Context: an optimization exercise on an open-source flow, tuned for small area and a short achievable clock period. The choices shown serve that exercise and are no tape-out recipe.
RTL that was checked went through simulation tests only; none was proved equivalent to the original.
Some runs may be left out. An edit can pass the tests and still lose a function that they never use.
No functional check of the RTL was part of runs 2 to 6.
The clock port is modelled as an ideal driver; clocking choices that lean on that would not hold on a real chip.

## design/flow/run.sh

```bash
#!/bin/bash
# synth_recipe.tcl (not shown) runs the flow's synth.tcl, then flattens the netlist and writes it again
# the make line also repeats each setting of config.mk as NAME=value (left out here)
make -C /OpenROAD-flow-scripts/flow DESIGN_CONFIG=/design/flow/config.mk WORK_HOME=/design/flow/orfs CLKGATE_MAP_FILE= SYNTH_SCRIPT=/design/flow/synth_recipe.tcl finish
```

## design/flow/config.mk

```make
export PLATFORM = sky130hd
export DESIGN_NAME = SMC_top
export DESIGN_NICKNAME = SMC_top
export VERILOG_FILES = /design/flow/design.v
export SDC_FILE = /design/flow/constraint.sdc
export NUM_CORES = 4
export LEC_CHECK = 0
export ABC_AREA = 1
export CAP_MARGIN = 20
export CORE_MARGIN = 2
export CORE_UTILIZATION = 40
export SLEW_MARGIN = 20
```

## design/flow/constraint.sdc

```tcl
create_clock -name core_clock -period 30.0 [get_ports {clk}]
set_input_delay 6.0000 -clock core_clock [delete_from_list [all_inputs] [get_ports {clk}]]
set_output_delay 6.0000 -clock core_clock [all_outputs]
set_load 0.01 [all_outputs]
```

## design/flow/design.v

```verilog
module SMC_top (
    input            clk,
    input      [1:0] mode,
    input      [2:0] Vgs0, Vgs1, Vgs2, Vgs3, Vgs4, Vgs5,
    input      [2:0] Vds0, Vds1, Vds2, Vds3, Vds4, Vds5,
    input      [2:0] W0, W1, W2, W3, W4, W5,
    output reg [9:0] out
);
    reg [1:0] r_mode;
    reg [2:0] r_Vgs0, r_Vgs1, r_Vgs2, r_Vgs3, r_Vgs4, r_Vgs5;
    reg [2:0] r_Vds0, r_Vds1, r_Vds2, r_Vds3, r_Vds4, r_Vds5;
    reg [2:0] r_W0, r_W1, r_W2, r_W3, r_W4, r_W5;
    wire [9:0] core_out;
    always @(posedge clk) begin
        r_mode <= mode;
        r_Vgs0 <= Vgs0; r_Vgs1 <= Vgs1; r_Vgs2 <= Vgs2;
        r_Vgs3 <= Vgs3; r_Vgs4 <= Vgs4; r_Vgs5 <= Vgs5;
        r_Vds0 <= Vds0; r_Vds1 <= Vds1; r_Vds2 <= Vds2;
        r_Vds3 <= Vds3; r_Vds4 <= Vds4; r_Vds5 <= Vds5;
        r_W0 <= W0; r_W1 <= W1; r_W2 <= W2;
        r_W3 <= W3; r_W4 <= W4; r_W5 <= W5;
        out <= core_out;
    end
    SMC core (
        .out(core_out), .mode(r_mode),
        .Vgs0(r_Vgs0), .Vgs1(r_Vgs1), .Vgs2(r_Vgs2), .Vgs3(r_Vgs3), .Vgs4(r_Vgs4), .Vgs5(r_Vgs5),
        .Vds0(r_Vds0), .Vds1(r_Vds1), .Vds2(r_Vds2), .Vds3(r_Vds3), .Vds4(r_Vds4), .Vds5(r_Vds5),
        .W0(r_W0), .W1(r_W1), .W2(r_W2), .W3(r_W3), .W4(r_W4), .W5(r_W5)
    );
endmodule

`timescale 1ns / 1ps
module Calc(
    output reg [9:0]Calc_Id_out0, output reg [9:0]Calc_Id_out1, output reg [9:0]Calc_Id_out2, output reg [9:0]Calc_Id_out3, output reg [9:0]Calc_Id_out4, output reg [9:0]Calc_Id_out5,
    output reg [9:0]Calc_gm_out0, output reg [9:0]Calc_gm_out1, output reg [9:0]Calc_gm_out2, output reg [9:0]Calc_gm_out3, output reg [9:0]Calc_gm_out4, output reg [9:0]Calc_gm_out5, 
    input [2:0]Vgs0, input [2:0]Vgs1, input [2:0]Vgs2, input [2:0]Vgs3, input [2:0]Vgs4, input [2:0]Vgs5,
    input [2:0]Vds0, input [2:0]Vds1, input [2:0]Vds2, input [2:0]Vds3, input [2:0]Vds4, input [2:0]Vds5,
    input [2:0]W0, input [2:0]W1, input [2:0]W2, input [2:0]W3, input [2:0]W4, input [2:0]W5);
    always @(*) begin
        if ((Vgs0-1)>Vds0) begin
            Calc_Id_out0 = W0*(2*(Vgs0-1)*Vds0-Vds0*Vds0)/3;
            Calc_gm_out0 = 2*(W0*Vds0)/3;
        end
        else begin
            Calc_Id_out0 = (W0*(Vgs0-1)*(Vgs0-1))/3;
            Calc_gm_out0 = 2*(W0*(Vgs0-1))/3;
        end
    end
    always @(*) begin
        if ((Vgs1-1)>Vds1) begin
            Calc_Id_out1 = W1*(2*(Vgs1-1)*Vds1-Vds1*Vds1)/3;
            Calc_gm_out1 = (2*(W1*Vds1))/3;
        end
        else begin
            Calc_Id_out1 = (W1*(Vgs1-1)*(Vgs1-1))/3;
            Calc_gm_out1 = 2*(W1*(Vgs1-1))/3;
        end
    end
    always @(*) begin
        if ((Vgs2-1)>Vds2) begin
            Calc_Id_out2 = W2*(2*(Vgs2-1)*Vds2-Vds2*Vds2)/3;
            Calc_gm_out2 = 2*(W2*Vds2)/3;
        end
        else begin
            Calc_Id_out2 = (W2*(Vgs2-1)*(Vgs2-1))/3;
            Calc_gm_out2 = 2*(W2*(Vgs2-1))/3;
        end
    end
    always @(*) begin
        if ((Vgs3-1)>Vds3) begin
            Calc_Id_out3 = W3*(2*(Vgs3-1)*Vds3-Vds3*Vds3)/3;
            Calc_gm_out3 = 2*(W3*Vds3)/3;
        end
        else begin
            Calc_Id_out3 = (W3*(Vgs3-1)*(Vgs3-1))/3;
            Calc_gm_out3 = 2*(W3*(Vgs3-1))/3;
        end
    end
    always @(*) begin
        if ((Vgs4-1)>Vds4) begin
            Calc_Id_out4 = W4*(2*(Vgs4-1)*Vds4-Vds4*Vds4)/3;
            Calc_gm_out4 = 2*(W4*Vds4)/3;
        end
        else begin
            Calc_Id_out4 = (W4*(Vgs4-1)*(Vgs4-1))/3;
            Calc_gm_out4 = 2*(W4*(Vgs4-1))/3;
        end
    end
    always @(*) begin
        if ((Vgs5-1)>Vds5) begin
            Calc_Id_out5 = W5*(2*(Vgs5-1)*Vds5-Vds5*Vds5)/3;
            Calc_gm_out5 = 2*(W5*Vds5)/3;
        end
        else begin
            Calc_Id_out5 = (W5*(Vgs5-1)*(Vgs5-1))/3;
            Calc_gm_out5 = 2*(W5*(Vgs5-1))/3;
        end
    end
endmodule
`timescale 1ns / 1ps
module Sort(output reg [9:0]n0,
            output reg [9:0]n1,
            output reg [9:0]n2,
            output reg [9:0]n3,
            output reg [9:0]n4,
            output reg [9:0]n5,
            input [9:0]Clac_out0,
            input [9:0]Clac_out1,
            input [9:0]Clac_out2,
            input [9:0]Clac_out3,
            input [9:0]Clac_out4,
            input [9:0]Clac_out5);
    integer i;
    reg [2:0]count;
    reg [9:0] tmp_n0, tmp_n1, tmp_n2, tmp_n3, tmp_n4, tmp_n5, tmp;
    always @(*) begin  
        tmp = 0;
        tmp_n0 = Clac_out0;
        tmp_n1 = Clac_out1;
        tmp_n2 = Clac_out2;
        tmp_n3 = Clac_out3;
        tmp_n4 = Clac_out4;
        tmp_n5 = Clac_out5;
        for (i = 0; i < 6; i = i + 1)begin
            count = i;
            if (count[0] == 0) begin
                if (tmp_n0 >= tmp_n1) begin
                    tmp_n0 = tmp_n0;
                    tmp_n1 = tmp_n1;
                end
                else begin
                    tmp = tmp_n0;
                    tmp_n0 = tmp_n1;
                    tmp_n1 = tmp;
                end
                if (tmp_n2 >= tmp_n3) begin
                    tmp_n2 = tmp_n2;
                    tmp_n3 = tmp_n3;
                end
                else begin
                    tmp = tmp_n2;
                    tmp_n2 = tmp_n3;
                    tmp_n3 = tmp;
                end
                if (tmp_n4 >= tmp_n5) begin
                    tmp_n4 = tmp_n4;
                    tmp_n5 = tmp_n5;
                end
                else begin
                    tmp = tmp_n4;
                    tmp_n4 = tmp_n5;
                    tmp_n5 = tmp;
                end
            end
            else begin
                if (tmp_n1 >= tmp_n2) begin
                    tmp_n1 = tmp_n1;
                    tmp_n2 = tmp_n2;
                end
                else begin
                    tmp = tmp_n1;
                    tmp_n1 = tmp_n2;
                    tmp_n2 = tmp;
                end
                if (tmp_n3 >= tmp_n4) begin
                    tmp_n3 = tmp_n3;
                    tmp_n4 = tmp_n4;
                end
                else begin
                    tmp = tmp_n3;
                    tmp_n3 = tmp_n4;
                    tmp_n4 = tmp;
                end
            end
            count = count + 1;
        end
        n0 = tmp_n0;
        n1 = tmp_n1;
        n2 = tmp_n2;
        n3 = tmp_n3;
        n4 = tmp_n4;
        n5 = tmp_n5;
    end
endmodule
`timescale 1ns / 1ps
module Choose(
    output reg [9:0]out,
    input [1:0]mode,
    input [9:0]n0,
    input [9:0]n1, 
    input [9:0]n2, 
    input [9:0]n3, 
    input [9:0]n4, 
    input [9:0]n5
);
    always@ (*) begin
        case (mode) 
            2'b00: out <= n3 + n4 + n5;
            2'b01: out <= 3*n3 + 4*n4 + 5*n5;
            2'b10: out <= n0 + n1 + n2;
            2'b11: out <= 3*n0 + 4*n1 + 5*n2;
            default : out <= 0;
        endcase
    end
endmodule
`timescale 1ns / 1ps
module SMC(output reg [9:0]out,
           input [1:0] mode,
           input [2:0] Vgs0, Vgs1, Vgs2, Vgs3, Vgs4, Vgs5,
           input [2:0] Vds0, Vds1, Vds2, Vds3, Vds4, Vds5,
           input [2:0] W0, W1, W2, W3, W4, W5
           );
    wire [9:0]Id_n0, Id_n1, Id_n2, Id_n3, Id_n4, Id_n5, gm_n0, gm_n1, gm_n2, gm_n3, gm_n4, gm_n5 ;
    wire [9:0]gm_out, Id_out;
    wire [9:0] Calc_Id_out0, Calc_Id_out1, Calc_Id_out2, Calc_Id_out3, Calc_Id_out4, Calc_Id_out5;
    wire [9:0] Calc_gm_out0, Calc_gm_out1, Calc_gm_out2, Calc_gm_out3, Calc_gm_out4, Calc_gm_out5;
    Calc Calc1(
    .Calc_Id_out0(Calc_Id_out0), .Calc_Id_out1(Calc_Id_out1), .Calc_Id_out2(Calc_Id_out2), .Calc_Id_out3(Calc_Id_out3), .Calc_Id_out4(Calc_Id_out4), .Calc_Id_out5(Calc_Id_out5),
    .Calc_gm_out0(Calc_gm_out0), .Calc_gm_out1(Calc_gm_out1), .Calc_gm_out2(Calc_gm_out2), .Calc_gm_out3(Calc_gm_out3), .Calc_gm_out4(Calc_gm_out4), .Calc_gm_out5(Calc_gm_out5), 
    .Vgs0(Vgs0), .Vgs1(Vgs1), .Vgs2(Vgs2), .Vgs3(Vgs3), .Vgs4(Vgs4), .Vgs5(Vgs5), .Vds0(Vds0), .Vds1(Vds1), .Vds2(Vds2), .Vds3(Vds3), .Vds4(Vds4), .Vds5(Vds5),
    .W0(W0), .W1(W1), .W2(W2), .W3(W3), .W4(W4), .W5(W5));
    Sort sort_Id(
                .n0(Id_n0),
                .n1(Id_n1),
                .n2(Id_n2),
                .n3(Id_n3),
                .n4(Id_n4),
                .n5(Id_n5),
                . Clac_out0(Calc_Id_out0),
                . Clac_out1(Calc_Id_out1),
                . Clac_out2(Calc_Id_out2),
                . Clac_out3(Calc_Id_out3),
                . Clac_out4(Calc_Id_out4),
                . Clac_out5(Calc_Id_out5)
                );
    Sort sort_gm(
                .n0(gm_n0),
                .n1(gm_n1),
                .n2(gm_n2),
                .n3(gm_n3),
                .n4(gm_n4),
                .n5(gm_n5),
                . Clac_out0(Calc_gm_out0),
                . Clac_out1(Calc_gm_out1),
                . Clac_out2(Calc_gm_out2),
                . Clac_out3(Calc_gm_out3),
                . Clac_out4(Calc_gm_out4),
                . Clac_out5(Calc_gm_out5)
                );
    Choose choose_gm(
    .out(gm_out),
    .mode(mode),
    .n0(gm_n0),
    .n1(gm_n1), 
    .n2(gm_n2), 
    .n3(gm_n3), 
    .n4(gm_n4), 
    .n5(gm_n5)
     );
    Choose choose_Id(
    .out(Id_out),
    .mode(mode),
    .n0(Id_n0),
    .n1(Id_n1), 
    .n2(Id_n2), 
    .n3(Id_n3), 
    .n4(Id_n4), 
    .n5(Id_n5)
    );
    always@(*) begin
        case (mode) 
            2'b00: out = gm_out;
            2'b01: out = Id_out;
            2'b10: out = gm_out;
            2'b11: out = Id_out;
            default : out = 0;
        endcase
    end
endmodule
```

Figure 1. Wires at chosen ports, followed through buffers (run 1).
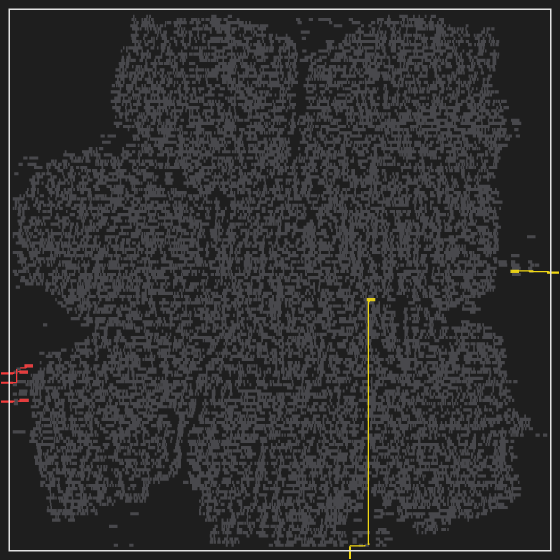
| port | color | bits | direction | edge | end cells | buffers | wire |
|---|---|---|---|---|---|---|---|
| Vds2 | red | 3 | input | west | 3 | 3 | 38.3 um |
| mode | yellow | 2 | input | 1 east, 1 south | 2 | 2 | 265 um |
Boundary Pins: 67
Buffers on Ports: 66

Figure 2. Metal layers overlaid (run 1).
Scale bar: 100 um.
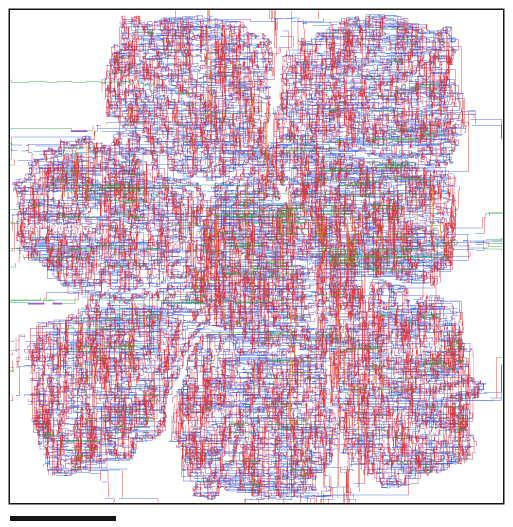
| layer | color | wire length |
|---|---|---|
| metal 4 | orange | 3420 um |
| metal 3 | green | 9810 um |
| metal 5 | purple | 35.0 um |
| metal 1 | blue | 122 mm |
| metal 2 | red | 112 mm |
gr usage total: 0.2202
total number of vias: 87210
final WL: 247200 um
Routed WL per cell: 14.41 um

==> metrics.md, run 1 <==
| Metric | Value |
|---|---|
| # diodes | 0 |
| R2R Setup Slk | approximately 2.1 ns |
| Initial antenna violation count | 3 |
| Worst slew margin | 0.2414 |
| Complex-gate fraction of the synthesized area | 0.1710 |
| Cell family with the largest share of critical-path delay | simple AND/OR/NAND/NOR gates |
| Post-synthesis xor/xnor area fraction | 0.03551 |
| Arr. time, crit path | about 28 ns |
| Vias in the first global route | 80880 |
| Post-synthesis sequential area ratio | 0.01544 |
| Most frequent CP cell | nand2_1 |
| Htree depth | 3 |
| Final setup fails | 0 |
| Final #Nets | 16230 |
| Buffer share of cell area | 0.03429 |
| Post-synth ARST share | 0 |
| Adder-cell share of the synthesized area | 0.3350 |
| Max Fclk | 35.84 MHz |
| Area of combinational cells with multiple inputs | 75490 sq um |
| Placed Cells | between 15000 and 20000 |
| CTS Buf Count | 9 |
| Gpl congestion | approximately 0.95 |
| Fraction of area in registers | 0.01424 |
| Run status | complete, no violations |
| MaxCap Viol Count | 0 |
| CTS tree | built |
| Pre-CTS setup slack | -1.031 ns |
| Root Buffer | clkbuf_16 |
| CP max FO | 28 |
| FF+latch count | 66 |
| Met3 usage | 0.01344 |
| Cell area after layout | approximately 94000 sq um |
| DIE AREA | between 200000 and 250000 sq um |
| Busiest layer in global routing | met2 |
| Post-synth top area share | 0.1750 |
| Register bit total from synthesis | between 60 and 70 |
| Crit. End Element | register |
| Clk tree area frac | 0.003023 |
| Reg2reg path depth | between 150 and 200 |
| Commonest non-fill, non-tap cells in the layout | nand2_1, inv_1, nor2_1, ha_1, o21ai_0 |
| Non-Clock Buffer Count | roughly 380 |
| WP data required | about 30 ns |
| Mapped Nets | approximately 16000 |
| Placed Area | a little under 90000 sq um |
| Top cells by area, synth | fa_1, nand2_1, ha_1, inv_1, o21ai_0 |
| Stages on the worst setup path | around 190 |
| Placed wire-length estimate | between 200000 and 250000 um |
| Worst skew pair latency | 0.47 ns |
| Max clock buf depth | 2 |
| Largest Register | out |
| Final hold slack | 0.7031 ns |
| Met1 WL | approximately 120000 um |
| Multi-input combinational area share | 0.8000 |
| # DRC | 0 |
Figure 3. The whole layout, all layers (run 1).
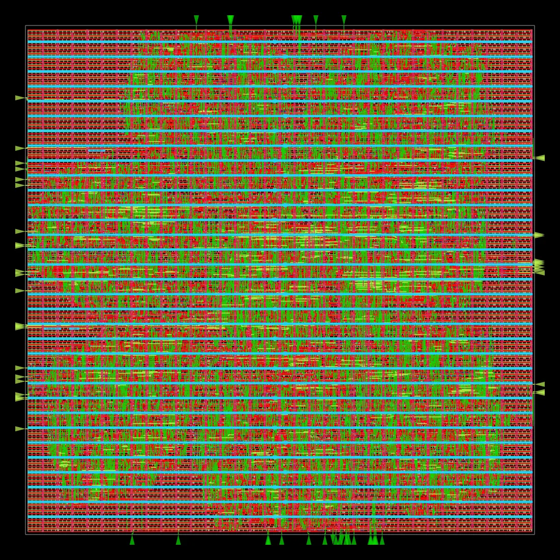
chip width: 466.5 um
# rows: 169
non-filler cells in the finished layout: 17160

--- run 2 (changed files replaced; the others as in run 1) ---
==> design/flow/design.v <==
module SMC_top (
    input            clk,
    input      [1:0] mode,
    input      [2:0] Vgs0, Vgs1, Vgs2, Vgs3, Vgs4, Vgs5,
    input      [2:0] Vds0, Vds1, Vds2, Vds3, Vds4, Vds5,
    input      [2:0] W0, W1, W2, W3, W4, W5,
    output reg [9:0] out
);
    reg [1:0] r_mode;
    reg [2:0] r_Vgs0, r_Vgs1, r_Vgs2, r_Vgs3, r_Vgs4, r_Vgs5;
    reg [2:0] r_Vds0, r_Vds1, r_Vds2, r_Vds3, r_Vds4, r_Vds5;
    reg [2:0] r_W0, r_W1, r_W2, r_W3, r_W4, r_W5;
    wire [9:0] core_out;
    always @(posedge clk) begin
        r_mode <= mode;
        r_Vgs0 <= Vgs0; r_Vgs1 <= Vgs1; r_Vgs2 <= Vgs2;
        r_Vgs3 <= Vgs3; r_Vgs4 <= Vgs4; r_Vgs5 <= Vgs5;
        r_Vds0 <= Vds0; r_Vds1 <= Vds1; r_Vds2 <= Vds2;
        r_Vds3 <= Vds3; r_Vds4 <= Vds4; r_Vds5 <= Vds5;
        r_W0 <= W0; r_W1 <= W1; r_W2 <= W2;
        r_W3 <= W3; r_W4 <= W4; r_W5 <= W5;
        out <= core_out;
    end
    SMC core (
        .out(core_out), .mode(r_mode),
        .Vgs0(r_Vgs0), .Vgs1(r_Vgs1), .Vgs2(r_Vgs2), .Vgs3(r_Vgs3), .Vgs4(r_Vgs4), .Vgs5(r_Vgs5),
        .Vds0(r_Vds0), .Vds1(r_Vds1), .Vds2(r_Vds2), .Vds3(r_Vds3), .Vds4(r_Vds4), .Vds5(r_Vds5),
        .W0(r_W0), .W1(r_W1), .W2(r_W2), .W3(r_W3), .W4(r_W4), .W5(r_W5)
    );
endmodule

module Calc(
    output [6:0] val,
    input m,
    input [2:0] Vgs, Vds, W);
    wire [2:0] v = Vgs - 3'd1;
    wire [2:0] x = (v > Vds) ? Vds : v;
    wire [3:0] a;
    wire [1:0] b;
    wire [2:0] c;
    assign a[0] = (m & x[1] & x[0]) | (m & v[2] & v[0] & ~x[2]) | (~m & x[2] & x[0]) | (~m & ~x[2] & x[1] & ~x[0]) | (m & v[1] & x[0]) | (~v[2] & ~v[0] & x[1]) | (m & ~v[1] & ~v[0] & x[2]);
    assign a[1] = (~m & x[1] & x[0]) | (m & v[2] & v[1] & ~x[2] & ~x[0]) | (~m & x[2] & ~x[1]) | (m & v[2] & ~x[2] & ~x[1]) | (v[1] & x[2] & ~x[1]) | (v[0] & x[1] & x[0]) | (m & v[1] & v[0] & x[1]);
    assign a[2] = (m & ~v[1] & x[1]) | (x[2] & x[1]) | (m & ~v[1] & ~v[0] & x[2]) | (m & v[2] & ~x[2] & ~x[0]);
    assign a[3] = (m & v[1] & x[2]) | (m & v[0] & x[2]) | (m & v[2] & v[1] & x[1] & x[0]);
    assign b[0] = (~m & x[2] & x[0]) | (~m & ~x[2] & x[1] & ~x[0]) | (m & v[2] & ~v[1] & ~v[0] & ~x[1]) | (~v[2] & ~v[0] & x[1]) | (v[0] & x[2] & x[0]) | (m & ~v[2] & ~v[1] & v[0]) | (~v[1] & v[0] & x[1] & ~x[0]);
    assign b[1] = (v[1] & v[0] & ~x[1]) | (m & v[2] & v[1] & ~x[2] & ~x[0]) | (~m & ~x[2] & ~x[1] & x[0]) | (~m & x[2] & ~x[1] & ~x[0]) | (m & v[2] & v[1] & ~x[1]) | (m & ~v[2] & v[0] & ~x[0]);
    assign c[0] = (b[1] & ~W[2] & ~W[0]) | (b[0] & W[2] & ~W[1]) | (b[0] & ~W[2] & W[1] & W[0]) | (b[1] & W[2] & ~W[1] & W[0]);
    assign c[1] = (b[1] & ~W[2] & W[1] & W[0]) | (b[1] & W[2] & ~W[1]) | (b[0] & W[2] & W[1]);
    assign c[2] = (b[1] & W[2] & W[1]);
    assign val = ({3'b0, {4{W[0]}} & a}) + ({2'b0, {4{W[1]}} & a, 1'b0})
               + ({1'b0, {4{W[2]}} & a, 2'b0}) + {4'b0, c};
endmodule
module Sort(
    output [5:0] r0, r1, r2, r3, r4, r5,
    input [6:0] n0, n1, n2, n3, n4, n5);
    wire [6:0] n [0:5];
    assign n[0] = n0; assign n[1] = n1; assign n[2] = n2;
    assign n[3] = n3; assign n[4] = n4; assign n[5] = n5;
    function ge7(input [6:0] a, input [6:0] b);
        reg [6:0] g, e;
        reg g10, e10, g32, e32, g54, e54, g30, e30, g64;
        begin
            g = a & ~b;
            e = ~(a ^ b);
            g10 = g[1] | (e[1] & (g[0] | e[0]));
            g32 = g[3] | (e[3] & g[2]); e32 = e[3] & e[2];
            g54 = g[5] | (e[5] & g[4]); e54 = e[5] & e[4];
            g30 = g32 | (e32 & g10);
            g64 = g[6] | (e[6] & g54); 
            ge7 = g64 | (e[6] & e54 & g30);
        end
    endfunction
    wire [5:0] beat [0:5];    
    genvar i, j;
    generate
        for (i = 0; i < 6; i = i + 1) begin : gi
            for (j = 0; j < 6; j = j + 1) begin : gj
                if (j < i) begin : lo
                    assign beat[i][j] = ge7(n[j], n[i]);
                end else if (j > i) begin : hi
                    assign beat[i][j] = ~ge7(n[i], n[j]);
                end
            end
        end
    endgenerate
    generate
        for (i = 0; i < 6; i = i + 1) begin : gc
            wire [4:0] b;
            if (i == 0) begin : b0 assign b = {beat[0][5], beat[0][4], beat[0][3], beat[0][2], beat[0][1]}; end
            if (i == 1) begin : b1 assign b = {beat[1][5], beat[1][4], beat[1][3], beat[1][2], beat[1][0]}; end
            if (i == 2) begin : b2 assign b = {beat[2][5], beat[2][4], beat[2][3], beat[2][1], beat[2][0]}; end
            if (i == 3) begin : b3 assign b = {beat[3][5], beat[3][4], beat[3][2], beat[3][1], beat[3][0]}; end
            if (i == 4) begin : b4 assign b = {beat[4][5], beat[4][3], beat[4][2], beat[4][1], beat[4][0]}; end
            if (i == 5) begin : b5 assign b = {beat[5][4], beat[5][3], beat[5][2], beat[5][1], beat[5][0]}; end
            wire p0 = ~b[0] & ~b[1], p1 = b[0] ^ b[1], p2 = b[0] & b[1];
            wire t0 = ~b[2] & ~b[3] & ~b[4];
            wire t3 = b[2] & b[3] & b[4];
            wire t1 = (b[2] ^ b[3] ^ b[4]) & ~t3;
            wire t2 = ~(b[2] ^ b[3] ^ b[4]) & ~t0;
            assign r0[i] = p0 & t0;
            assign r1[i] = (p0 & t1) | (p1 & t0);
            assign r2[i] = (p0 & t2) | (p1 & t1) | (p2 & t0);
            assign r3[i] = (p0 & t3) | (p1 & t2) | (p2 & t1);
            assign r4[i] = (p1 & t3) | (p2 & t2);
            assign r5[i] = p2 & t3;
        end
    endgenerate
endmodule
module Choose(
    output [9:0] out,
    input [1:0] mode,
    input [5:0] sp, sq, sr,
    input [6:0] n0, n1, n2, n3, n4, n5);
    wire [6:0] P = ({7{sp[0]}} & n0) | ({7{sp[1]}} & n1) | ({7{sp[2]}} & n2)
                 | ({7{sp[3]}} & n3) | ({7{sp[4]}} & n4) | ({7{sp[5]}} & n5);
    wire [6:0] Q = ({7{sq[0]}} & n0) | ({7{sq[1]}} & n1) | ({7{sq[2]}} & n2)
                 | ({7{sq[3]}} & n3) | ({7{sq[4]}} & n4) | ({7{sq[5]}} & n5);
    wire [6:0] R = ({7{sr[0]}} & n0) | ({7{sr[1]}} & n1) | ({7{sr[2]}} & n2)
                 | ({7{sr[3]}} & n3) | ({7{sr[4]}} & n4) | ({7{sr[5]}} & n5);
    wire [9:0] sum = P + Q + R;
    wire [9:0] wsum = {P, 1'b0} + P + {Q, 2'b0} + {R, 2'b0} + R;
    assign out = mode[0] ? wsum : sum;
endmodule
module SMC(output [9:0] out,
           input [1:0] mode,
           input [2:0] Vgs0, Vgs1, Vgs2, Vgs3, Vgs4, Vgs5,
           input [2:0] Vds0, Vds1, Vds2, Vds3, Vds4, Vds5,
           input [2:0] W0, W1, W2, W3, W4, W5
           );
    wire [6:0] n0, n1, n2, n3, n4, n5;
    Calc c0(.val(n0), .m(mode[0]), .Vgs(Vgs0), .Vds(Vds0), .W(W0));
    Calc c1(.val(n1), .m(mode[0]), .Vgs(Vgs1), .Vds(Vds1), .W(W1));
    Calc c2(.val(n2), .m(mode[0]), .Vgs(Vgs2), .Vds(Vds2), .W(W2));
    Calc c3(.val(n3), .m(mode[0]), .Vgs(Vgs3), .Vds(Vds3), .W(W3));
    Calc c4(.val(n4), .m(mode[0]), .Vgs(Vgs4), .Vds(Vds4), .W(W4));
    Calc c5(.val(n5), .m(mode[0]), .Vgs(Vgs5), .Vds(Vds5), .W(W5));
    wire [5:0] r0, r1, r2, r3, r4, r5;
    Sort sort_val(.r0(r0), .r1(r1), .r2(r2), .r3(r3), .r4(r4), .r5(r5),
                  .n0(n0), .n1(n1), .n2(n2), .n3(n3), .n4(n4), .n5(n5));
    wire [5:0] sp = mode[1] ? r0 : r3;
    wire [5:0] sq = mode[1] ? r1 : r4;
    wire [5:0] sr = mode[1] ? r2 : r5;
    Choose choose_out(.out(out), .mode(mode), .sp(sp), .sq(sq), .sr(sr),
                      .n0(n0), .n1(n1), .n2(n2), .n3(n3), .n4(n4), .n5(n5));
endmodule
Figure 4. Wires at chosen ports, followed through buffers (run 2).
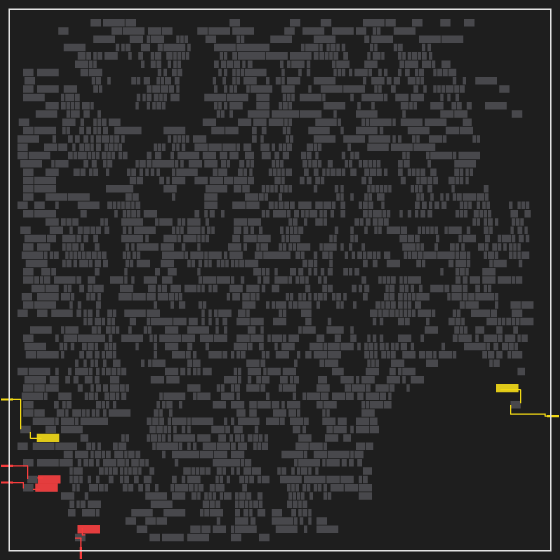
| port | color | bits | direction | edge | end cells | buffers | wire |
|---|---|---|---|---|---|---|---|
| mode | yellow | 2 | input | 1 west, 1 east | 2 | 2 | 45.0 um |
| Vds2 | red | 3 | input | 2 west, 1 south | 3 | 3 | 27.6 um |

Figure 5. Placed cells, one color a class (run 2).
Scale bar: 50 um. Fill, decap, tap and diode cells in gray.
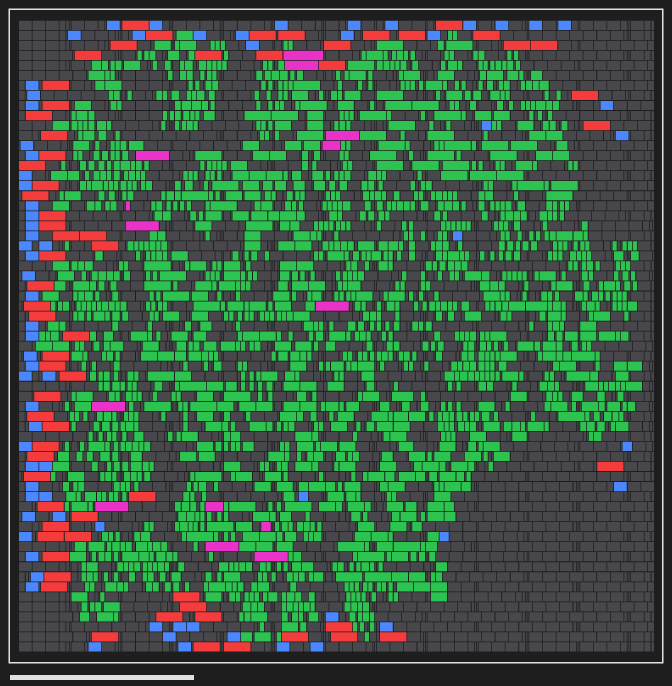
| class | color | cells |
|---|---|---|
| clock drivers and dummy loads | magenta | 14 |
| flops | red | 66 |
| combinational and other logic | green | 1699 |
| other buffers and delay cells | blue | 72 |
# rows: 63
cell area after layout: 13380 sq um
fraction of area in registers: 0.09878
final core utilization: 0.4525
core footprint: 29560 sq um

==> metrics.md, run 2 <==
| Metric | Value |
|---|---|
| Most frequent CP cell | inv_1 |
| Multi-input combinational area share | 0.7075 |
| Top cells by area, synth | ha_1, nand2_1, dfxtp_1, fa_1, inv_1 |
| Max Fclk | ~84 MHz |
| Met3 usage | 0.02513 |
| Worst slew margin | 0.2522 |
| Final hold slack | 0.8146 ns |
| Mapped Nets | about 2100 |
| Crit. End Element | register |
| Area of combinational cells with multiple inputs | roughly 9500 sq um |
| Boundary Pins | 67 |
| Final #Nets | between 2000 and 2500 |
| Root Buffer | clkbuf_16 |
| Placed Cells | 2227 |
| Htree depth | 3 |
| Pre-CTS setup slack | 18.19 ns |
| Post-synth ARST share | 0 |
| Busiest layer in global routing | met2 |
| Worst skew pair latency | roughly 0.36 ns |
| Largest Register | out |
| Non-Clock Buffer Count | 72 |
| Total number of vias | between 10000 and 15000 |
| Adder-cell share of the synthesized area | 0.3226 |
| Buffer share of cell area | 0.05276 |
| Arr. time, crit path | between 10 and 15 ns |
| Reg2reg path depth | 47 |
| R2R Setup Slk | 18.08 ns |
| Routed WL per cell | approximately 15 um |
| Post CTS Setup Buffer Count | 0 |
| Placed wire-length estimate | between 20000 and 30000 um |
| Placed Area | 13080 sq um |
| Register bit total from synthesis | 66 |
| Max reg flops | 10 |
| Commonest non-fill, non-tap cells in the layout | nand2_1, inv_1, ha_1, nand3_1, nor2_1 |
| Gpl congestion | ~1 |
| Run status | complete, no violations |
| CTS tree | built |
| Buffers on Ports | between 60 and 70 |
| CTS Buf Count | 9 |
| Final setup fails | 0 |
| Met1 WL | 15260 um |
| Cell family with the largest share of critical-path delay | adder cells |
| # DRC | 0 |
| Post-synth top area share | 0.2272 |
| CP max FO | 8 |
| Clk tree area frac | 0.02198 |
Figure 6. The whole layout, all layers (run 2).
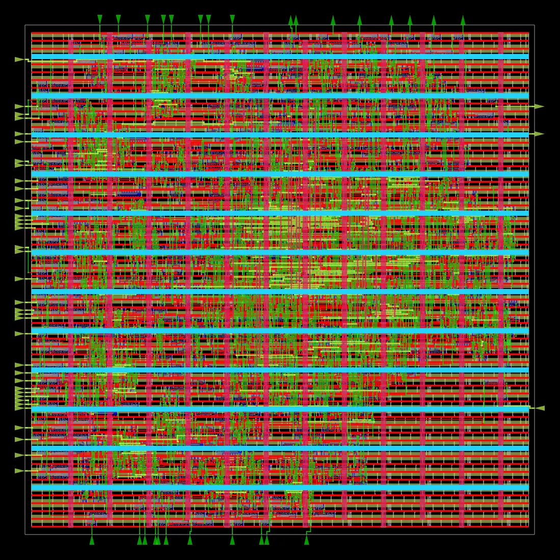
die height: 176.9 um
non-filler cells in the finished layout: 2241
DIE AREA: 31280 sq um
final WL: 33420 um
chip width: 176.9 um

==> inputs of run 3 (changes only) <==
==> design/flow/flow/run.sh (new file) <==
#!/bin/bash
# Own flow: the standard synthesis, then the combinational cells are
# re-mapped by ABC with an area-oriented script (flip-flops kept as they are),
# then the standard layout from floorplan to finish.
set -euo pipefail
HERE=$(pwd)
R=$HERE/orfs/results/$FLOW_PLATFORM/SMC_top/base
LIB=$FLOW_HOME/platforms/sky130hd/lib/sky130_fd_sc_hd__tt_025C_1v80.lib
bash standard.sh synth > synth_std.log 2>&1
cp $R/1_2_yosys.v $HERE/synth_std.v
DU=$(grep -A40 "DONT_USE_CELLS +=" $FLOW_HOME/platforms/sky130hd/config.mk | grep -o "sky130_fd_sc_hd__[a-z0-9_]*" | sed 's/^/-dont_use /' | tr '\n' ' ')
cat > resynth.ys <<EOT
read_liberty -ignore_miss_func $LIB
blackbox sky130_fd_sc_hd__dfxtp_1
read_verilog $HERE/synth_std.v
hierarchy -top $FLOW_TOP
flatten
opt_clean
abc -script $HERE/flow/resynth.abc -liberty $LIB $DU
opt_clean -purge
hilomap -singleton -hicell sky130_fd_sc_hd__conb_1 HI -locell sky130_fd_sc_hd__conb_1 LO
stat -liberty $LIB
write_verilog -noattr -nohex -nodec $HERE/synth_re.v
EOT
yosys -s resynth.ys > resynth.log 2>&1
cp $HERE/synth_re.v $R/1_2_yosys.v
rm -f $R/1_synth.odb $R/1_synth.sdc
bash standard.sh > layout.log 2>&1
==> design/flow/flow/resynth.abc (new file) <==
strash; dch; amap
==> design/flow/standard.sh (new file) <==
#!/bin/bash
# synth_recipe.tcl (not shown) runs the flow's synth.tcl, then flattens the netlist and writes it again
# the make line also repeats each setting of config.mk as NAME=value (left out here)
make -C /OpenROAD-flow-scripts/flow DESIGN_CONFIG=/design/flow/config.mk WORK_HOME=/design/flow/orfs CLKGATE_MAP_FILE= SYNTH_SCRIPT=/design/flow/synth_recipe.tcl "${@:-finish}"
removed: design/flow/run.sh
Figure 7. Metal layers overlaid (run 3).
Scale bar: 50 um.
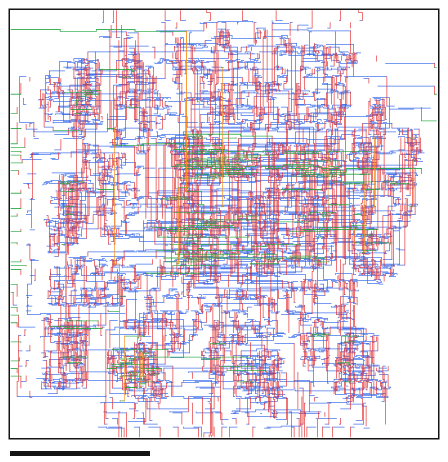
| layer | color | wire length |
|---|---|---|
| metal 4 | orange | 464 um |
| metal 3 | green | 1710 um |
| metal 1 | blue | 12500 um |
| metal 2 | red | 12300 um |

Figure 8. Placed cells, one color a class (run 3).
Scale bar: 50 um. Fill, decap, tap and diode cells in gray.
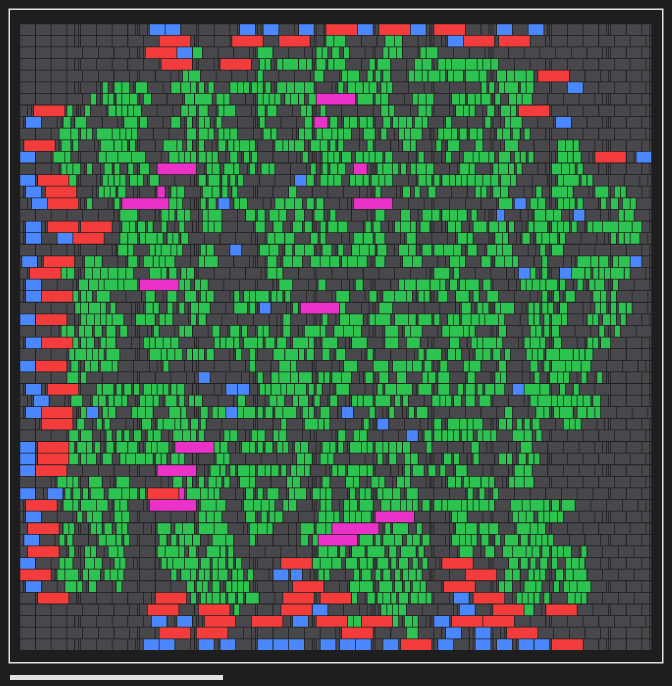
| class | color | cells |
|---|---|---|
| clock drivers and dummy loads | magenta | 16 |
| combinational and other logic | green | 1507 |
| flops | red | 66 |
| other buffers and delay cells | blue | 86 |
cell area after layout: 10360 sq um
fraction of area in registers: 0.1275
# rows: 54
core footprint: 21760 sq um
final core utilization: 0.4762

==> metrics.md, run 3 <==
| Metric | Value |
|---|---|
| Met3 usage | 0.03657 |
| Post CTS Setup Buffer Count | 0 |
| CTS tree | built |
| Routed WL per cell | roughly 14 um |
| Max reg flops | 10 |
| # diodes | 0 |
| Crit. End Element | register |
| R2R Setup Slk | 17.41 ns |
| Final setup fails | 0 |
| Total number of vias | ~11000 |
| CTS Buf Count | 9 |
| MaxCap Viol Count | 0 |
| Met1 WL | roughly 13000 um |
| Pre-CTS setup slack | about 18 ns |
| WP data required | a little over 30 ns |
| Vias in the first global route | approximately 10000 |
| Worst slew margin | 0.2569 |
| Gr usage total | 0.2266 |
| Max clock buf depth | 2 |
| Final WL | between 20000 and 30000 um |
| Mapped Nets | ~1600 |
| # DRC | 0 |
| FF+latch count | between 60 and 70 |
| Run status | complete, no violations |
| Commonest non-fill, non-tap cells in the layout | nor2_1, clkinv_1, nand2_1, o21ai_0, a21oi_1 |
Figure 9. Wires at chosen ports, followed through buffers (run 3).
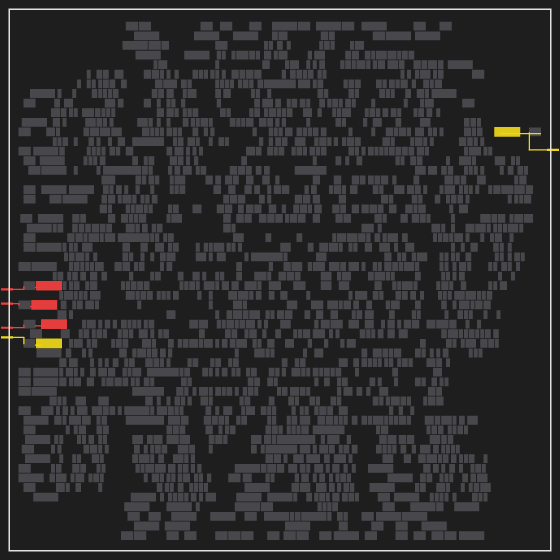
| port | color | bits | direction | edge | end cells | buffers | wire |
|---|---|---|---|---|---|---|---|
| mode | yellow | 2 | input | 1 west, 1 east | 2 | 2 | 28.8 um |
| Vds2 | red | 3 | input | west | 3 | 3 | 17.6 um |

==> run 4: too many edits to list; what changed since run 3 <==
design/flow/design.v: 145 -> 1321 lines; modules unchanged: 1
  Calc: edited, 21 -> 62 lines
  Sort: edited, 56 -> 929 lines
  Choose: edited, 15 -> 280 lines
  SMC: edited, 22 -> 19 lines
==> module Calc as of run 4 <==
module Calc(
    output [6:0] val,
    input m,
    input [2:0] Vgs, Vds, W);
    wire [5:0] y; wire [3:0] y3; wire [4:0] y23;
    assign y[0] = (m & ~Vgs[2] & ~Vgs[0]) | (m & Vgs[2] & ~Vds[2] & Vds[0]) | (m & ~Vgs[0] & Vds[2] & Vds[1]) | (m & Vgs[1] & ~Vds[2] & ~Vds[1]) | (m & Vgs[2] & Vgs[1] & ~Vds[1] & Vds[0]) | (m & ~Vgs[1] & ~Vgs[0] & Vds[2]);
    assign y[1] = (~m & ~Vgs[2] & ~Vgs[0]) | (~m & ~Vgs[0] & Vds[2] & Vds[1]) | (Vgs[1] & Vgs[0] & ~Vds[2] & ~Vds[1]) | (Vgs[2] & Vgs[0] & ~Vds[2] & Vds[0]) | (Vgs[2] & Vgs[1] & Vgs[0] & ~Vds[1] & Vds[0]) | (~m & ~Vgs[0] & Vds[0]) | (~m & ~Vgs[1] & ~Vgs[0] & Vds[2]);
    assign y[2] = (~Vgs[2] & Vgs[1] & Vgs[0] & Vds[2]) | (~m & ~Vgs[1] & ~Vgs[0] & Vds[2]) | (~Vgs[2] & Vgs[1] & Vgs[0] & Vds[1]) | (Vgs[2] & Vgs[1] & ~Vgs[0] & ~Vds[2] & Vds[1] & Vds[0]) | (Vgs[1] & Vgs[0] & Vds[2] & Vds[1]) | (~m & Vgs[2] & ~Vds[2] & Vds[1]) | (m & Vgs[2] & ~Vgs[1] & Vgs[0] & ~Vds[2]) | (Vgs[1] & Vgs[0] & ~Vds[2] & ~Vds[0]) | (m & Vgs[2] & ~Vgs[1] & ~Vds[2] & ~Vds[1]);
    assign y[3] = (~m & Vgs[2] & Vgs[0] & Vds[2]) | (Vgs[2] & Vgs[1] & ~Vgs[0] & Vds[2]) | (m & ~Vgs[1] & ~Vgs[0] & Vds[2]) | (m & Vgs[2] & ~Vgs[1] & ~Vds[2] & Vds[1]) | (m & Vgs[2] & Vgs[1] & ~Vds[2] & ~Vds[1]) | (m & Vgs[2] & Vgs[1] & Vgs[0] & ~Vds[2] & Vds[0]);
    assign y[4] = (m & Vgs[2] & ~Vgs[1] & Vgs[0] & Vds[2]) | (m & Vgs[2] & Vgs[1] & ~Vgs[0] & Vds[2]) | (m & Vgs[2] & Vgs[1] & ~Vds[2] & Vds[1]);
    assign y[5] = (m & Vgs[2] & Vgs[1] & Vgs[0] & Vds[2]);
    assign y3[0] = (~Vgs[2] & Vgs[1] & Vgs[0] & Vds[1]) | (~m & Vgs[2] & ~Vds[2] & ~Vds[0]) | (m & Vgs[2] & ~Vgs[1] & Vds[2]) | (~Vgs[2] & Vgs[1] & Vgs[0] & Vds[2]) | (m & Vgs[2] & Vgs[1] & ~Vds[2] & Vds[0]) | (m & ~Vgs[1] & ~Vgs[0] & Vds[0]) | (Vgs[1] & Vgs[0] & Vds[2] & ~Vds[1] & Vds[0]) | (~m & Vgs[2] & Vgs[1] & ~Vgs[0] & Vds[2] & Vds[1]) | (m & ~Vgs[2] & Vgs[1] & Vgs[0]) | (Vgs[2] & Vgs[1] & ~Vgs[0] & ~Vds[2] & ~Vds[0]) | (m & Vgs[2] & ~Vgs[1] & Vds[1] & Vds[0]) | (~m & Vgs[2] & Vgs[1] & Vds[2] & ~Vds[1] & Vds[0]);
    assign y3[1] = (~Vgs[1] & ~Vgs[0] & Vds[2]) | (~m & Vgs[2] & ~Vgs[1] & Vds[2]) | (~m & Vgs[2] & ~Vgs[0] & Vds[2]) | (m & Vgs[2] & Vgs[0] & ~Vds[2] & ~Vds[1]) | (m & Vgs[2] & Vgs[1] & Vgs[0] & ~Vds[2] & ~Vds[0]) | (~m & Vgs[2] & ~Vds[2] & Vds[1] & Vds[0]) | (Vgs[2] & Vgs[1] & Vgs[0] & Vds[2] & ~Vds[1]) | (m & ~Vgs[1] & ~Vgs[0] & Vds[1]) | (m & Vgs[2] & Vgs[1] & ~Vgs[0] & ~Vds[2] & Vds[0]);
    assign y3[2] = (m & Vgs[2] & ~Vgs[1] & Vgs[0] & Vds[1]) | (m & Vgs[2] & ~Vgs[1] & Vgs[0] & Vds[2]) | (m & Vgs[2] & Vgs[1] & ~Vgs[0] & ~Vds[2] & Vds[1]) | (Vgs[2] & Vgs[1] & Vgs[0] & Vds[2] & Vds[1]) | (m & Vgs[2] & Vgs[0] & Vds[1] & ~Vds[0]);
    assign y3[3] = (m & Vgs[2] & Vgs[1] & Vds[2]) | (m & Vgs[2] & Vgs[1] & Vgs[0] & Vds[1] & Vds[0]);
    assign y23[0] = (~m & ~Vgs[2] & ~Vgs[0]) | (m & ~Vgs[1] & ~Vgs[0] & ~Vds[2] & ~Vds[0]) | (~Vgs[1] & ~Vgs[0] & ~Vds[2] & ~Vds[1]) | (~m & Vgs[2] & ~Vgs[1] & Vgs[0] & Vds[2]) | (m & Vgs[2] & Vgs[1] & Vgs[0] & ~Vds[2] & ~Vds[0]) | (m & Vgs[2] & Vgs[1] & Vgs[0] & ~Vds[1]) | (~m & Vgs[1] & ~Vds[2] & ~Vds[1]) | (~m & Vgs[2] & Vgs[1] & ~Vds[1] & ~Vds[0]) | (~m & Vgs[2] & ~Vds[2] & ~Vds[1]);
    assign y23[1] = (~Vgs[2] & Vgs[1] & Vgs[0] & Vds[1]) | (~m & Vgs[2] & ~Vds[2] & ~Vds[0]) | (m & Vgs[2] & ~Vgs[1] & Vds[2]) | (~Vgs[2] & Vgs[1] & Vgs[0] & Vds[2]) | (m & Vgs[2] & Vgs[1] & ~Vds[2] & Vds[0]) | (m & ~Vgs[1] & ~Vgs[0] & Vds[0]) | (Vgs[1] & Vgs[0] & Vds[2] & ~Vds[1] & Vds[0]) | (~m & Vgs[2] & Vgs[1] & ~Vgs[0] & Vds[2] & Vds[1]) | (m & ~Vgs[2] & Vgs[1] & Vgs[0]) | (Vgs[2] & Vgs[1] & ~Vgs[0] & ~Vds[2] & ~Vds[0]) | (m & Vgs[2] & ~Vgs[1] & Vds[1] & Vds[0]) | (~m & Vgs[2] & Vgs[1] & Vds[2] & ~Vds[1] & Vds[0]);
    assign y23[2] = (~Vgs[1] & ~Vgs[0] & Vds[2]) | (~m & Vgs[2] & ~Vgs[1] & Vds[2]) | (~m & Vgs[2] & ~Vgs[0] & Vds[2]) | (m & Vgs[2] & Vgs[0] & ~Vds[2] & ~Vds[1]) | (m & Vgs[2] & Vgs[1] & Vgs[0] & ~Vds[2] & ~Vds[0]) | (~m & Vgs[2] & ~Vds[2] & Vds[1] & Vds[0]) | (Vgs[2] & Vgs[1] & Vgs[0] & Vds[2] & ~Vds[1]) | (m & ~Vgs[1] & ~Vgs[0] & Vds[1]) | (m & Vgs[2] & Vgs[1] & ~Vgs[0] & ~Vds[2] & Vds[0]);
    assign y23[3] = (m & Vgs[2] & ~Vgs[1] & Vgs[0] & Vds[1]) | (m & Vgs[2] & ~Vgs[1] & Vgs[0] & Vds[2]) | (m & Vgs[2] & Vgs[1] & ~Vgs[0] & ~Vds[2] & Vds[1]) | (Vgs[2] & Vgs[1] & Vgs[0] & Vds[2] & Vds[1]) | (m & Vgs[2] & Vgs[0] & Vds[1] & ~Vds[0]);
    assign y23[4] = (m & Vgs[2] & Vgs[1] & Vds[2]) | (m & Vgs[2] & Vgs[1] & Vgs[0] & Vds[1] & Vds[0]);
    wire q2 = W[2] & W[1];
    wire q1 = ~q2 & (W[2] | (W[1] & W[0]));
    wire r1 = (W == 3'd1) | (W == 3'd4) | (W == 3'd7);
    wire r2 = (W == 3'd2) | (W == 3'd5);
    wire [6:0] A = ({7{q2}} & {y, 1'b0}) | ({7{q1}} & {1'b0, y});
    wire [4:0] B = ({5{r1}} & {1'b0, y3}) | ({5{r2}} & y23);
    wire _k0;
    wire _k1;
    wire _k2;
    wire _k3;
    wire _k4;
    wire _k5;
    wire _k6;
    wire _k7;
    wire _k8;
    wire _k9;
    wire _k10;
    wire _k11;
    wire _k12;
    wire _k13;
    assign _k0 = A[0] ^ B[0];
    assign _k1 = A[0] & B[0];
    assign _k2 = A[1] ^ B[1] ^ _k1;
    assign _k3 = (A[1] & B[1]) | (A[1] & _k1) | (B[1] & _k1);
    assign _k4 = A[2] ^ B[2] ^ _k3;
    assign _k5 = (A[2] & B[2]) | (A[2] & _k3) | (B[2] & _k3);
    assign _k6 = A[3] ^ B[3] ^ _k5;
    assign _k7 = (A[3] & B[3]) | (A[3] & _k5) | (B[3] & _k5);
    assign _k8 = A[4] ^ B[4] ^ _k7;
    assign _k9 = (A[4] & B[4]) | (A[4] & _k7) | (B[4] & _k7);
    assign _k10 = A[5] ^ _k9;
    assign _k11 = A[5] & _k9;
    assign _k12 = A[6] ^ _k11;
    assign _k13 = A[6] & _k11;
    assign val[0] = _k0;
    assign val[1] = _k2;
    assign val[2] = _k4;
    assign val[3] = _k6;
    assign val[4] = _k8;
    assign val[5] = _k10;
    assign val[6] = _k12;
endmodule
==> module SMC as of run 4 <==
module SMC(output [9:0] out,
           input [1:0] mode,
           input [2:0] Vgs0, Vgs1, Vgs2, Vgs3, Vgs4, Vgs5,
           input [2:0] Vds0, Vds1, Vds2, Vds3, Vds4, Vds5,
           input [2:0] W0, W1, W2, W3, W4, W5
           );
    wire [6:0] n0, n1, n2, n3, n4, n5;
    Calc c0(.val(n0), .m(mode[0]), .Vgs(Vgs0), .Vds(Vds0), .W(W0));
    Calc c1(.val(n1), .m(mode[0]), .Vgs(Vgs1), .Vds(Vds1), .W(W1));
    Calc c2(.val(n2), .m(mode[0]), .Vgs(Vgs2), .Vds(Vds2), .W(W2));
    Calc c3(.val(n3), .m(mode[0]), .Vgs(Vgs3), .Vds(Vds3), .W(W3));
    Calc c4(.val(n4), .m(mode[0]), .Vgs(Vgs4), .Vds(Vds4), .W(W4));
    Calc c5(.val(n5), .m(mode[0]), .Vgs(Vgs5), .Vds(Vds5), .W(W5));
    wire [5:0] sp, sq, sr;
    Sort sort_val(.sp(sp), .sq(sq), .sr(sr), .top(mode[1]),
                  .n0(n0), .n1(n1), .n2(n2), .n3(n3), .n4(n4), .n5(n5));
    Choose choose_out(.out(out), .w(mode[0]), .sp(sp), .sq(sq), .sr(sr),
                      .n0(n0), .n1(n1), .n2(n2), .n3(n3), .n4(n4), .n5(n5));
endmodule
==> design/flow/run.sh (new file) <==
#!/bin/bash
# synth_recipe.tcl (not shown) runs the flow's synth.tcl, then flattens the netlist and writes it again
# the make line also repeats each setting of config.mk as NAME=value (left out here)
make -C /OpenROAD-flow-scripts/flow DESIGN_CONFIG=/design/flow/config.mk WORK_HOME=/design/flow/orfs CLKGATE_MAP_FILE= SYNTH_SCRIPT=/design/flow/synth_recipe.tcl finish
removed: design/flow/flow/run.sh
removed: design/flow/flow/resynth.abc
removed: design/flow/standard.sh
Figure 10. Metal 2 (run 4).
Scale bar: 50 um.
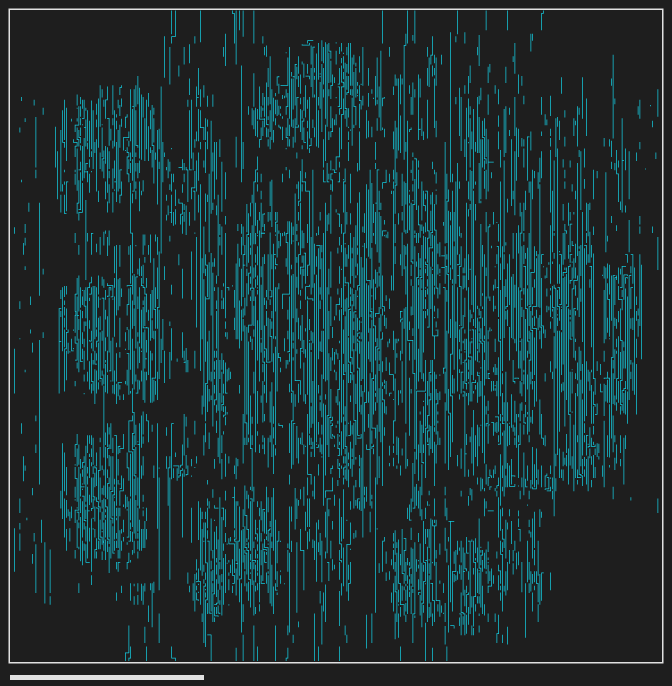
main direction: vertical
longest straight run: 48.1 um
share of all routed wire: 45%
wire length on this layer: 17000 um
nets with wire on the layer: 1579
final WL: 37900 um
grt met2 use: 0.4342
total number of vias: 12930

Figure 11. The whole layout, all layers (run 4).
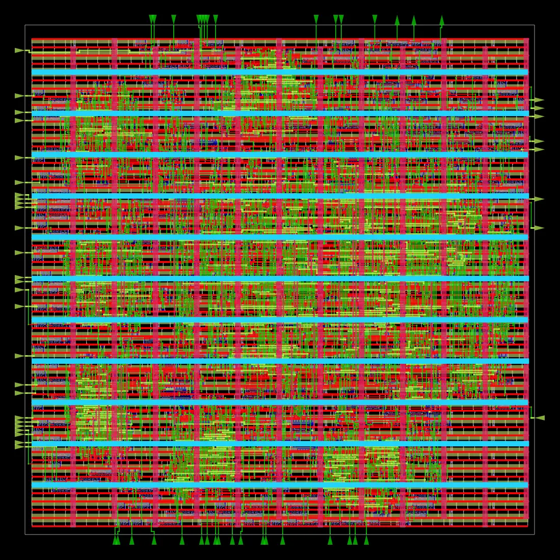
cell area after layout: 11890 sq um
# rows: 59
final core utilization: 0.4536

==> metrics.md, run 4 <==
| Metric | Value |
|---|---|
| Most frequent CP cell | nand2_1 |
| Root Buffer | clkbuf_16 |
| Crit. End Element | register |
| Top cells by area, synth | nand2_1, dfxtp_1, nand3_1, inv_1, fa_1 |
| Run status | complete, no violations |
| Placed Cells | 2201 |
| Cell family with the largest share of critical-path delay | adder cells |
| Chip width | about 170 um |
| # DRC | 0 |
| Worst slew margin | 0.4836 |
| Multi-input combinational area share | 0.6799 |
| Fraction of area in registers | 0.1113 |
| Clk tree area frac | 0.02895 |
| Post-synthesis xor/xnor area fraction | 0.004079 |
| Max clock buf depth | 2 |
| Adder-cell share of the synthesized area | 0.1207 |
| Non-filler cells in the finished layout | roughly 2200 |
| Commonest non-fill, non-tap cells in the layout | nand2_1, inv_1, nor2_1, nand3_1, o21ai_0 |
| Met1 WL | approximately 17000 um |
| Core footprint | about 26000 sq um |
| Reg2reg path depth | 42 |
| Final #Nets | 2010 |
| MaxCap Viol Count | 0 |
| Buffer share of cell area | 0.05684 |
| Routed WL per cell | ~17 um |
| R2R Setup Slk | approximately 20 ns |
| Post-synth top area share | 0.1626 |
| Register bit total from synthesis | 66 |
| Max reg flops | 10 |
| Final setup fails | 0 |
| FF+latch count | 66 |
| Placed wire-length estimate | roughly 30000 um |
| DIE AREA | 28170 sq um |
| Arr. time, crit path | just over 10 ns |
| Gpl congestion | around 1 |
| Vias in the first global route | around 12000 |
| Stages on the worst setup path | 42 |
| Post CTS Setup Buffer Count | 0 |
| Met3 usage | 0.02633 |
| Worst skew pair latency | approximately 0.35 ns |
| Buffers on Ports | 66 |
| Area of combinational cells with multiple inputs | ~8000 sq um |
| Boundary Pins | 67 |
| Die height | 167.8 um |
| Placed Area | around 12000 sq um |
| Initial antenna violation count | 0 |
| Largest Register | out |
| CTS Buf Count | 9 |
| Pre-CTS setup slack | 20.08 ns |
| Post-synthesis sequential area ratio | 0.1231 |
| WP data required | roughly 30 ns |
| Htree depth | 3 |
| Final hold slack | between 1 and 1.5 ns |
Figure 12. Placed cells, one color a class (run 4).
Scale bar: 50 um. Fill, decap, tap and diode cells in gray.
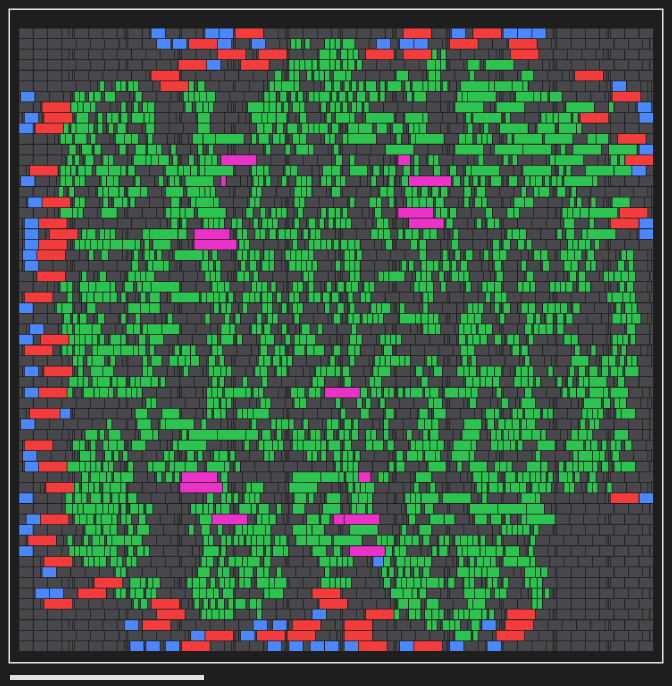
| class | color | cells |
|---|---|---|
| other buffers and delay cells | blue | 68 |
| clock drivers and dummy loads | magenta | 16 |
| combinational and other logic | green | 1732 |
| flops | red | 66 |

==> inputs of run 5 (changes only) <==
==> design/flow/flow/run.sh (new file) <==
#!/bin/bash
# Own flow: the standard synthesis, then the combinational cells are
# re-mapped by ABC (flip-flops kept as they are, same names and cells), then
# the standard layout from floorplan to finish, with small port buffers.
set -euo pipefail
HERE=$(pwd)
R=$HERE/orfs/results/$FLOW_PLATFORM/SMC_top/base
LIB=$FLOW_HOME/platforms/sky130hd/lib/sky130_fd_sc_hd__tt_025C_1v80.lib
source $HERE/flow/params.sh
bash standard.sh synth > synth_std.log 2>&1
cp $R/1_2_yosys.v $HERE/synth_std.v
DU=$(grep -A40 "DONT_USE_CELLS +=" $FLOW_HOME/platforms/sky130hd/config.mk | grep -o "sky130_fd_sc_hd__[a-z0-9_]*" | sed 's/^/-dont_use /' | tr '\n' ' ')
cat > resynth.ys <<EOT
read_liberty -ignore_miss_func $LIB
blackbox sky130_fd_sc_hd__dfxtp_1
read_verilog $HERE/synth_std.v
hierarchy -top $FLOW_TOP
flatten
opt_clean
abc -script $HERE/flow/resynth.abc -liberty $LIB $DU -D $ABC_D
opt_clean -purge
hilomap -singleton -hicell sky130_fd_sc_hd__conb_1 HI -locell sky130_fd_sc_hd__conb_1 LO
stat -liberty $LIB
write_verilog -noattr -nohex -nodec $HERE/synth_re.v
EOT
yosys -s resynth.ys > resynth.log 2>&1
cp $HERE/synth_re.v $R/1_2_yosys.v
rm -f $R/1_synth.odb $R/1_synth.sdc
bash standard.sh "BUFFER_PORTS_ARGS=$PORT_BUF_ARGS" $EXTRA_MAKE finish > layout.log 2>&1
==> design/flow/flow/params.sh (new file) <==
ABC_D=6000
PORT_BUF_ARGS="-buffer_cell sky130_fd_sc_hd__buf_1"
EXTRA_MAKE="SETUP_SLACK_MARGIN=21"
==> design/flow/flow/resynth.abc (new file) <==
strash; dch; map -D 6000; topo; buffer -p; upsize -D 6000; dnsize -D 6000
==> design/flow/standard.sh (new file) <==
#!/bin/bash
# synth_recipe.tcl (not shown) runs the flow's synth.tcl, then flattens the netlist and writes it again
# the make line also repeats each setting of config.mk as NAME=value (left out here)
make -C /OpenROAD-flow-scripts/flow DESIGN_CONFIG=/design/flow/config.mk WORK_HOME=/design/flow/orfs CLKGATE_MAP_FILE= SYNTH_SCRIPT=/design/flow/synth_recipe.tcl "${@:-finish}"
--- a/design/flow/config.mk
+++ b/design/flow/config.mk
@@ -9,4 +9,5 @@
 export CAP_MARGIN = 20
 export CORE_MARGIN = 2
 export CORE_UTILIZATION = 40
+export CTS_BUF_LIST = sky130_fd_sc_hd__clkbuf_8
 export SLEW_MARGIN = 20
removed: design/flow/run.sh
Figure 13. Placed cells, one color a class (run 5).
Scale bar: 50 um. Fill, decap, tap and diode cells in gray.
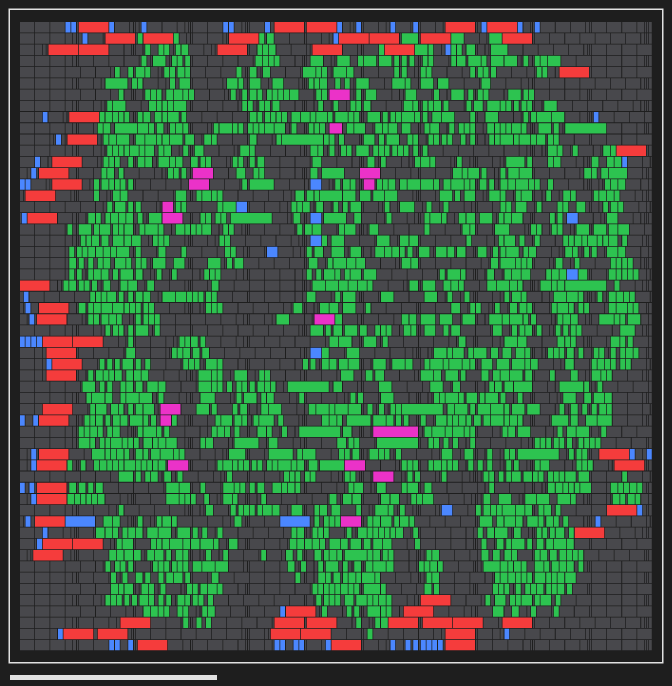
| class | color | cells |
|---|---|---|
| flops | red | 66 |
| combinational and other logic | green | 1617 |
| other buffers and delay cells | blue | 77 |
| clock drivers and dummy loads | magenta | 16 |
final core utilization: 0.4573
fraction of area in registers: 0.1238

Figure 14. The whole layout, all layers (run 5).
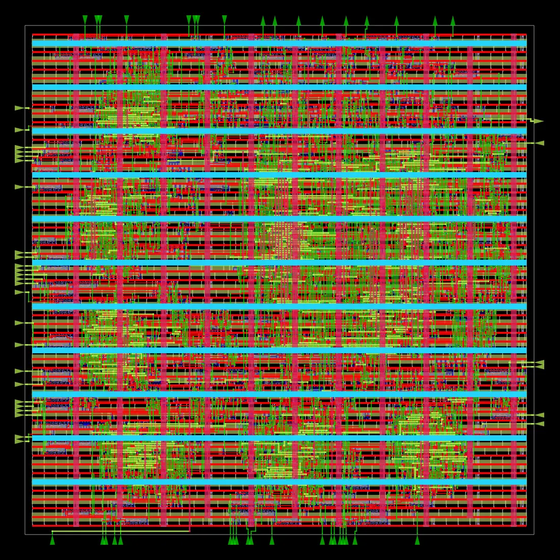
# rows: 56
chip width: 157.9 um
die height: 157.9 um
final WL: 33080 um

==> metrics.md, run 5 <==
| Metric | Value |
|---|---|
| Initial antenna violation count | 0 |
| Worst skew pair latency | 0.38 ns |
| WP data required | ~30 ns |
| Max Fclk | about 120 MHz |
| Crit. End Element | register |
| Ys Warns | 1 |
| Final hold slack | a little under 0.9 ns |
| CTS tree | built |
| Syn Inst Count | ~1700 |
| # diodes | 0 |
| Max clock buf depth | 2 |
| Routed WL per cell | about 16 um |
| Placed Area | 10090 sq um |
| Clk tree area frac | 0.01994 |
| Gr usage total | 0.2618 |
| Grt met2 use | 0.4201 |
| Final setup fails | 0 |
| Met3 usage | 0.04489 |
| CTS Buf Count | 9 |
| Max reg flops | 10 |
| Commonest non-fill, non-tap cells in the layout | nand2_1, nor2_1, inv_1, a21oi_1, o21ai_0 |
| Arr. time, crit path | 8.45 ns |
| Placed Cells | 2074 |
| Cell area after layout | ~11000 sq um |
| Mapped Nets | approximately 1700 |
| Post CTS Setup Buffer Count | 0 |
| Cell family with the largest share of critical-path delay | simple AND/OR/NAND/NOR gates |
| Largest Register | out |
| Busiest layer in global routing | met2 |
| FF+latch count | 66 |
| Worst slew margin | 0.3659 |
| Buffers on Ports | 66 |
| Run status | complete, no violations |
| Multi-input combinational area share | 0.6839 |
| Reg2reg path depth | a little under 50 |
| Htree depth | 3 |
| DIE AREA | approximately 25000 sq um |
| R2R Setup Slk | around 22 ns |
| MaxCap Viol Count | 0 |
| Non-Clock Buffer Count | slightly below 80 |
| # DRC | 0 |
| Stages on the worst setup path | 49 |
| Gpl congestion | between 1 and 1.5 |
| Boundary Pins | 67 |
| Met1 WL | 14400 um |
| CP max FO | 35 |
| Root Buffer | clkbuf_8 |
| Vias in the first global route | roughly 11000 |
| Placed wire-length estimate | between 20000 and 30000 um |
Figure 15. Wires at chosen ports, followed through buffers (run 5).
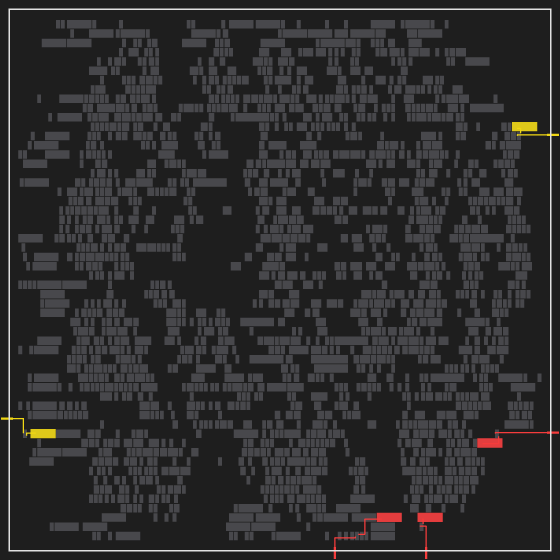
| port | color | bits | direction | edge | end cells | buffers | wire |
|---|---|---|---|---|---|---|---|
| Vds2 | red | 3 | input | 2 south, 1 east | 3 | 3 | 53.0 um |
| mode | yellow | 2 | input | 1 west, 1 east | 2 | 2 | 22.6 um |

==> inputs of run 6 (changes only) <==
==> design/flow/flow/params.sh (replaced) <==
ABC_D=6000
PORT_BUF_ARGS="-buffer_cell sky130_fd_sc_hd__buf_1"
EXTRA_MAKE="SETUP_SLACK_MARGIN=23"
Figure 16. Wires at chosen ports, followed through buffers (run 6).
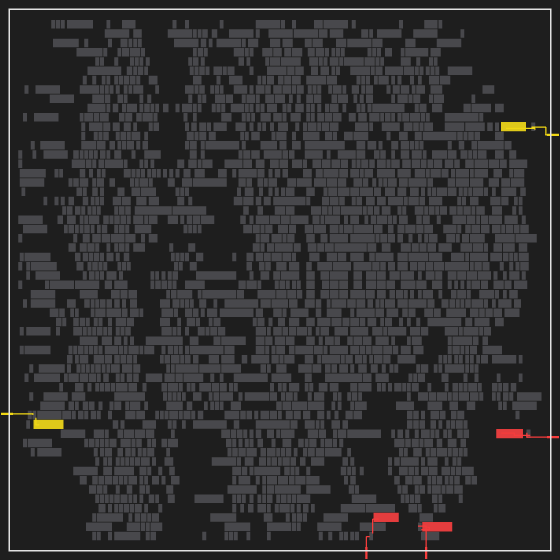
| port | color | bits | direction | edge | end cells | buffers | wire |
|---|---|---|---|---|---|---|---|
| mode | yellow | 2 | input | 1 west, 1 east | 2 | 2 | 25.2 um |
| Vds2 | red | 3 | input | 2 south, 1 east | 3 | 3 | 39.2 um |

Figure 17. Metal 2 (run 6).
Scale bar: 50 um.
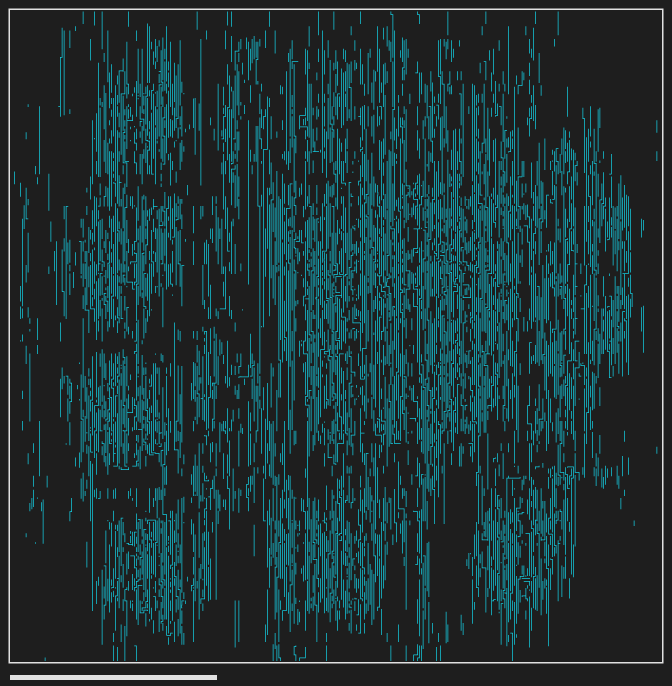
nets with wire on the layer: 1729
main direction: vertical
longest straight run: 43.0 um
grt met2 use: 0.4673
final WL: 39180 um
total number of vias: 13740

==> metrics.md, run 6 <==
| Metric | Value |
|---|---|
| Multi-input combinational area share | 0.6386 |
| Clk tree area frac | 0.01780 |
| Busiest layer in global routing | met2 |
| Run status | complete, no violations |
| # rows | 56 |
| FF+latch count | between 60 and 70 |
| Largest Register | out |
| Buffers on Ports | 66 |
| Ys Warns | 1 |
| Non-Clock Buffer Count | ~250 |
| Chip width | around 160 um |
| Final setup fails | 0 |
| Commonest non-fill, non-tap cells in the layout | nand2_1, nor2_1, inv_1, buf_4, a21oi_1 |
| Final hold slack | ~1.1 ns |
| Placed Cells | a little over 2000 |
| Core footprint | 23330 sq um |
| Boundary Pins | 67 |
| Cell family with the largest share of critical-path delay | simple AND/OR/NAND/NOR gates |
| Gr usage total | 0.2893 |
| Post CTS Setup Buffer Count | 96 |
| Initial antenna violation count | 0 |
| Non-filler cells in the finished layout | around 2300 |
Figure 18. Placed cells, one color a class (run 6).
Scale bar: 50 um. Fill, decap, tap and diode cells in gray.
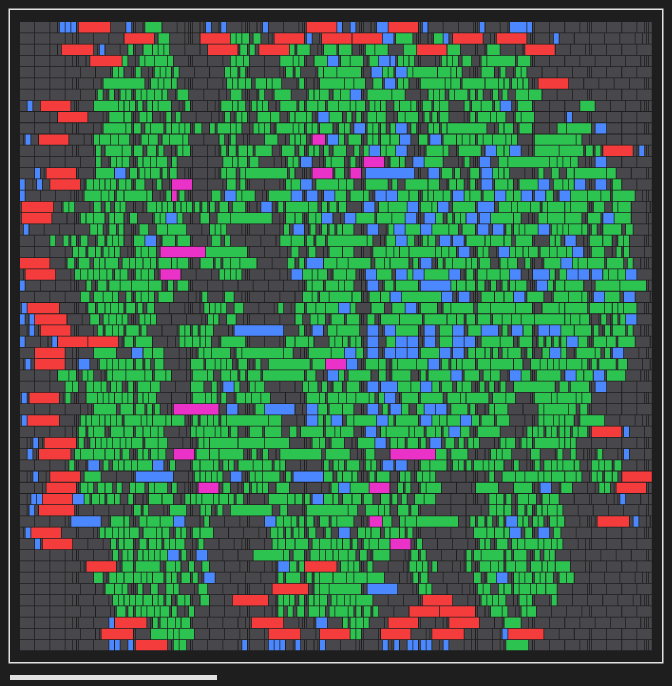
| class | color | cells |
|---|---|---|
| clock drivers and dummy loads | magenta | 16 |
| flops | red | 66 |
| combinational and other logic | green | 1620 |
| other buffers and delay cells | blue | 247 |

==> inputs of run 7 (changes only) <==
--- a/design/flow/design.v
+++ b/design/flow/design.v
@@ -29,67 +29,46 @@
     );
 endmodule
 
-module Calc(
-    output [6:0] val,
-    input m,
-    input [2:0] Vgs, Vds, W);
-    wire [5:0] y; wire [3:0] y3; wire [4:0] y23;
-    assign y[0] = (m & ~Vgs[2] & ~Vgs[0]) | (m & Vgs[2] & ~Vds[2] & Vds[0]) | (m & ~Vgs[0] & Vds[2] & Vds[1]) | (m & Vgs[1] & ~Vds[2] & ~Vds[1]) | (m & Vgs[2] & Vgs[1] & ~Vds[1] & Vds[0]) | (m & ~Vgs[1] & ~Vgs[0] & Vds[2]);
-    assign y[1] = (~m & ~Vgs[2] & ~Vgs[0]) | (~m & ~Vgs[0] & Vds[2] & Vds[1]) | (Vgs[1] & Vgs[0] & ~Vds[2] & ~Vds[1]) | (Vgs[2] & Vgs[0] & ~Vds[2] & Vds[0]) | (Vgs[2] & Vgs[1] & Vgs[0] & ~Vds[1] & Vds[0]) | (~m & ~Vgs[0] & Vds[0]) | (~m & ~Vgs[1] & ~Vgs[0] & Vds[2]);
-    assign y[2] = (~Vgs[2] & Vgs[1] & Vgs[0] & Vds[2]) | (~m & ~Vgs[1] & ~Vgs[0] & Vds[2]) | (~Vgs[2] & Vgs[1] & Vgs[0] & Vds[1]) | (Vgs[2] & Vgs[1] & ~Vgs[0] & ~Vds[2] & Vds[1] & Vds[0]) | (Vgs[1] & Vgs[0] & Vds[2] & Vds[1]) | (~m & Vgs[2] & ~Vds[2] & Vds[1]) | (m & Vgs[2] & ~Vgs[1] & Vgs[0] & ~Vds[2]) | (Vgs[1] & Vgs[0] & ~Vds[2] & ~Vds[0]) | (m & Vgs[2] & ~Vgs[1] & ~Vds[2] & ~Vds[1]);
-    assign y[3] = (~m & Vgs[2] & Vgs[0] & Vds[2]) | (Vgs[2] & Vgs[1] & ~Vgs[0] & Vds[2]) | (m & ~Vgs[1] & ~Vgs[0] & Vds[2]) | (m & Vgs[2] & ~Vgs[1] & ~Vds[2] & Vds[1]) | (m & Vgs[2] & Vgs[1] & ~Vds[2] & ~Vds[1]) | (m & Vgs[2] & Vgs[1] & Vgs[0] & ~Vds[2] & Vds[0]);
-    assign y[4] = (m & Vgs[2] & ~Vgs[1] & Vgs[0] & Vds[2]) | (m & Vgs[2] & Vgs[1] & ~Vgs[0] & Vds[2]) | (m & Vgs[2] & Vgs[1] & ~Vds[2] & Vds[1]);
-    assign y[5] = (m & Vgs[2] & Vgs[1] & Vgs[0] & Vds[2]);
-    assign y3[0] = (~Vgs[2] & Vgs[1] & Vgs[0] & Vds[1]) | (~m & Vgs[2] & ~Vds[2] & ~Vds[0]) | (m & Vgs[2] & ~Vgs[1] & Vds[2]) | (~Vgs[2] & Vgs[1] & Vgs[0] & Vds[2]) | (m & Vgs[2] & Vgs[1] & ~Vds[2] & Vds[0]) | (m & ~Vgs[1] & ~Vgs[0] & Vds[0]) | (Vgs[1] & Vgs[0] & Vds[2] & ~Vds[1] & Vds[0]) | (~m & Vgs[2] & Vgs[1] & ~Vgs[0] & Vds[2] & Vds[1]) | (m & ~Vgs[2] & Vgs[1] & Vgs[0]) | (Vgs[2] & Vgs[1] & ~Vgs[0] & ~Vds[2] & ~Vds[0]) | (m & Vgs[2] & ~Vgs[1] & Vds[1] & Vds[0]) | (~m & Vgs[2] & Vgs[1] & Vds[2] & ~Vds[1] & Vds[0]);
-    assign y3[1] = (~Vgs[1] & ~Vgs[0] & Vds[2]) | (~m & Vgs[2] & ~Vgs[1] & Vds[2]) | (~m & Vgs[2] & ~Vgs[0] & Vds[2]) | (m & Vgs[2] & Vgs[0] & ~Vds[2] & ~Vds[1]) | (m & Vgs[2] & Vgs[1] & Vgs[0] & ~Vds[2] & ~Vds[0]) | (~m & Vgs[2] & ~Vds[2] & Vds[1] & Vds[0]) | (Vgs[2] & Vgs[1] & Vgs[0] & Vds[2] & ~Vds[1]) | (m & ~Vgs[1] & ~Vgs[0] & Vds[1]) | (m & Vgs[2] & Vgs[1] & ~Vgs[0] & ~Vds[2] & Vds[0]);
-    assign y3[2] = (m & Vgs[2] & ~Vgs[1] & Vgs[0] & Vds[1]) | (m & Vgs[2] & ~Vgs[1] & Vgs[0] & Vds[2]) | (m & Vgs[2] & Vgs[1] & ~Vgs[0] & ~Vds[2] & Vds[1]) | (Vgs[2] & Vgs[1] & Vgs[0] & Vds[2] & Vds[1]) | (m & Vgs[2] & Vgs[0] & Vds[1] & ~Vds[0]);
-    assign y3[3] = (m & Vgs[2] & Vgs[1] & Vds[2]) | (m & Vgs[2] & Vgs[1] & Vgs[0] & Vds[1] & Vds[0]);
-    assign y23[0] = (~m & ~Vgs[2] & ~Vgs[0]) | (m & ~Vgs[1] & ~Vgs[0] & ~Vds[2] & ~Vds[0]) | (~Vgs[1] & ~Vgs[0] & ~Vds[2] & ~Vds[1]) | (~m & Vgs[2] & ~Vgs[1] & Vgs[0] & Vds[2]) | (m & Vgs[2] & Vgs[1] & Vgs[0] & ~Vds[2] & ~Vds[0]) | (m & Vgs[2] & Vgs[1] & Vgs[0] & ~Vds[1]) | (~m & Vgs[1] & ~Vds[2] & ~Vds[1]) | (~m & Vgs[2] & Vgs[1] & ~Vds[1] & ~Vds[0]) | (~m & Vgs[2] & ~Vds[2] & ~Vds[1]);
-    assign y23[1] = (~Vgs[2] & Vgs[1] & Vgs[0] & Vds[1]) | (~m & Vgs[2] & ~Vds[2] & ~Vds[0]) | (m & Vgs[2] & ~Vgs[1] & Vds[2]) | (~Vgs[2] & Vgs[1] & Vgs[0] & Vds[2]) | (m & Vgs[2] & Vgs[1] & ~Vds[2] & Vds[0]) | (m & ~Vgs[1] & ~Vgs[0] & Vds[0]) | (Vgs[1] & Vgs[0] & Vds[2] & ~Vds[1] & Vds[0]) | (~m & Vgs[2] & Vgs[1] & ~Vgs[0] & Vds[2] & Vds[1]) | (m & ~Vgs[2] & Vgs[1] & Vgs[0]) | (Vgs[2] & Vgs[1] & ~Vgs[0] & ~Vds[2] & ~Vds[0]) | (m & Vgs[2] & ~Vgs[1] & Vds[1] & Vds[0]) | (~m & Vgs[2] & Vgs[1] & Vds[2] & ~Vds[1] & Vds[0]);
-    assign y23[2] = (~Vgs[1] & ~Vgs[0] & Vds[2]) | (~m & Vgs[2] & ~Vgs[1] & Vds[2]) | (~m & Vgs[2] & ~Vgs[0] & Vds[2]) | (m & Vgs[2] & Vgs[0] & ~Vds[2] & ~Vds[1]) | (m & Vgs[2] & Vgs[1] & Vgs[0] & ~Vds[2] & ~Vds[0]) | (~m & Vgs[2] & ~Vds[2] & Vds[1] & Vds[0]) | (Vgs[2] & Vgs[1] & Vgs[0] & Vds[2] & ~Vds[1]) | (m & ~Vgs[1] & ~Vgs[0] & Vds[1]) | (m & Vgs[2] & Vgs[1] & ~Vgs[0] & ~Vds[2] & Vds[0]);
-    assign y23[3] = (m & Vgs[2] & ~Vgs[1] & Vgs[0] & Vds[1]) | (m & Vgs[2] & ~Vgs[1] & Vgs[0] & Vds[2]) | (m & Vgs[2] & Vgs[1] & ~Vgs[0] & ~Vds[2] & Vds[1]) | (Vgs[2] & Vgs[1] & Vgs[0] & Vds[2] & Vds[1]) | (m & Vgs[2] & Vgs[0] & Vds[1] & ~Vds[0]);
-    assign y23[4] = (m & Vgs[2] & Vgs[1] & Vds[2]) | (m & Vgs[2] & Vgs[1] & Vgs[0] & Vds[1] & Vds[0]);
+module Calc(output [6:0] val, input m, input [2:0] Vgs, Vds, W);
+    wire [5:0] yI, yG; wire [3:0] y3I, y3G; wire [4:0] y23I, y23G;
+    assign yI[0] = (~Vgs[2] & ~Vgs[0]) | (Vgs[2] & ~Vds[2] & Vds[0]) | (~Vgs[0] & Vds[2] & Vds[1]) | (Vgs[1] & ~Vds[2] & ~Vds[1]) | (Vgs[2] & Vgs[1] & ~Vds[1] & Vds[0]) | (~Vgs[1] & ~Vgs[0] & Vds[2]);
+    assign yI[1] = (Vgs[2] & Vgs[0] & ~Vds[2] & Vds[0]) | (Vgs[1] & Vgs[0] & ~Vds[2] & ~Vds[1]) | (Vgs[2] & Vgs[1] & Vgs[0] & ~Vds[1] & Vds[0]);
+    assign yI[2] = (Vgs[2] & ~Vgs[1] & Vgs[0] & ~Vds[2]) | (Vgs[2] & Vgs[1] & ~Vgs[0] & ~Vds[2] & Vds[1] & Vds[0]) | (Vgs[1] & Vgs[0] & Vds[2] & Vds[1]) | (~Vgs[2] & Vgs[1] & Vgs[0] & Vds[1]) | (~Vgs[2] & Vgs[1] & Vgs[0] & Vds[2]) | (Vgs[2] & ~Vgs[1] & ~Vds[2] & ~Vds[1]) | (Vgs[1] & Vgs[0] & Vds[1] & ~Vds[0]);
+    assign yI[3] = (Vgs[2] & ~Vgs[0] & Vds[2]) | (Vgs[2] & ~Vgs[1] & ~Vds[2] & Vds[1]) | (Vgs[2] & Vgs[1] & ~Vds[2] & ~Vds[1]) | (Vgs[2] & Vgs[1] & Vgs[0] & ~Vds[2] & Vds[0]);
+    assign yI[4] = (Vgs[2] & ~Vgs[1] & Vgs[0] & Vds[2]) | (Vgs[2] & Vgs[1] & ~Vgs[0] & Vds[2]) | (Vgs[2] & Vgs[1] & ~Vds[2] & Vds[1]);
+    assign yI[5] = (Vgs[2] & Vgs[1] & Vgs[0] & Vds[2]);
+    assign y3I[0] = (~Vgs[2] & Vgs[1] & Vgs[0]) | (Vgs[2] & ~Vgs[1] & Vds[2]) | (Vgs[2] & Vgs[1] & ~Vgs[0] & ~Vds[2]) | (Vgs[2] & ~Vds[2] & Vds[1] & Vds[0]) | (Vgs[1] & Vgs[0] & ~Vds[1] & Vds[0]) | (~Vgs[1] & ~Vgs[0] & ~Vds[1]);
+    assign y3I[1] = (~Vgs[1] & ~Vgs[0] & Vds[2]) | (Vgs[2] & Vgs[0] & ~Vds[2] & ~Vds[1]) | (Vgs[2] & Vgs[1] & Vgs[0] & ~Vds[2] & ~Vds[0]) | (Vgs[2] & Vgs[1] & Vgs[0] & ~Vds[1]) | (~Vgs[1] & ~Vgs[0] & Vds[1]) | (Vgs[2] & Vgs[1] & ~Vgs[0] & ~Vds[2] & Vds[0]);
+    assign y3I[2] = (Vgs[2] & ~Vgs[1] & Vgs[0] & Vds[1]) | (Vgs[2] & ~Vgs[1] & Vgs[0] & Vds[2]) | (Vgs[2] & Vgs[1] & ~Vgs[0] & ~Vds[2] & Vds[1]) | (Vgs[2] & Vgs[0] & Vds[2] & Vds[1]) | (Vgs[2] & Vgs[0] & Vds[1] & ~Vds[0]);
+    assign y3I[3] = (Vgs[2] & Vgs[1] & Vds[2]) | (Vgs[2] & Vgs[1] & Vgs[0] & Vds[1] & Vds[0]);
+    assign y23I[0] = (~Vgs[1] & ~Vgs[0] & ~Vds[2] & ~Vds[1]) | (~Vgs[1] & ~Vgs[0] & ~Vds[2] & ~Vds[0]) | (Vgs[2] & Vgs[1] & Vgs[0] & ~Vds[1]) | (Vgs[2] & Vgs[1] & Vgs[0] & ~Vds[2] & ~Vds[0]);
+    assign y23I[1] = (~Vgs[2] & Vgs[1] & Vgs[0]) | (Vgs[2] & ~Vgs[1] & Vds[2]) | (Vgs[2] & Vgs[1] & ~Vgs[0] & ~Vds[2]) | (Vgs[2] & ~Vds[2] & Vds[1] & Vds[0]) | (Vgs[1] & Vgs[0] & ~Vds[1] & Vds[0]) | (~Vgs[1] & ~Vgs[0] & ~Vds[1]);
+    assign y23I[2] = (~Vgs[1] & ~Vgs[0] & Vds[2]) | (Vgs[2] & Vgs[0] & ~Vds[2] & ~Vds[1]) | (Vgs[2] & Vgs[1] & Vgs[0] & ~Vds[2] & ~Vds[0]) | (Vgs[2] & Vgs[1] & Vgs[0] & ~Vds[1]) | (~Vgs[1] & ~Vgs[0] & Vds[1]) | (Vgs[2] & Vgs[1] & ~Vgs[0] & ~Vds[2] & Vds[0]);
+    assign y23I[3] = (Vgs[2] & ~Vgs[1] & Vgs[0] & Vds[1]) | (Vgs[2] & ~Vgs[1] & Vgs[0] & Vds[2]) | (Vgs[2] & Vgs[1] & ~Vgs[0] & ~Vds[2] & Vds[1]) | (Vgs[2] & Vgs[0] & Vds[2] & Vds[1]) | (Vgs[2] & Vgs[0] & Vds[1] & ~Vds[0]);
+    assign y23I[4] = (Vgs[2] & Vgs[1] & Vds[2]) | (Vgs[2] & Vgs[1] & Vgs[0] & Vds[1] & Vds[0]);
+    assign yG[0] = 1'b0;
+    assign yG[1] = (~Vgs[2] & ~Vgs[0]) | (Vgs[2] & ~Vds[2] & Vds[0]) | (~Vgs[0] & Vds[2] & Vds[1]) | (Vgs[1] & ~Vds[2] & ~Vds[1]) | (Vgs[2] & Vgs[1] & ~Vds[1] & Vds[0]) | (~Vgs[1] & ~Vgs[0] & Vds[2]);
+    assign yG[2] = (Vgs[1] & Vgs[0] & Vds[1]) | (~Vgs[1] & ~Vgs[0] & Vds[2]) | (Vgs[2] & ~Vds[2] & Vds[1]) | (~Vgs[2] & Vgs[1] & Vgs[0] & Vds[2]);
+    assign yG[3] = (Vgs[2] & Vgs[0] & Vds[2]) | (Vgs[2] & Vgs[1] & Vds[2]);
+    assign yG[4] = 1'b0;
+    assign yG[5] = 1'b0;
+    assign y3G[0] = (Vgs[2] & ~Vds[2] & ~Vds[0]) | (~Vgs[2] & Vgs[1] & Vgs[0] & Vds[1]) | (~Vgs[2] & Vgs[1] & Vgs[0] & Vds[2]) | (Vgs[2] & Vgs[1] & Vds[2] & ~Vds[1] & Vds[0]) | (Vgs[2] & Vgs[1] & ~Vgs[0] & Vds[2] & Vds[1]);
+    assign y3G[1] = (Vgs[2] & ~Vgs[1] & Vds[2]) | (Vgs[2] & ~Vgs[0] & Vds[2]) | (Vgs[2] & ~Vds[2] & Vds[1] & Vds[0]) | (Vgs[2] & Vds[2] & ~Vds[1]);
+    assign y3G[2] = (Vgs[2] & Vgs[1] & Vgs[0] & Vds[2] & Vds[1]);
+    assign y3G[3] = 1'b0;
+    assign y23G[0] = (~Vgs[2] & ~Vgs[0]) | (Vgs[2] & ~Vgs[1] & Vgs[0] & Vds[2]) | (Vgs[1] & ~Vds[2] & ~Vds[1]) | (Vgs[2] & ~Vds[2] & ~Vds[1]) | (Vgs[2] & Vgs[1] & ~Vds[1] & ~Vds[0]);
+    assign y23G[1] = (Vgs[2] & ~Vds[2] & ~Vds[0]) | (~Vgs[2] & Vgs[1] & Vgs[0] & Vds[1]) | (~Vgs[2] & Vgs[1] & Vgs[0] & Vds[2]) | (Vgs[2] & Vgs[1] & Vds[2] & ~Vds[1] & Vds[0]) | (Vgs[2] & Vgs[1] & ~Vgs[0] & Vds[2] & Vds[1]);
+    assign y23G[2] = (Vgs[2] & ~Vgs[1] & Vds[2]) | (Vgs[2] & ~Vgs[0] & Vds[2]) | (Vgs[2] & ~Vds[2] & Vds[1] & Vds[0]) | (Vgs[2] & Vds[2] & ~Vds[1]);
+    assign y23G[3] = (Vgs[2] & Vgs[1] & Vgs[0] & Vds[2] & Vds[1]);
+    assign y23G[4] = 1'b0;
+    wire [5:0] y = m ? yI : yG; wire [3:0] y3 = m ? y3I : y3G; wire [4:0] y23 = m ? y23I : y23G;
     wire q2 = W[2] & W[1];
     wire q1 = ~q2 & (W[2] | (W[1] & W[0]));
     wire r1 = (W == 3'd1) | (W == 3'd4) | (W == 3'd7);
     wire r2 = (W == 3'd2) | (W == 3'd5);
     wire [6:0] A = ({7{q2}} & {y, 1'b0}) | ({7{q1}} & {1'b0, y});
     wire [4:0] B = ({5{r1}} & {1'b0, y3}) | ({5{r2}} & y23);
-    wire _k0;
-    wire _k1;
-    wire _k2;
-    wire _k3;
-    wire _k4;
-    wire _k5;
-    wire _k6;
-    wire _k7;
-    wire _k8;
-    wire _k9;
-    wire _k10;
-    wire _k11;
-    wire _k12;
-    wire _k13;
-    assign _k0 = A[0] ^ B[0];
-    assign _k1 = A[0] & B[0];
-    assign _k2 = A[1] ^ B[1] ^ _k1;
-    assign _k3 = (A[1] & B[1]) | (A[1] & _k1) | (B[1] & _k1);
-    assign _k4 = A[2] ^ B[2] ^ _k3;
-    assign _k5 = (A[2] & B[2]) | (A[2] & _k3) | (B[2] & _k3);
-    assign _k6 = A[3] ^ B[3] ^ _k5;
-    assign _k7 = (A[3] & B[3]) | (A[3] & _k5) | (B[3] & _k5);
-    assign _k8 = A[4] ^ B[4] ^ _k7;
-    assign _k9 = (A[4] & B[4]) | (A[4] & _k7) | (B[4] & _k7);
-    assign _k10 = A[5] ^ _k9;
-    assign _k11 = A[5] & _k9;
-    assign _k12 = A[6] ^ _k11;
-    assign _k13 = A[6] & _k11;
-    assign val[0] = _k0;
-    assign val[1] = _k2;
-    assign val[2] = _k4;
-    assign val[3] = _k6;
-    assign val[4] = _k8;
-    assign val[5] = _k10;
-    assign val[6] = _k12;
+    assign val = A + B;
 endmodule
 module Sort(
     output [5:0] sp, sq, sr,
==> design/flow/flow/params.sh (replaced) <==
ABC_D=6000
PORT_BUF_ARGS="-buffer_cell sky130_fd_sc_hd__buf_1"
EXTRA_MAKE="SETUP_SLACK_MARGIN=21"
==> design/flow/flow/resynth.abc (replaced) <==
strash; dch; amap
Figure 19. Placed cells, one color a class (run 7).
Scale bar: 50 um. Fill, decap, tap and diode cells in gray.
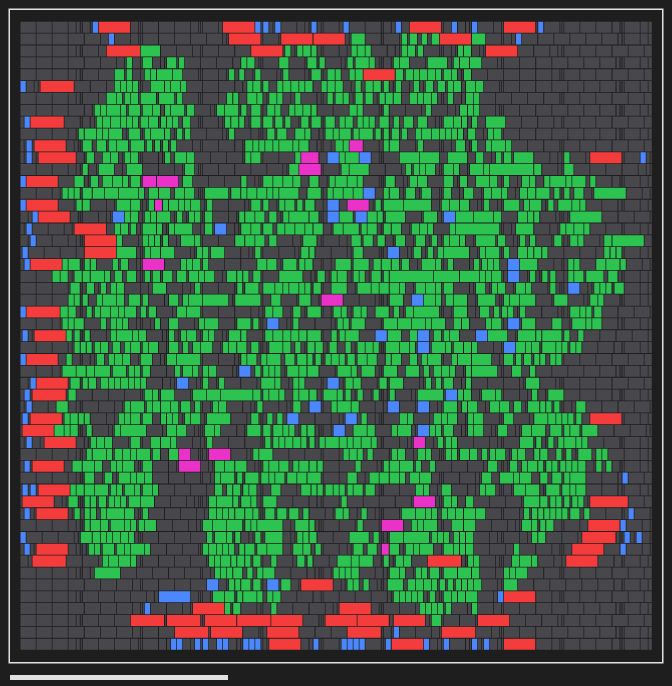
| class | color | cells |
|---|---|---|
| flops | red | 66 |
| combinational and other logic | green | 1412 |
| clock drivers and dummy loads | magenta | 16 |
| other buffers and delay cells | blue | 101 |
cell area after layout: 10160 sq um
# rows: 53

Figure 20. Metal 2 (run 7).
Scale bar: 50 um.
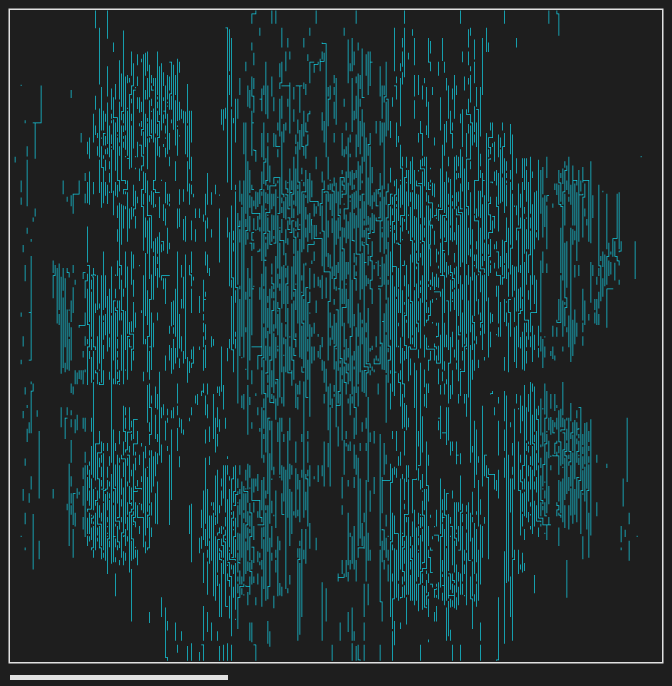
share of all routed wire: 46%
nets with wire on the layer: 1353
main direction: vertical
total number of vias: 11520
final WL: 28770 um
grt met2 use: 0.4076

==> metrics.md, run 7 <==
| Metric | Value |
|---|---|
| CTS Buf Count | 9 |
| Buffers on Ports | 66 |
| CP max FO | 8 |
| Placed wire-length estimate | around 21000 um |
| Met3 usage | 0.04085 |
| Commonest non-fill, non-tap cells in the layout | nor2_1, nand2_1, o22ai_1, clkinv_1, o21ai_0 |
| Stages on the worst setup path | 44 |
| Cell family with the largest share of critical-path delay | compound AO/OA/AOI/OAI gates |
| Non-clock inverter count in the final layout | roughly 160 |
| Placed Area | roughly 9100 sq um |
| Worst skew pair latency | 0.38 ns |
| R2R Setup Slk | about 22 ns |
| Vias in the first global route | roughly 10000 |
| WP data required | a little over 30 ns |
| Largest Register | out |
| Share of layout cells above drive strength 1 | 0.1292 |
| Boundary Pins | 67 |
| FF+latch count | 66 |
| Final hold slack | roughly 1.1 ns |
| # diodes | 0 |
| Arr. time, crit path | about 8.5 ns |
| Crit. End Element | register |
| Final #Nets | roughly 1600 |
| Reg2reg path depth | 44 |
| Root Buffer | clkbuf_8 |
| Reg area | 1346 sq um |
| Gr usage total | 0.2462 |
| Ys Warns | 1 |
| Max Fclk | 121.8 MHz |
| Post-CTS Resized | between 50 and 60 |
| Most frequent CP cell | nor2_1 |
| Run status | complete, no violations |
| Gpl congestion | between 0.9 and 1 |
| Met1 WL | 12400 um |
| Area of combinational cells with multiple inputs | 7123 sq um |
| Htree depth | 3 |
| Mapped Nets | 1535 |
| Pre-CTS setup slack | about 20 ns |
| Initial antenna violation count | 0 |
| Non-Clock Buffer Count | roughly 100 |
| Final setup fails | 0 |
| Multi-input combinational area share | 0.7014 |
| MaxCap Viol Count | 0 |
| Routed WL per cell | between 15 and 20 um |
Figure 21. The whole layout, all layers (run 7).
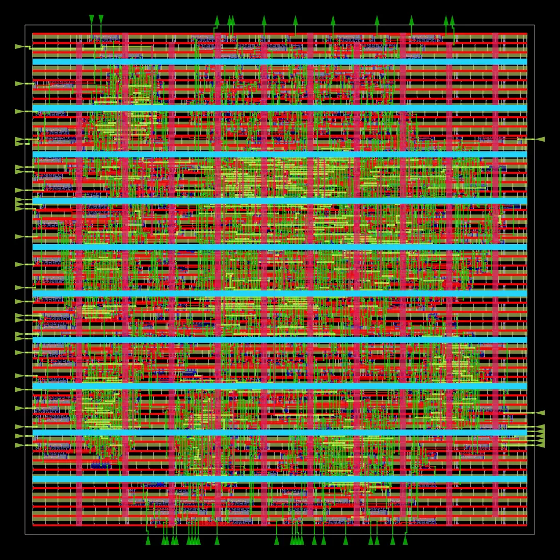
chip width: 149.5 um
die height: 149.5 um
DIE AREA: 22340 sq um
final core utilization: 0.4862
non-filler cells in the finished layout: 1870

==> inputs of run 8 (changes only) <==
==> design/flow/flow/resynth.abc (replaced) <==
strash; dch; map -D 6000; topo; buffer -p; upsize -D 6000; dnsize -D 6000
Figure 22. Metal 2 (run 8).
Scale bar: 50 um.
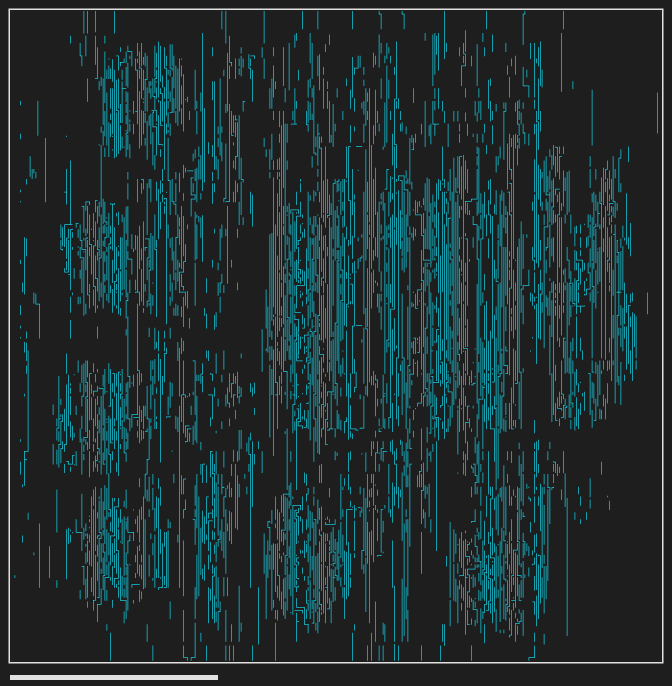
longest straight run: 59.2 um
nets with wire on the layer: 1423
main direction: vertical
share of all routed wire: 45%
total number of vias: 11910
grt met2 use: 0.4300
final WL: 31710 um

Figure 23. Wires at chosen ports, followed through buffers (run 8).
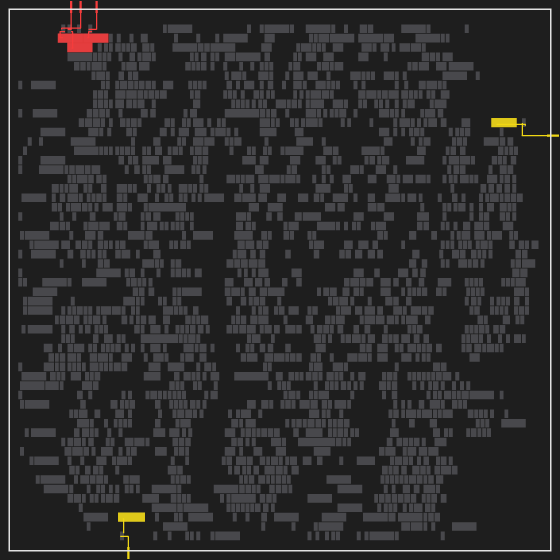
| port | color | bits | direction | edge | end cells | buffers | wire |
|---|---|---|---|---|---|---|---|
| mode | yellow | 2 | input | 1 south, 1 east | 2 | 2 | 29.8 um |
| Vds2 | red | 3 | input | north | 3 | 3 | 36.4 um |

==> metrics.md, run 8 <==
| Metric | Value |
|---|---|
| Placed Area | slightly below 10000 sq um |
| # rows | 55 |
| # DRC | 0 |
| Pre-CTS setup slack | around 21 ns |
| Fraction of area in registers | 0.1291 |
| Chip width | ~160 um |
| Worst slew margin | 0.3328 |
| Run status | complete, no violations |
| Non-Clock Buffer Count | 70 |
| Final #Nets | 1783 |
| CP max FO | 13 |
| Core footprint | 22710 sq um |
| Met1 WL | about 14000 um |
| Area of combinational cells with multiple inputs | 6968 sq um |
| CTS Buf Count | 9 |
| Initial antenna violation count | 0 |
| GRT met1 Usage | 0.3425 |
| Reg2reg path depth | 42 |
| Vias in the first global route | ~11000 |
| Stages on the worst setup path | 42 |
| Placed Cells | 2000 |
| R2R Setup Slk | roughly 22 ns |
| Boundary Pins | 67 |
| # diodes | 0 |
| Gpl congestion | about 1.0 |
| Syn Inst Count | between 1500 and 2000 |
| Ys Warns | 1 |
| Busiest layer in global routing | met2 |
| Met3 usage | 0.03489 |
| Max Fclk | between 100 and 150 MHz |
| Crit. End Element | register |
| Root Buffer | clkbuf_8 |
| Commonest non-fill, non-tap cells in the layout | nand2_1, nor2_1, inv_1, o21ai_0, a21oi_1 |
| Most frequent CP cell | inv_1 |
| WP data required | around 30 ns |
| Gr usage total | 0.2562 |
| Worst skew pair latency | ~0.37 ns |
| Max reg flops | 10 |
| Arr. time, crit path | between 8 and 9 ns |
| Largest Register | out |
| Post-CTS Resized | 0 |
| Mapped Nets | between 1500 and 2000 |
| Reg area | around 1300 sq um |
| Htree depth | 3 |
| MaxCap Viol Count | 0 |
| Buffer share of cell area | 0.02846 |
| Multi-input combinational area share | 0.6802 |
| Post CTS Setup Buffer Count | 0 |
Figure 24. The whole layout, all layers (run 8).
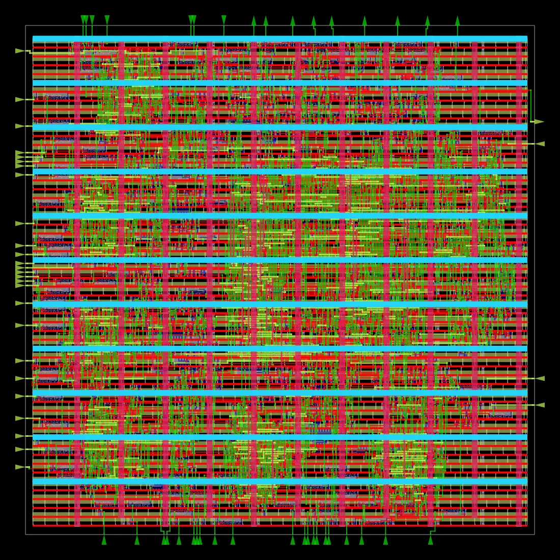
final core utilization: 0.4511
die height: 156.4 um
cell area after layout: 10240 sq um
non-filler cells in the finished layout: 2016
DIE AREA: 24450 sq um

## Run 9: large edit since run 8, in outline
design/flow/design.v: 1300 -> 1335 lines; modules unchanged: 2
  Calc: edited, 41 -> 315 lines
  Cmp7: new, 57 lines
  Dec5: new, 57 lines
  Sort: edited, 929 -> 41 lines
  Choose: edited, 280 -> 815 lines
==> module Dec5 as of run 9 <==
module Dec5(b, top, sp, sq, sr);
  input [4:0] b;
  wire [4:0] b;
  input top;
  wire top;
  output sp;
  wire sp;
  output sq;
  wire sq;
  output sr;
  wire sr;
  wire _0_;
  wire _10_;
  wire _11_;
  wire _12_;
  wire _13_;
  wire _14_;
  wire _15_;
  wire _16_;
  wire _17_;
  wire _18_;
  wire _19_;
  wire _1_;
  wire _20_;
  wire _2_;
  wire _3_;
  wire _4_;
  wire _5_;
  wire _6_;
  wire _7_;
  wire _8_;
  wire _9_;
  assign _11_ = b[2] & b[4];
  assign _10_ = b[0] ^ b[1];
  assign _9_ = ~(_10_ ^ b[3]);
  assign _8_ = b[2] ^ b[4];
  assign _7_ = _8_ & ~(_9_);
  assign _6_ = _7_ | _11_;
  assign _5_ = b[0] | b[1];
  assign _4_ = _10_ & ~(b[3]);
  assign _3_ = _5_ & ~(_4_);
  assign _2_ = _3_ & _6_;
  assign _1_ = _2_ ^ top;
  assign _0_ = ~(_8_ ^ _9_);
  assign _20_ = ~(_0_ ^ top);
  assign _19_ = ~(_3_ ^ _6_);
  assign _12_ = ~(_19_ & _20_);
  assign sq = _1_ & ~(_12_);
  assign _13_ = ~(_0_ & top);
  assign _14_ = _19_ | ~(_0_);
  assign _15_ = _3_ | _6_;
  assign _16_ = top & ~(_15_);
  assign _17_ = _14_ & ~(_16_);
  assign sp = _13_ & ~(_17_);
  assign _18_ = _16_ | _20_;
  assign sr = _1_ & ~(_18_);
endmodule
==> module Sort as of run 9 <==
module Sort(
    output [5:0] sp, sq, sr,
    input top,
    input [6:0] n0, n1, n2, n3, n4, n5);
    wire g01;   
    Cmp7 k01(.a(n0), .b(n1), .ge(g01));
    wire g02;   
    Cmp7 k02(.a(n0), .b(n2), .ge(g02));
    wire g03;   
    Cmp7 k03(.a(n0), .b(n3), .ge(g03));
    wire g04;   
    Cmp7 k04(.a(n0), .b(n4), .ge(g04));
    wire g05;   
    Cmp7 k05(.a(n0), .b(n5), .ge(g05));
    wire g12;   
    Cmp7 k12(.a(n1), .b(n2), .ge(g12));
    wire g13;   
    Cmp7 k13(.a(n1), .b(n3), .ge(g13));
    wire g14;   
    Cmp7 k14(.a(n1), .b(n4), .ge(g14));
    wire g15;   
    Cmp7 k15(.a(n1), .b(n5), .ge(g15));
    wire g23;   
    Cmp7 k23(.a(n2), .b(n3), .ge(g23));
    wire g24;   
    Cmp7 k24(.a(n2), .b(n4), .ge(g24));
    wire g25;   
    Cmp7 k25(.a(n2), .b(n5), .ge(g25));
    wire g34;   
    Cmp7 k34(.a(n3), .b(n4), .ge(g34));
    wire g35;   
    Cmp7 k35(.a(n3), .b(n5), .ge(g35));
    wire g45;   
    Cmp7 k45(.a(n4), .b(n5), .ge(g45));
    Dec5 d0(.b({~g05, ~g04, ~g03, ~g02, ~g01}), .top(top), .sp(sp[0]), .sq(sq[0]), .sr(sr[0]));
    Dec5 d1(.b({~g15, ~g14, ~g13, ~g12, g01}), .top(top), .sp(sp[1]), .sq(sq[1]), .sr(sr[1]));
    Dec5 d2(.b({~g25, ~g24, ~g23, g12, g02}), .top(top), .sp(sp[2]), .sq(sq[2]), .sr(sr[2]));
    Dec5 d3(.b({~g35, ~g34, g23, g13, g03}), .top(top), .sp(sp[3]), .sq(sq[3]), .sr(sr[3]));
    Dec5 d4(.b({~g45, g34, g24, g14, g04}), .top(top), .sp(sp[4]), .sq(sq[4]), .sr(sr[4]));
    Dec5 d5(.b({g45, g35, g25, g15, g05}), .top(top), .sp(sp[5]), .sq(sq[5]), .sr(sr[5]));
endmodule
==> module Cmp7 as of run 9 <==
module Cmp7(a, b, ge);
  input [6:0] a;
  wire [6:0] a;
  input [6:0] b;
  wire [6:0] b;
  output ge;
  wire ge;
  wire _0_;
  wire _10_;
  wire _11_;
  wire _12_;
  wire _13_;
  wire _14_;
  wire _15_;
  wire _16_;
  wire _17_;
  wire _18_;
  wire _19_;
  wire _1_;
  wire _20_;
  wire _21_;
  wire _22_;
  wire _23_;
  wire _2_;
  wire _3_;
  wire _4_;
  wire _5_;
  wire _6_;
  wire _7_;
  wire _8_;
  wire _9_;
  assign _8_ = a[6] | ~(b[6]);
  assign _7_ = b[6] | ~(a[6]);
  assign _6_ = a[5] | ~(b[5]);
  assign _5_ = b[5] | ~(a[5]);
  assign _4_ = a[4] | ~(b[4]);
  assign _3_ = b[4] | ~(a[4]);
  assign _2_ = a[3] | ~(b[3]);
  assign _1_ = b[1] | ~(a[1]);
  assign _0_ = a[0] | ~(b[0]);
  assign _23_ = _1_ & ~(_0_);
  assign _22_ = b[2] & ~(a[2]);
  assign _21_ = b[1] & ~(a[1]);
  assign _20_ = _21_ | _22_;
  assign _19_ = _20_ | _23_;
  assign _18_ = a[3] & ~(b[3]);
  assign _17_ = a[2] & ~(b[2]);
  assign _16_ = _17_ | _18_;
  assign _15_ = _19_ & ~(_16_);
  assign _9_ = _2_ & ~(_15_);
  assign _10_ = _3_ & ~(_9_);
  assign _11_ = _4_ & ~(_10_);
  assign _12_ = _5_ & ~(_11_);
  assign _13_ = _6_ & ~(_12_);
  assign _14_ = _7_ & ~(_13_);
  assign ge = _8_ & ~(_14_);
endmodule
==> design/flow/flow/resynth.abc (replaced) <==
strash; dch; amap
Figure 25. Placed cells, one color a class (run 9).
Scale bar: 50 um. Fill, decap, tap and diode cells in gray.
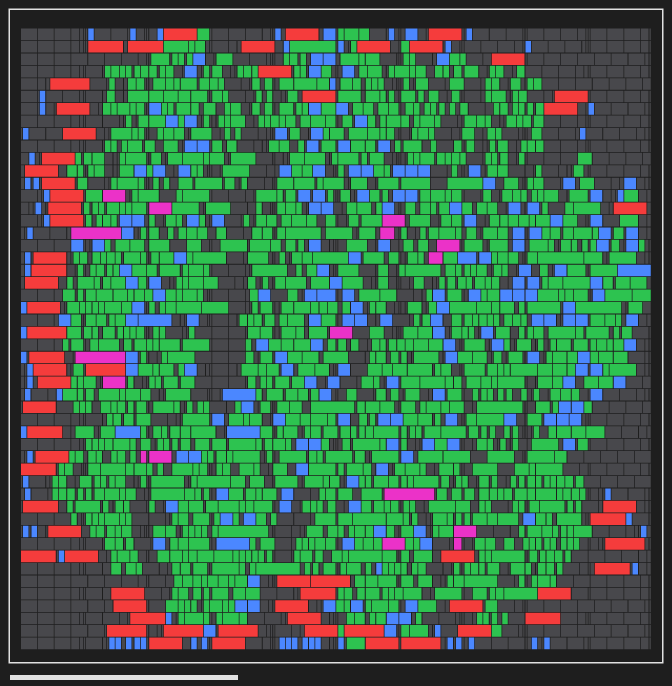
| class | color | cells |
|---|---|---|
| other buffers and delay cells | blue | 255 |
| combinational and other logic | green | 1261 |
| flops | red | 66 |
| clock drivers and dummy loads | magenta | 16 |
core footprint: 18770 sq um
fraction of area in registers: 0.1145
final core utilization: 0.6397
cell area after layout: 12010 sq um
# rows: 50

Figure 26. Metal 2 (run 9).
Scale bar: 50 um.
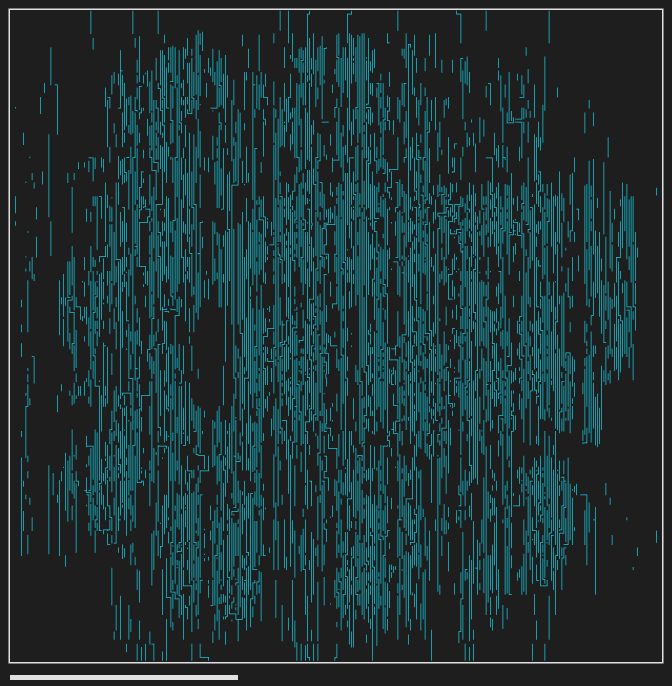
main direction: vertical
wire length on this layer: 15200 um

==> metrics.md, run 9 <==
| Metric | Value |
|---|---|
| Post CTS Setup Buffer Count | 132 |
| Non-filler cells in the finished layout | ~1800 |
| Syn Inst Count | ~1300 |
| Placed wire-length estimate | approximately 19000 um |
| Root Buffer | clkbuf_8 |
| Clk tree area frac | 0.02001 |
| Placed Cells | between 1500 and 2000 |
| Boundary Pins | between 60 and 70 |
| Run status | complete, no violations |
| Post-CTS Resized | 332 |
| Max Fclk | 105.8 MHz |
| Most frequent CP cell | a21oi_2 |
| Routed WL per cell | 17.57 um |
| Initial antenna violation count | 1 |
| Met1 WL | between 10000 and 15000 um |
| Area of combinational cells with multiple inputs | around 7700 sq um |
| Busiest layer in global routing | met2 |
| # DRC | 0 |
| Largest Register | out |
| CTS tree | built |
| Final #Nets | 1650 |
| Gr usage total | 0.2924 |
| Worst skew pair latency | approximately 0.40 ns |
| Max clock buf depth | 2 |
| DIE AREA | slightly above 20000 sq um |
| # diodes | 0 |
| Crit. End Element | register |
| R2R Setup Slk | 20.55 ns |
| Met3 usage | 0.05768 |
| Mapped Nets | ~1400 |
| Buffer share of cell area | 0.1453 |
| Pre-CTS setup slack | between 15 and 20 ns |
| Ys Warns | 1 |
| Non-clock inverter count in the final layout | ~140 |
| Grt met2 use | 0.4995 |
| Reg2reg path depth | 63 |
| Final setup fails | 0 |
| Vias in the first global route | about 10000 |
| Placed Area | between 8000 and 9000 sq um |
| Share of layout cells above drive strength 1 | 0.3824 |
| GRT met1 Usage | 0.3551 |
| MaxCap Viol Count | 0 |
| Gpl congestion | 0.9999 |
| Reg area | ~1400 sq um |
| FF+latch count | 66 |
| WP data required | just over 30 ns |
Figure 27. Metal layers overlaid (run 9).
Scale bar: 50 um.
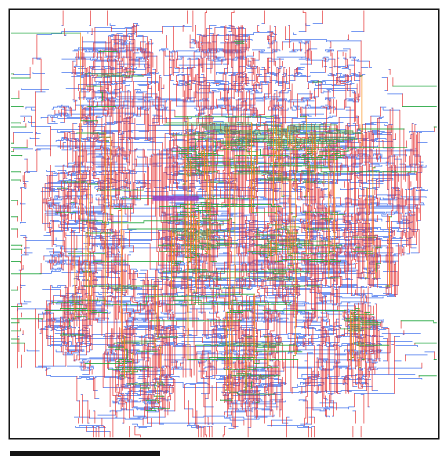
| layer | color | wire length |
|---|---|---|
| metal 1 | blue | 12700 um |
| metal 2 | red | 15200 um |
| metal 4 | orange | 1560 um |
| metal 5 | purple | 13.8 um |
| metal 3 | green | 2730 um |

==> inputs of run 10 (changes only) <==
==> design/flow/flow/resynth.abc (replaced) <==
strash; dch; map -D 6000; topo; buffer -p; upsize -D 6000; dnsize -D 6000
Figure 28. Wires at chosen ports, followed through buffers (run 10).
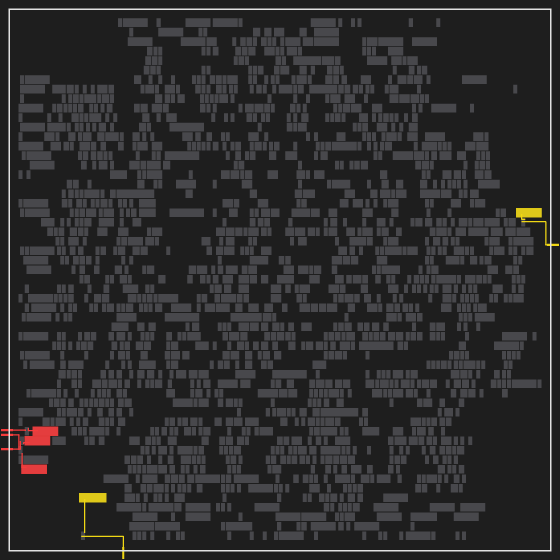
| port | color | bits | direction | edge | end cells | buffers | wire |
|---|---|---|---|---|---|---|---|
| Vds2 | red | 3 | input | west | 3 | 3 | 25.8 um |
| mode | yellow | 2 | input | 1 south, 1 east | 2 | 2 | 41.6 um |

Figure 29. Metal 2 (run 10).
Scale bar: 50 um.
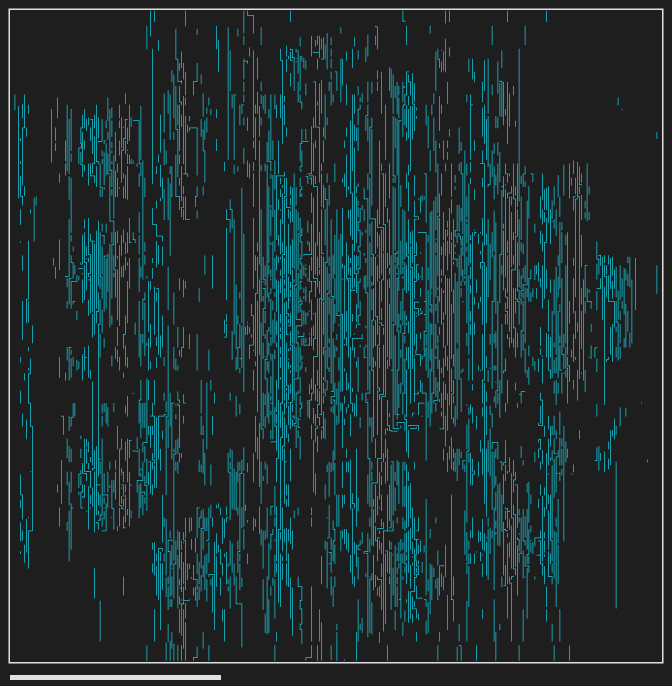
nets with wire on the layer: 1342
main direction: vertical
longest straight run: 45.6 um
grt met2 use: 0.3939
total number of vias: 10680

==> metrics.md, run 10 <==
| Metric | Value |
|---|---|
| Run status | complete, no violations |
| Vias in the first global route | ~10000 |
| MaxCap Viol Count | 0 |
| WP data required | about 30 ns |
| Share of layout cells above drive strength 1 | 0.1302 |
| Routed WL per cell | between 15 and 20 um |
| Reg2reg path depth | between 40 and 50 |
| Htree depth | 3 |
| Final core utilization | 0.4506 |
| Area of combinational cells with multiple inputs | about 7000 sq um |
| Boundary Pins | between 60 and 70 |
| Mapped Nets | approximately 1600 |
| Syn Inst Count | 1517 |
| CTS Buf Count | 9 |
| # DRC | 0 |
| Multi-input combinational area share | 0.6927 |
| Buffers on Ports | 66 |
| Final #Nets | approximately 1700 |
| Final setup fails | 0 |
| Max clock buf depth | 2 |
| Gr usage total | 0.2349 |
| Max Fclk | between 100 and 150 MHz |
| CP max FO | 30 |
| Placed Area | slightly below 10000 sq um |
| # diodes | 0 |
| Busiest layer in global routing | met2 |
| Met3 usage | 0.03166 |
| Reg area | about 1300 sq um |
| Crit. End Element | register |
| Worst slew margin | 0.4258 |
| Clk tree area frac | 0.02228 |
| Largest Register | out |
| GRT met1 Usage | 0.3104 |
| Non-filler cells in the finished layout | approximately 1900 |
| Worst skew pair latency | around 0.38 ns |
| Non-clock inverter count in the final layout | 224 |
| Commonest non-fill, non-tap cells in the layout | nand2_1, nor2_1, inv_1, o22ai_1, a21oi_1 |
| Ys Warns | 1 |
| Buffer share of cell area | 0.03193 |
| DIE AREA | between 20000 and 25000 sq um |
| Post CTS Setup Buffer Count | 0 |
| Pre-CTS setup slack | roughly 21 ns |
| Met1 WL | 12880 um |
| Final hold slack | a little under 0.9 ns |
| Stages on the worst setup path | 47 |
| Placed Cells | 1862 |
| Fraction of area in registers | 0.1311 |
| Max reg flops | 10 |
| Most frequent CP cell | nand2_1 |
| Initial antenna violation count | 0 |
| CTS tree | built |
| Arr. time, crit path | between 8 and 9 ns |
| Placed wire-length estimate | ~22000 um |
Figure 30. The whole layout, all layers (run 10).
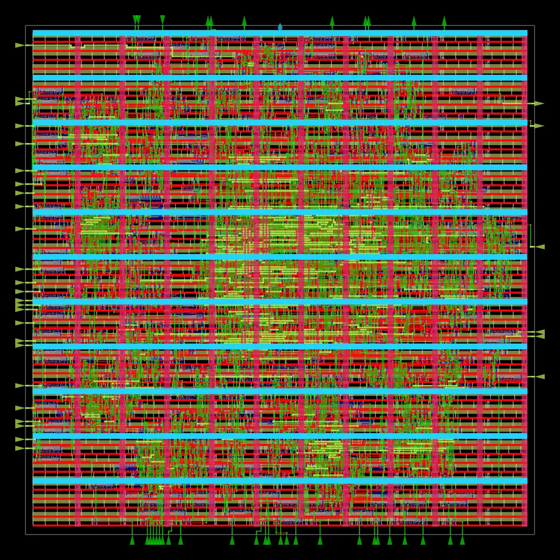
# rows: 55
chip width: 154.6 um
die height: 154.6 um
final WL: 28750 um
cell area after layout: 10110 sq um

==> inputs of run 11 (changes only) <==
--- a/design/flow/flow/run.sh
+++ b/design/flow/flow/run.sh
@@ -1,7 +1,10 @@
 #!/bin/bash
 # Own flow: the standard synthesis, then the combinational cells are
-# re-mapped by ABC (flip-flops kept as they are, same names and cells), then
-# the standard layout from floorplan to finish, with small port buffers.
+# re-mapped by ABC (flip-flops kept as they are, same names and cells); the standard flow's
+# standard layout with small port buffers. After clock tree synthesis the
+# output registers' clock pins get a short buffer chain of their own, so they
+# are clocked a little later than the input registers (skew that helps the
+# register-to-register paths; it only lengthens the paths to the outputs).
 set -euo pipefail
 HERE=$(pwd)
 R=$HERE/orfs/results/$FLOW_PLATFORM/SMC_top/base
@@ -26,4 +29,9 @@
 yosys -s resynth.ys > resynth.log 2>&1
 cp $HERE/synth_re.v $R/1_2_yosys.v
 rm -f $R/1_synth.odb $R/1_synth.sdc
+bash standard.sh "BUFFER_PORTS_ARGS=$PORT_BUF_ARGS" $EXTRA_MAKE cts > layout_cts.log 2>&1
+if [[ -n "$SKEW_CELLS" ]]; then
+  cp $R/4_cts.odb $HERE/4_cts_noskew.odb
+  R=$R LIB=$LIB SKEW_CELLS="$SKEW_CELLS" openroad -no_init -exit $HERE/flow/skew.tcl > skew.log 2>&1
+fi
 bash standard.sh "BUFFER_PORTS_ARGS=$PORT_BUF_ARGS" $EXTRA_MAKE finish > layout.log 2>&1
==> design/flow/flow/params.sh (replaced) <==
ABC_D=6000
PORT_BUF_ARGS="-buffer_cell sky130_fd_sc_hd__buf_1"
EXTRA_MAKE="SETUP_SLACK_MARGIN=21"
SKEW_CELLS="sky130_fd_sc_hd__clkdlybuf4s50_1 sky130_fd_sc_hd__clkbuf_4"
==> design/flow/flow/resynth.abc (replaced) <==
strash; dch; amap
==> design/flow/flow/skew.tcl (new file) <==
# Give the output registers (out[*]) a clock branch of their own: a chain of
# the cells in SKEW_CELLS (first nearest the clock tree), the last one driving
# all of their clock pins. Edits 4_cts.odb in place.
read_db $::env(R)/4_cts.odb
read_liberty $::env(LIB)
read_sdc $::env(R)/4_cts.sdc
set_propagated_clock [all_clocks]
source $::env(FLOW_HOME)/platforms/sky130hd/setRC.tcl
estimate_parasitics -placement
set pins {}
set xs 0; set ys 0
foreach c [get_cells *] {
  if {[regexp {^out\[} [get_full_name $c]] && [string match "sky130_fd_sc_hd__dfxtp_*" [get_property $c ref_name]]} {
    lappend pins [get_pins -of_objects $c -filter "name == CLK"]
    set bb [[sta::sta_to_db_inst $c] getBBox]
    set xs [expr {$xs + [$bb xMin]}]; set ys [expr {$ys + [$bb yMin]}]
  }
}
set n [llength $pins]
puts "output registers: $n"
set loc [list [expr {$xs / $n / 1000.0}] [expr {$ys / $n / 1000.0}]]
puts "before:"
report_clock_skew
set tip $pins
set diff 1
foreach cell [lreverse $::env(SKEW_CELLS)] {
  if {$diff} {
    insert_buffer -buffer_cell $cell -load_pins $tip -load_pins_on_diff_nets -location $loc
  } else {
    insert_buffer -buffer_cell $cell -load_pins $tip -location $loc
  }
  set diff 0
  set drv [get_pins -of_objects [get_nets -of_objects [lindex $tip 0]] -filter "direction == output"]
  set buf [get_cells -of_objects $drv]
  puts "inserted [get_full_name $buf] ([get_property $buf ref_name])"
  set tip [list [get_pins -of_objects $buf -filter "direction == input"]]
}
detailed_placement
check_placement -verbose
estimate_parasitics -placement
puts "after:"
report_clock_skew
report_checks -path_delay max -digits 3
report_checks -path_delay min -digits 3
report_checks -to [all_outputs] -path_delay max -digits 3
write_db $::env(R)/4_cts.odb
Figure 31. Wires at chosen ports, followed through buffers (run 11).
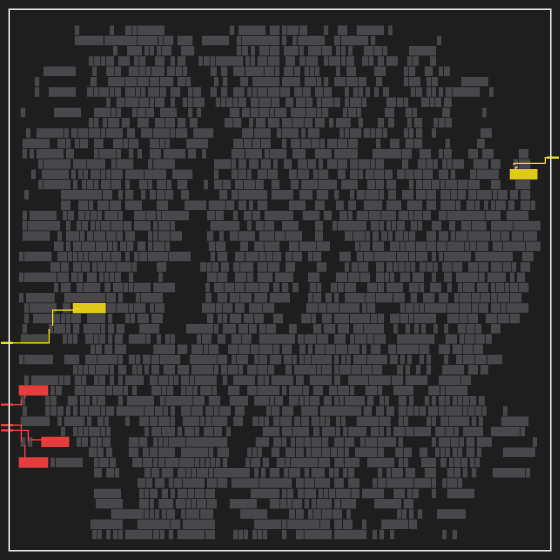
| port | color | bits | direction | edge | end cells | buffers | wire |
|---|---|---|---|---|---|---|---|
| Vds2 | red | 3 | input | west | 3 | 3 | 27.6 um |
| mode | yellow | 2 | input | 1 west, 1 east | 2 | 2 | 37.5 um |

Figure 32. Metal 2 (run 11).
Scale bar: 50 um.
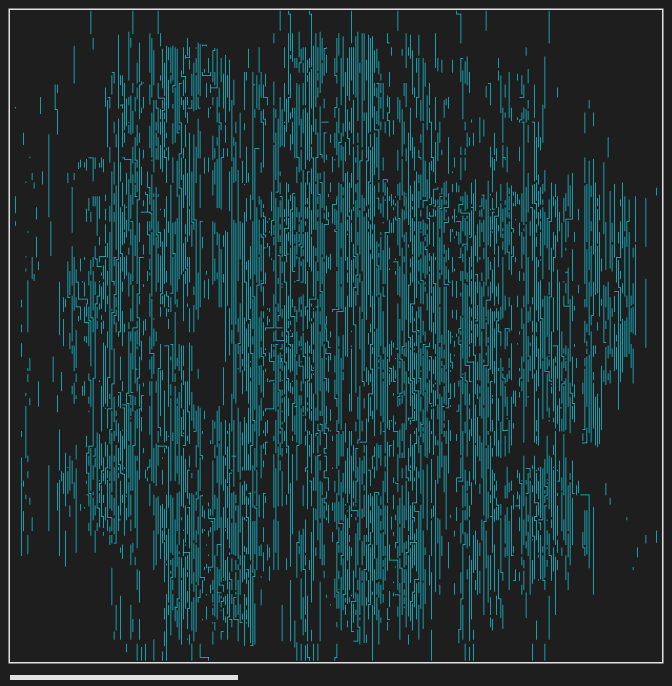
wire length on this layer: 15400 um
share of all routed wire: 47%
longest straight run: 42.0 um
grt met2 use: 0.4982
total number of vias: 11660
final WL: 32770 um

==> metrics.md, run 11 <==
| Metric | Value |
|---|---|
| Placed wire-length estimate | 18840 um |
| Max clock buf depth | 2 |
| Worst slew margin | 0.3910 |
| MaxCap Viol Count | 0 |
| DIE AREA | 20360 sq um |
| WP data required | ~31 ns |
| Max reg flops | 10 |
| Mapped Nets | approximately 1400 |
| Buffer share of cell area | 0.1465 |
| Non-filler cells in the finished layout | about 1800 |
| Gr usage total | 0.2925 |
| GRT met1 Usage | 0.3580 |
| Reg2reg path depth | 63 |
| Syn Inst Count | between 1000 and 1500 |
| Share of layout cells above drive strength 1 | 0.3878 |
| FF+latch count | 66 |
| Buffers on Ports | 66 |
| Vias in the first global route | 10400 |
| Largest Register | out |
| CTS tree | built |
| CP max FO | 7 |
| Routed WL per cell | approximately 18 um |
| Stages on the worst setup path | 63 |
| Worst skew pair latency | 1.05 ns |
| Htree depth | 3 |
| # DRC | 0 |
| Area of combinational cells with multiple inputs | about 7700 sq um |
| Non-clock inverter count in the final layout | roughly 140 |
| Busiest layer in global routing | met2 |
| Final #Nets | between 1500 and 2000 |
| # rows | 50 |
| Core footprint | 18770 sq um |
| Final hold slack | ~0.39 ns |
| Met3 usage | 0.05634 |
| R2R Setup Slk | 21.27 ns |
| Run status | complete, no violations |
| Placed Cells | between 1500 and 2000 |
| Max Fclk | 114.6 MHz |
| Post CTS Setup Buffer Count | 132 |
| Met1 WL | 12850 um |
| Fraction of area in registers | 0.1149 |
| Ys Warns | 1 |
| Commonest non-fill, non-tap cells in the layout | nor2_1, buf_4, nand2_1, clkinv_1, o22ai_1 |
| # diodes | 0 |
| Placed Area | approximately 8400 sq um |
| Final core utilization | 0.6423 |
| Arr. time, crit path | 9.72 ns |
Figure 33. Placed cells, one color a class (run 11).
Scale bar: 50 um. Fill, decap, tap and diode cells in gray.
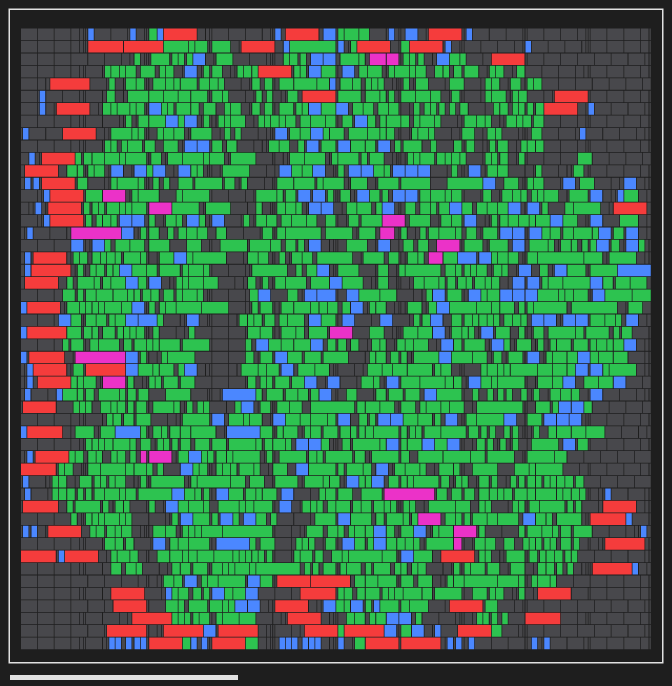
| class | color | cells |
|---|---|---|
| other buffers and delay cells | blue | 259 |
| flops | red | 66 |
| combinational and other logic | green | 1261 |
| clock drivers and dummy loads | magenta | 18 |

-- re-timing with driven ports --
The flow's constraints put no driver on any port. The routed layouts listed below were extracted and timed again, unchanged, in two steps. Step 1 assumes that a clkbuf_16 drives the clock port and a buf_2 every other input. Step 2, shift: input delay + t, output delay - t, t = (earliest + latest rising clock arrival at the registers) / 2. This alone moves slack from input paths to output paths. Slacks: ideal / step 1 / step 2; pairs: ideal / step 1.
run	t, ns	setup WS [ns]	clock arrival spread, ns	pins driven straight from the clock port
run 1	0.552	2.099 / 2.099 / 2.099	0.015 / 0.015	1
run 2	0.401	18.077 / 18.077 / 18.077	0.018 / 0.017	1
run 3	0.388	17.406 / 17.406 / 17.406	0.009 / 0.009	1
run 4	0.402	19.909 / 19.909 / 19.909	0.009 / 0.009	1
run 5	0.406	21.850 / 21.850 / 21.850	0.025 / 0.025	1
run 6	0.413	22.783 / 22.783 / 22.783	0.018 / 0.018	1
run 7	0.411	21.792 / 21.792 / 21.792	0.020 / 0.020	1
run 8	0.408	21.845 / 21.845 / 21.845	0.015 / 0.015	1
run 9	0.431	20.546 / 20.546 / 20.546	0.026 / 0.026	1
run 10	0.417	21.748 / 21.748 / 21.748	0.017 / 0.017	1
run 11	0.755	21.273 / 21.273 / 21.273	0.676 / 0.676	1
In run 11 the clock reaches the registers at very different times; t lies between them, and the last value is a rough guide only.
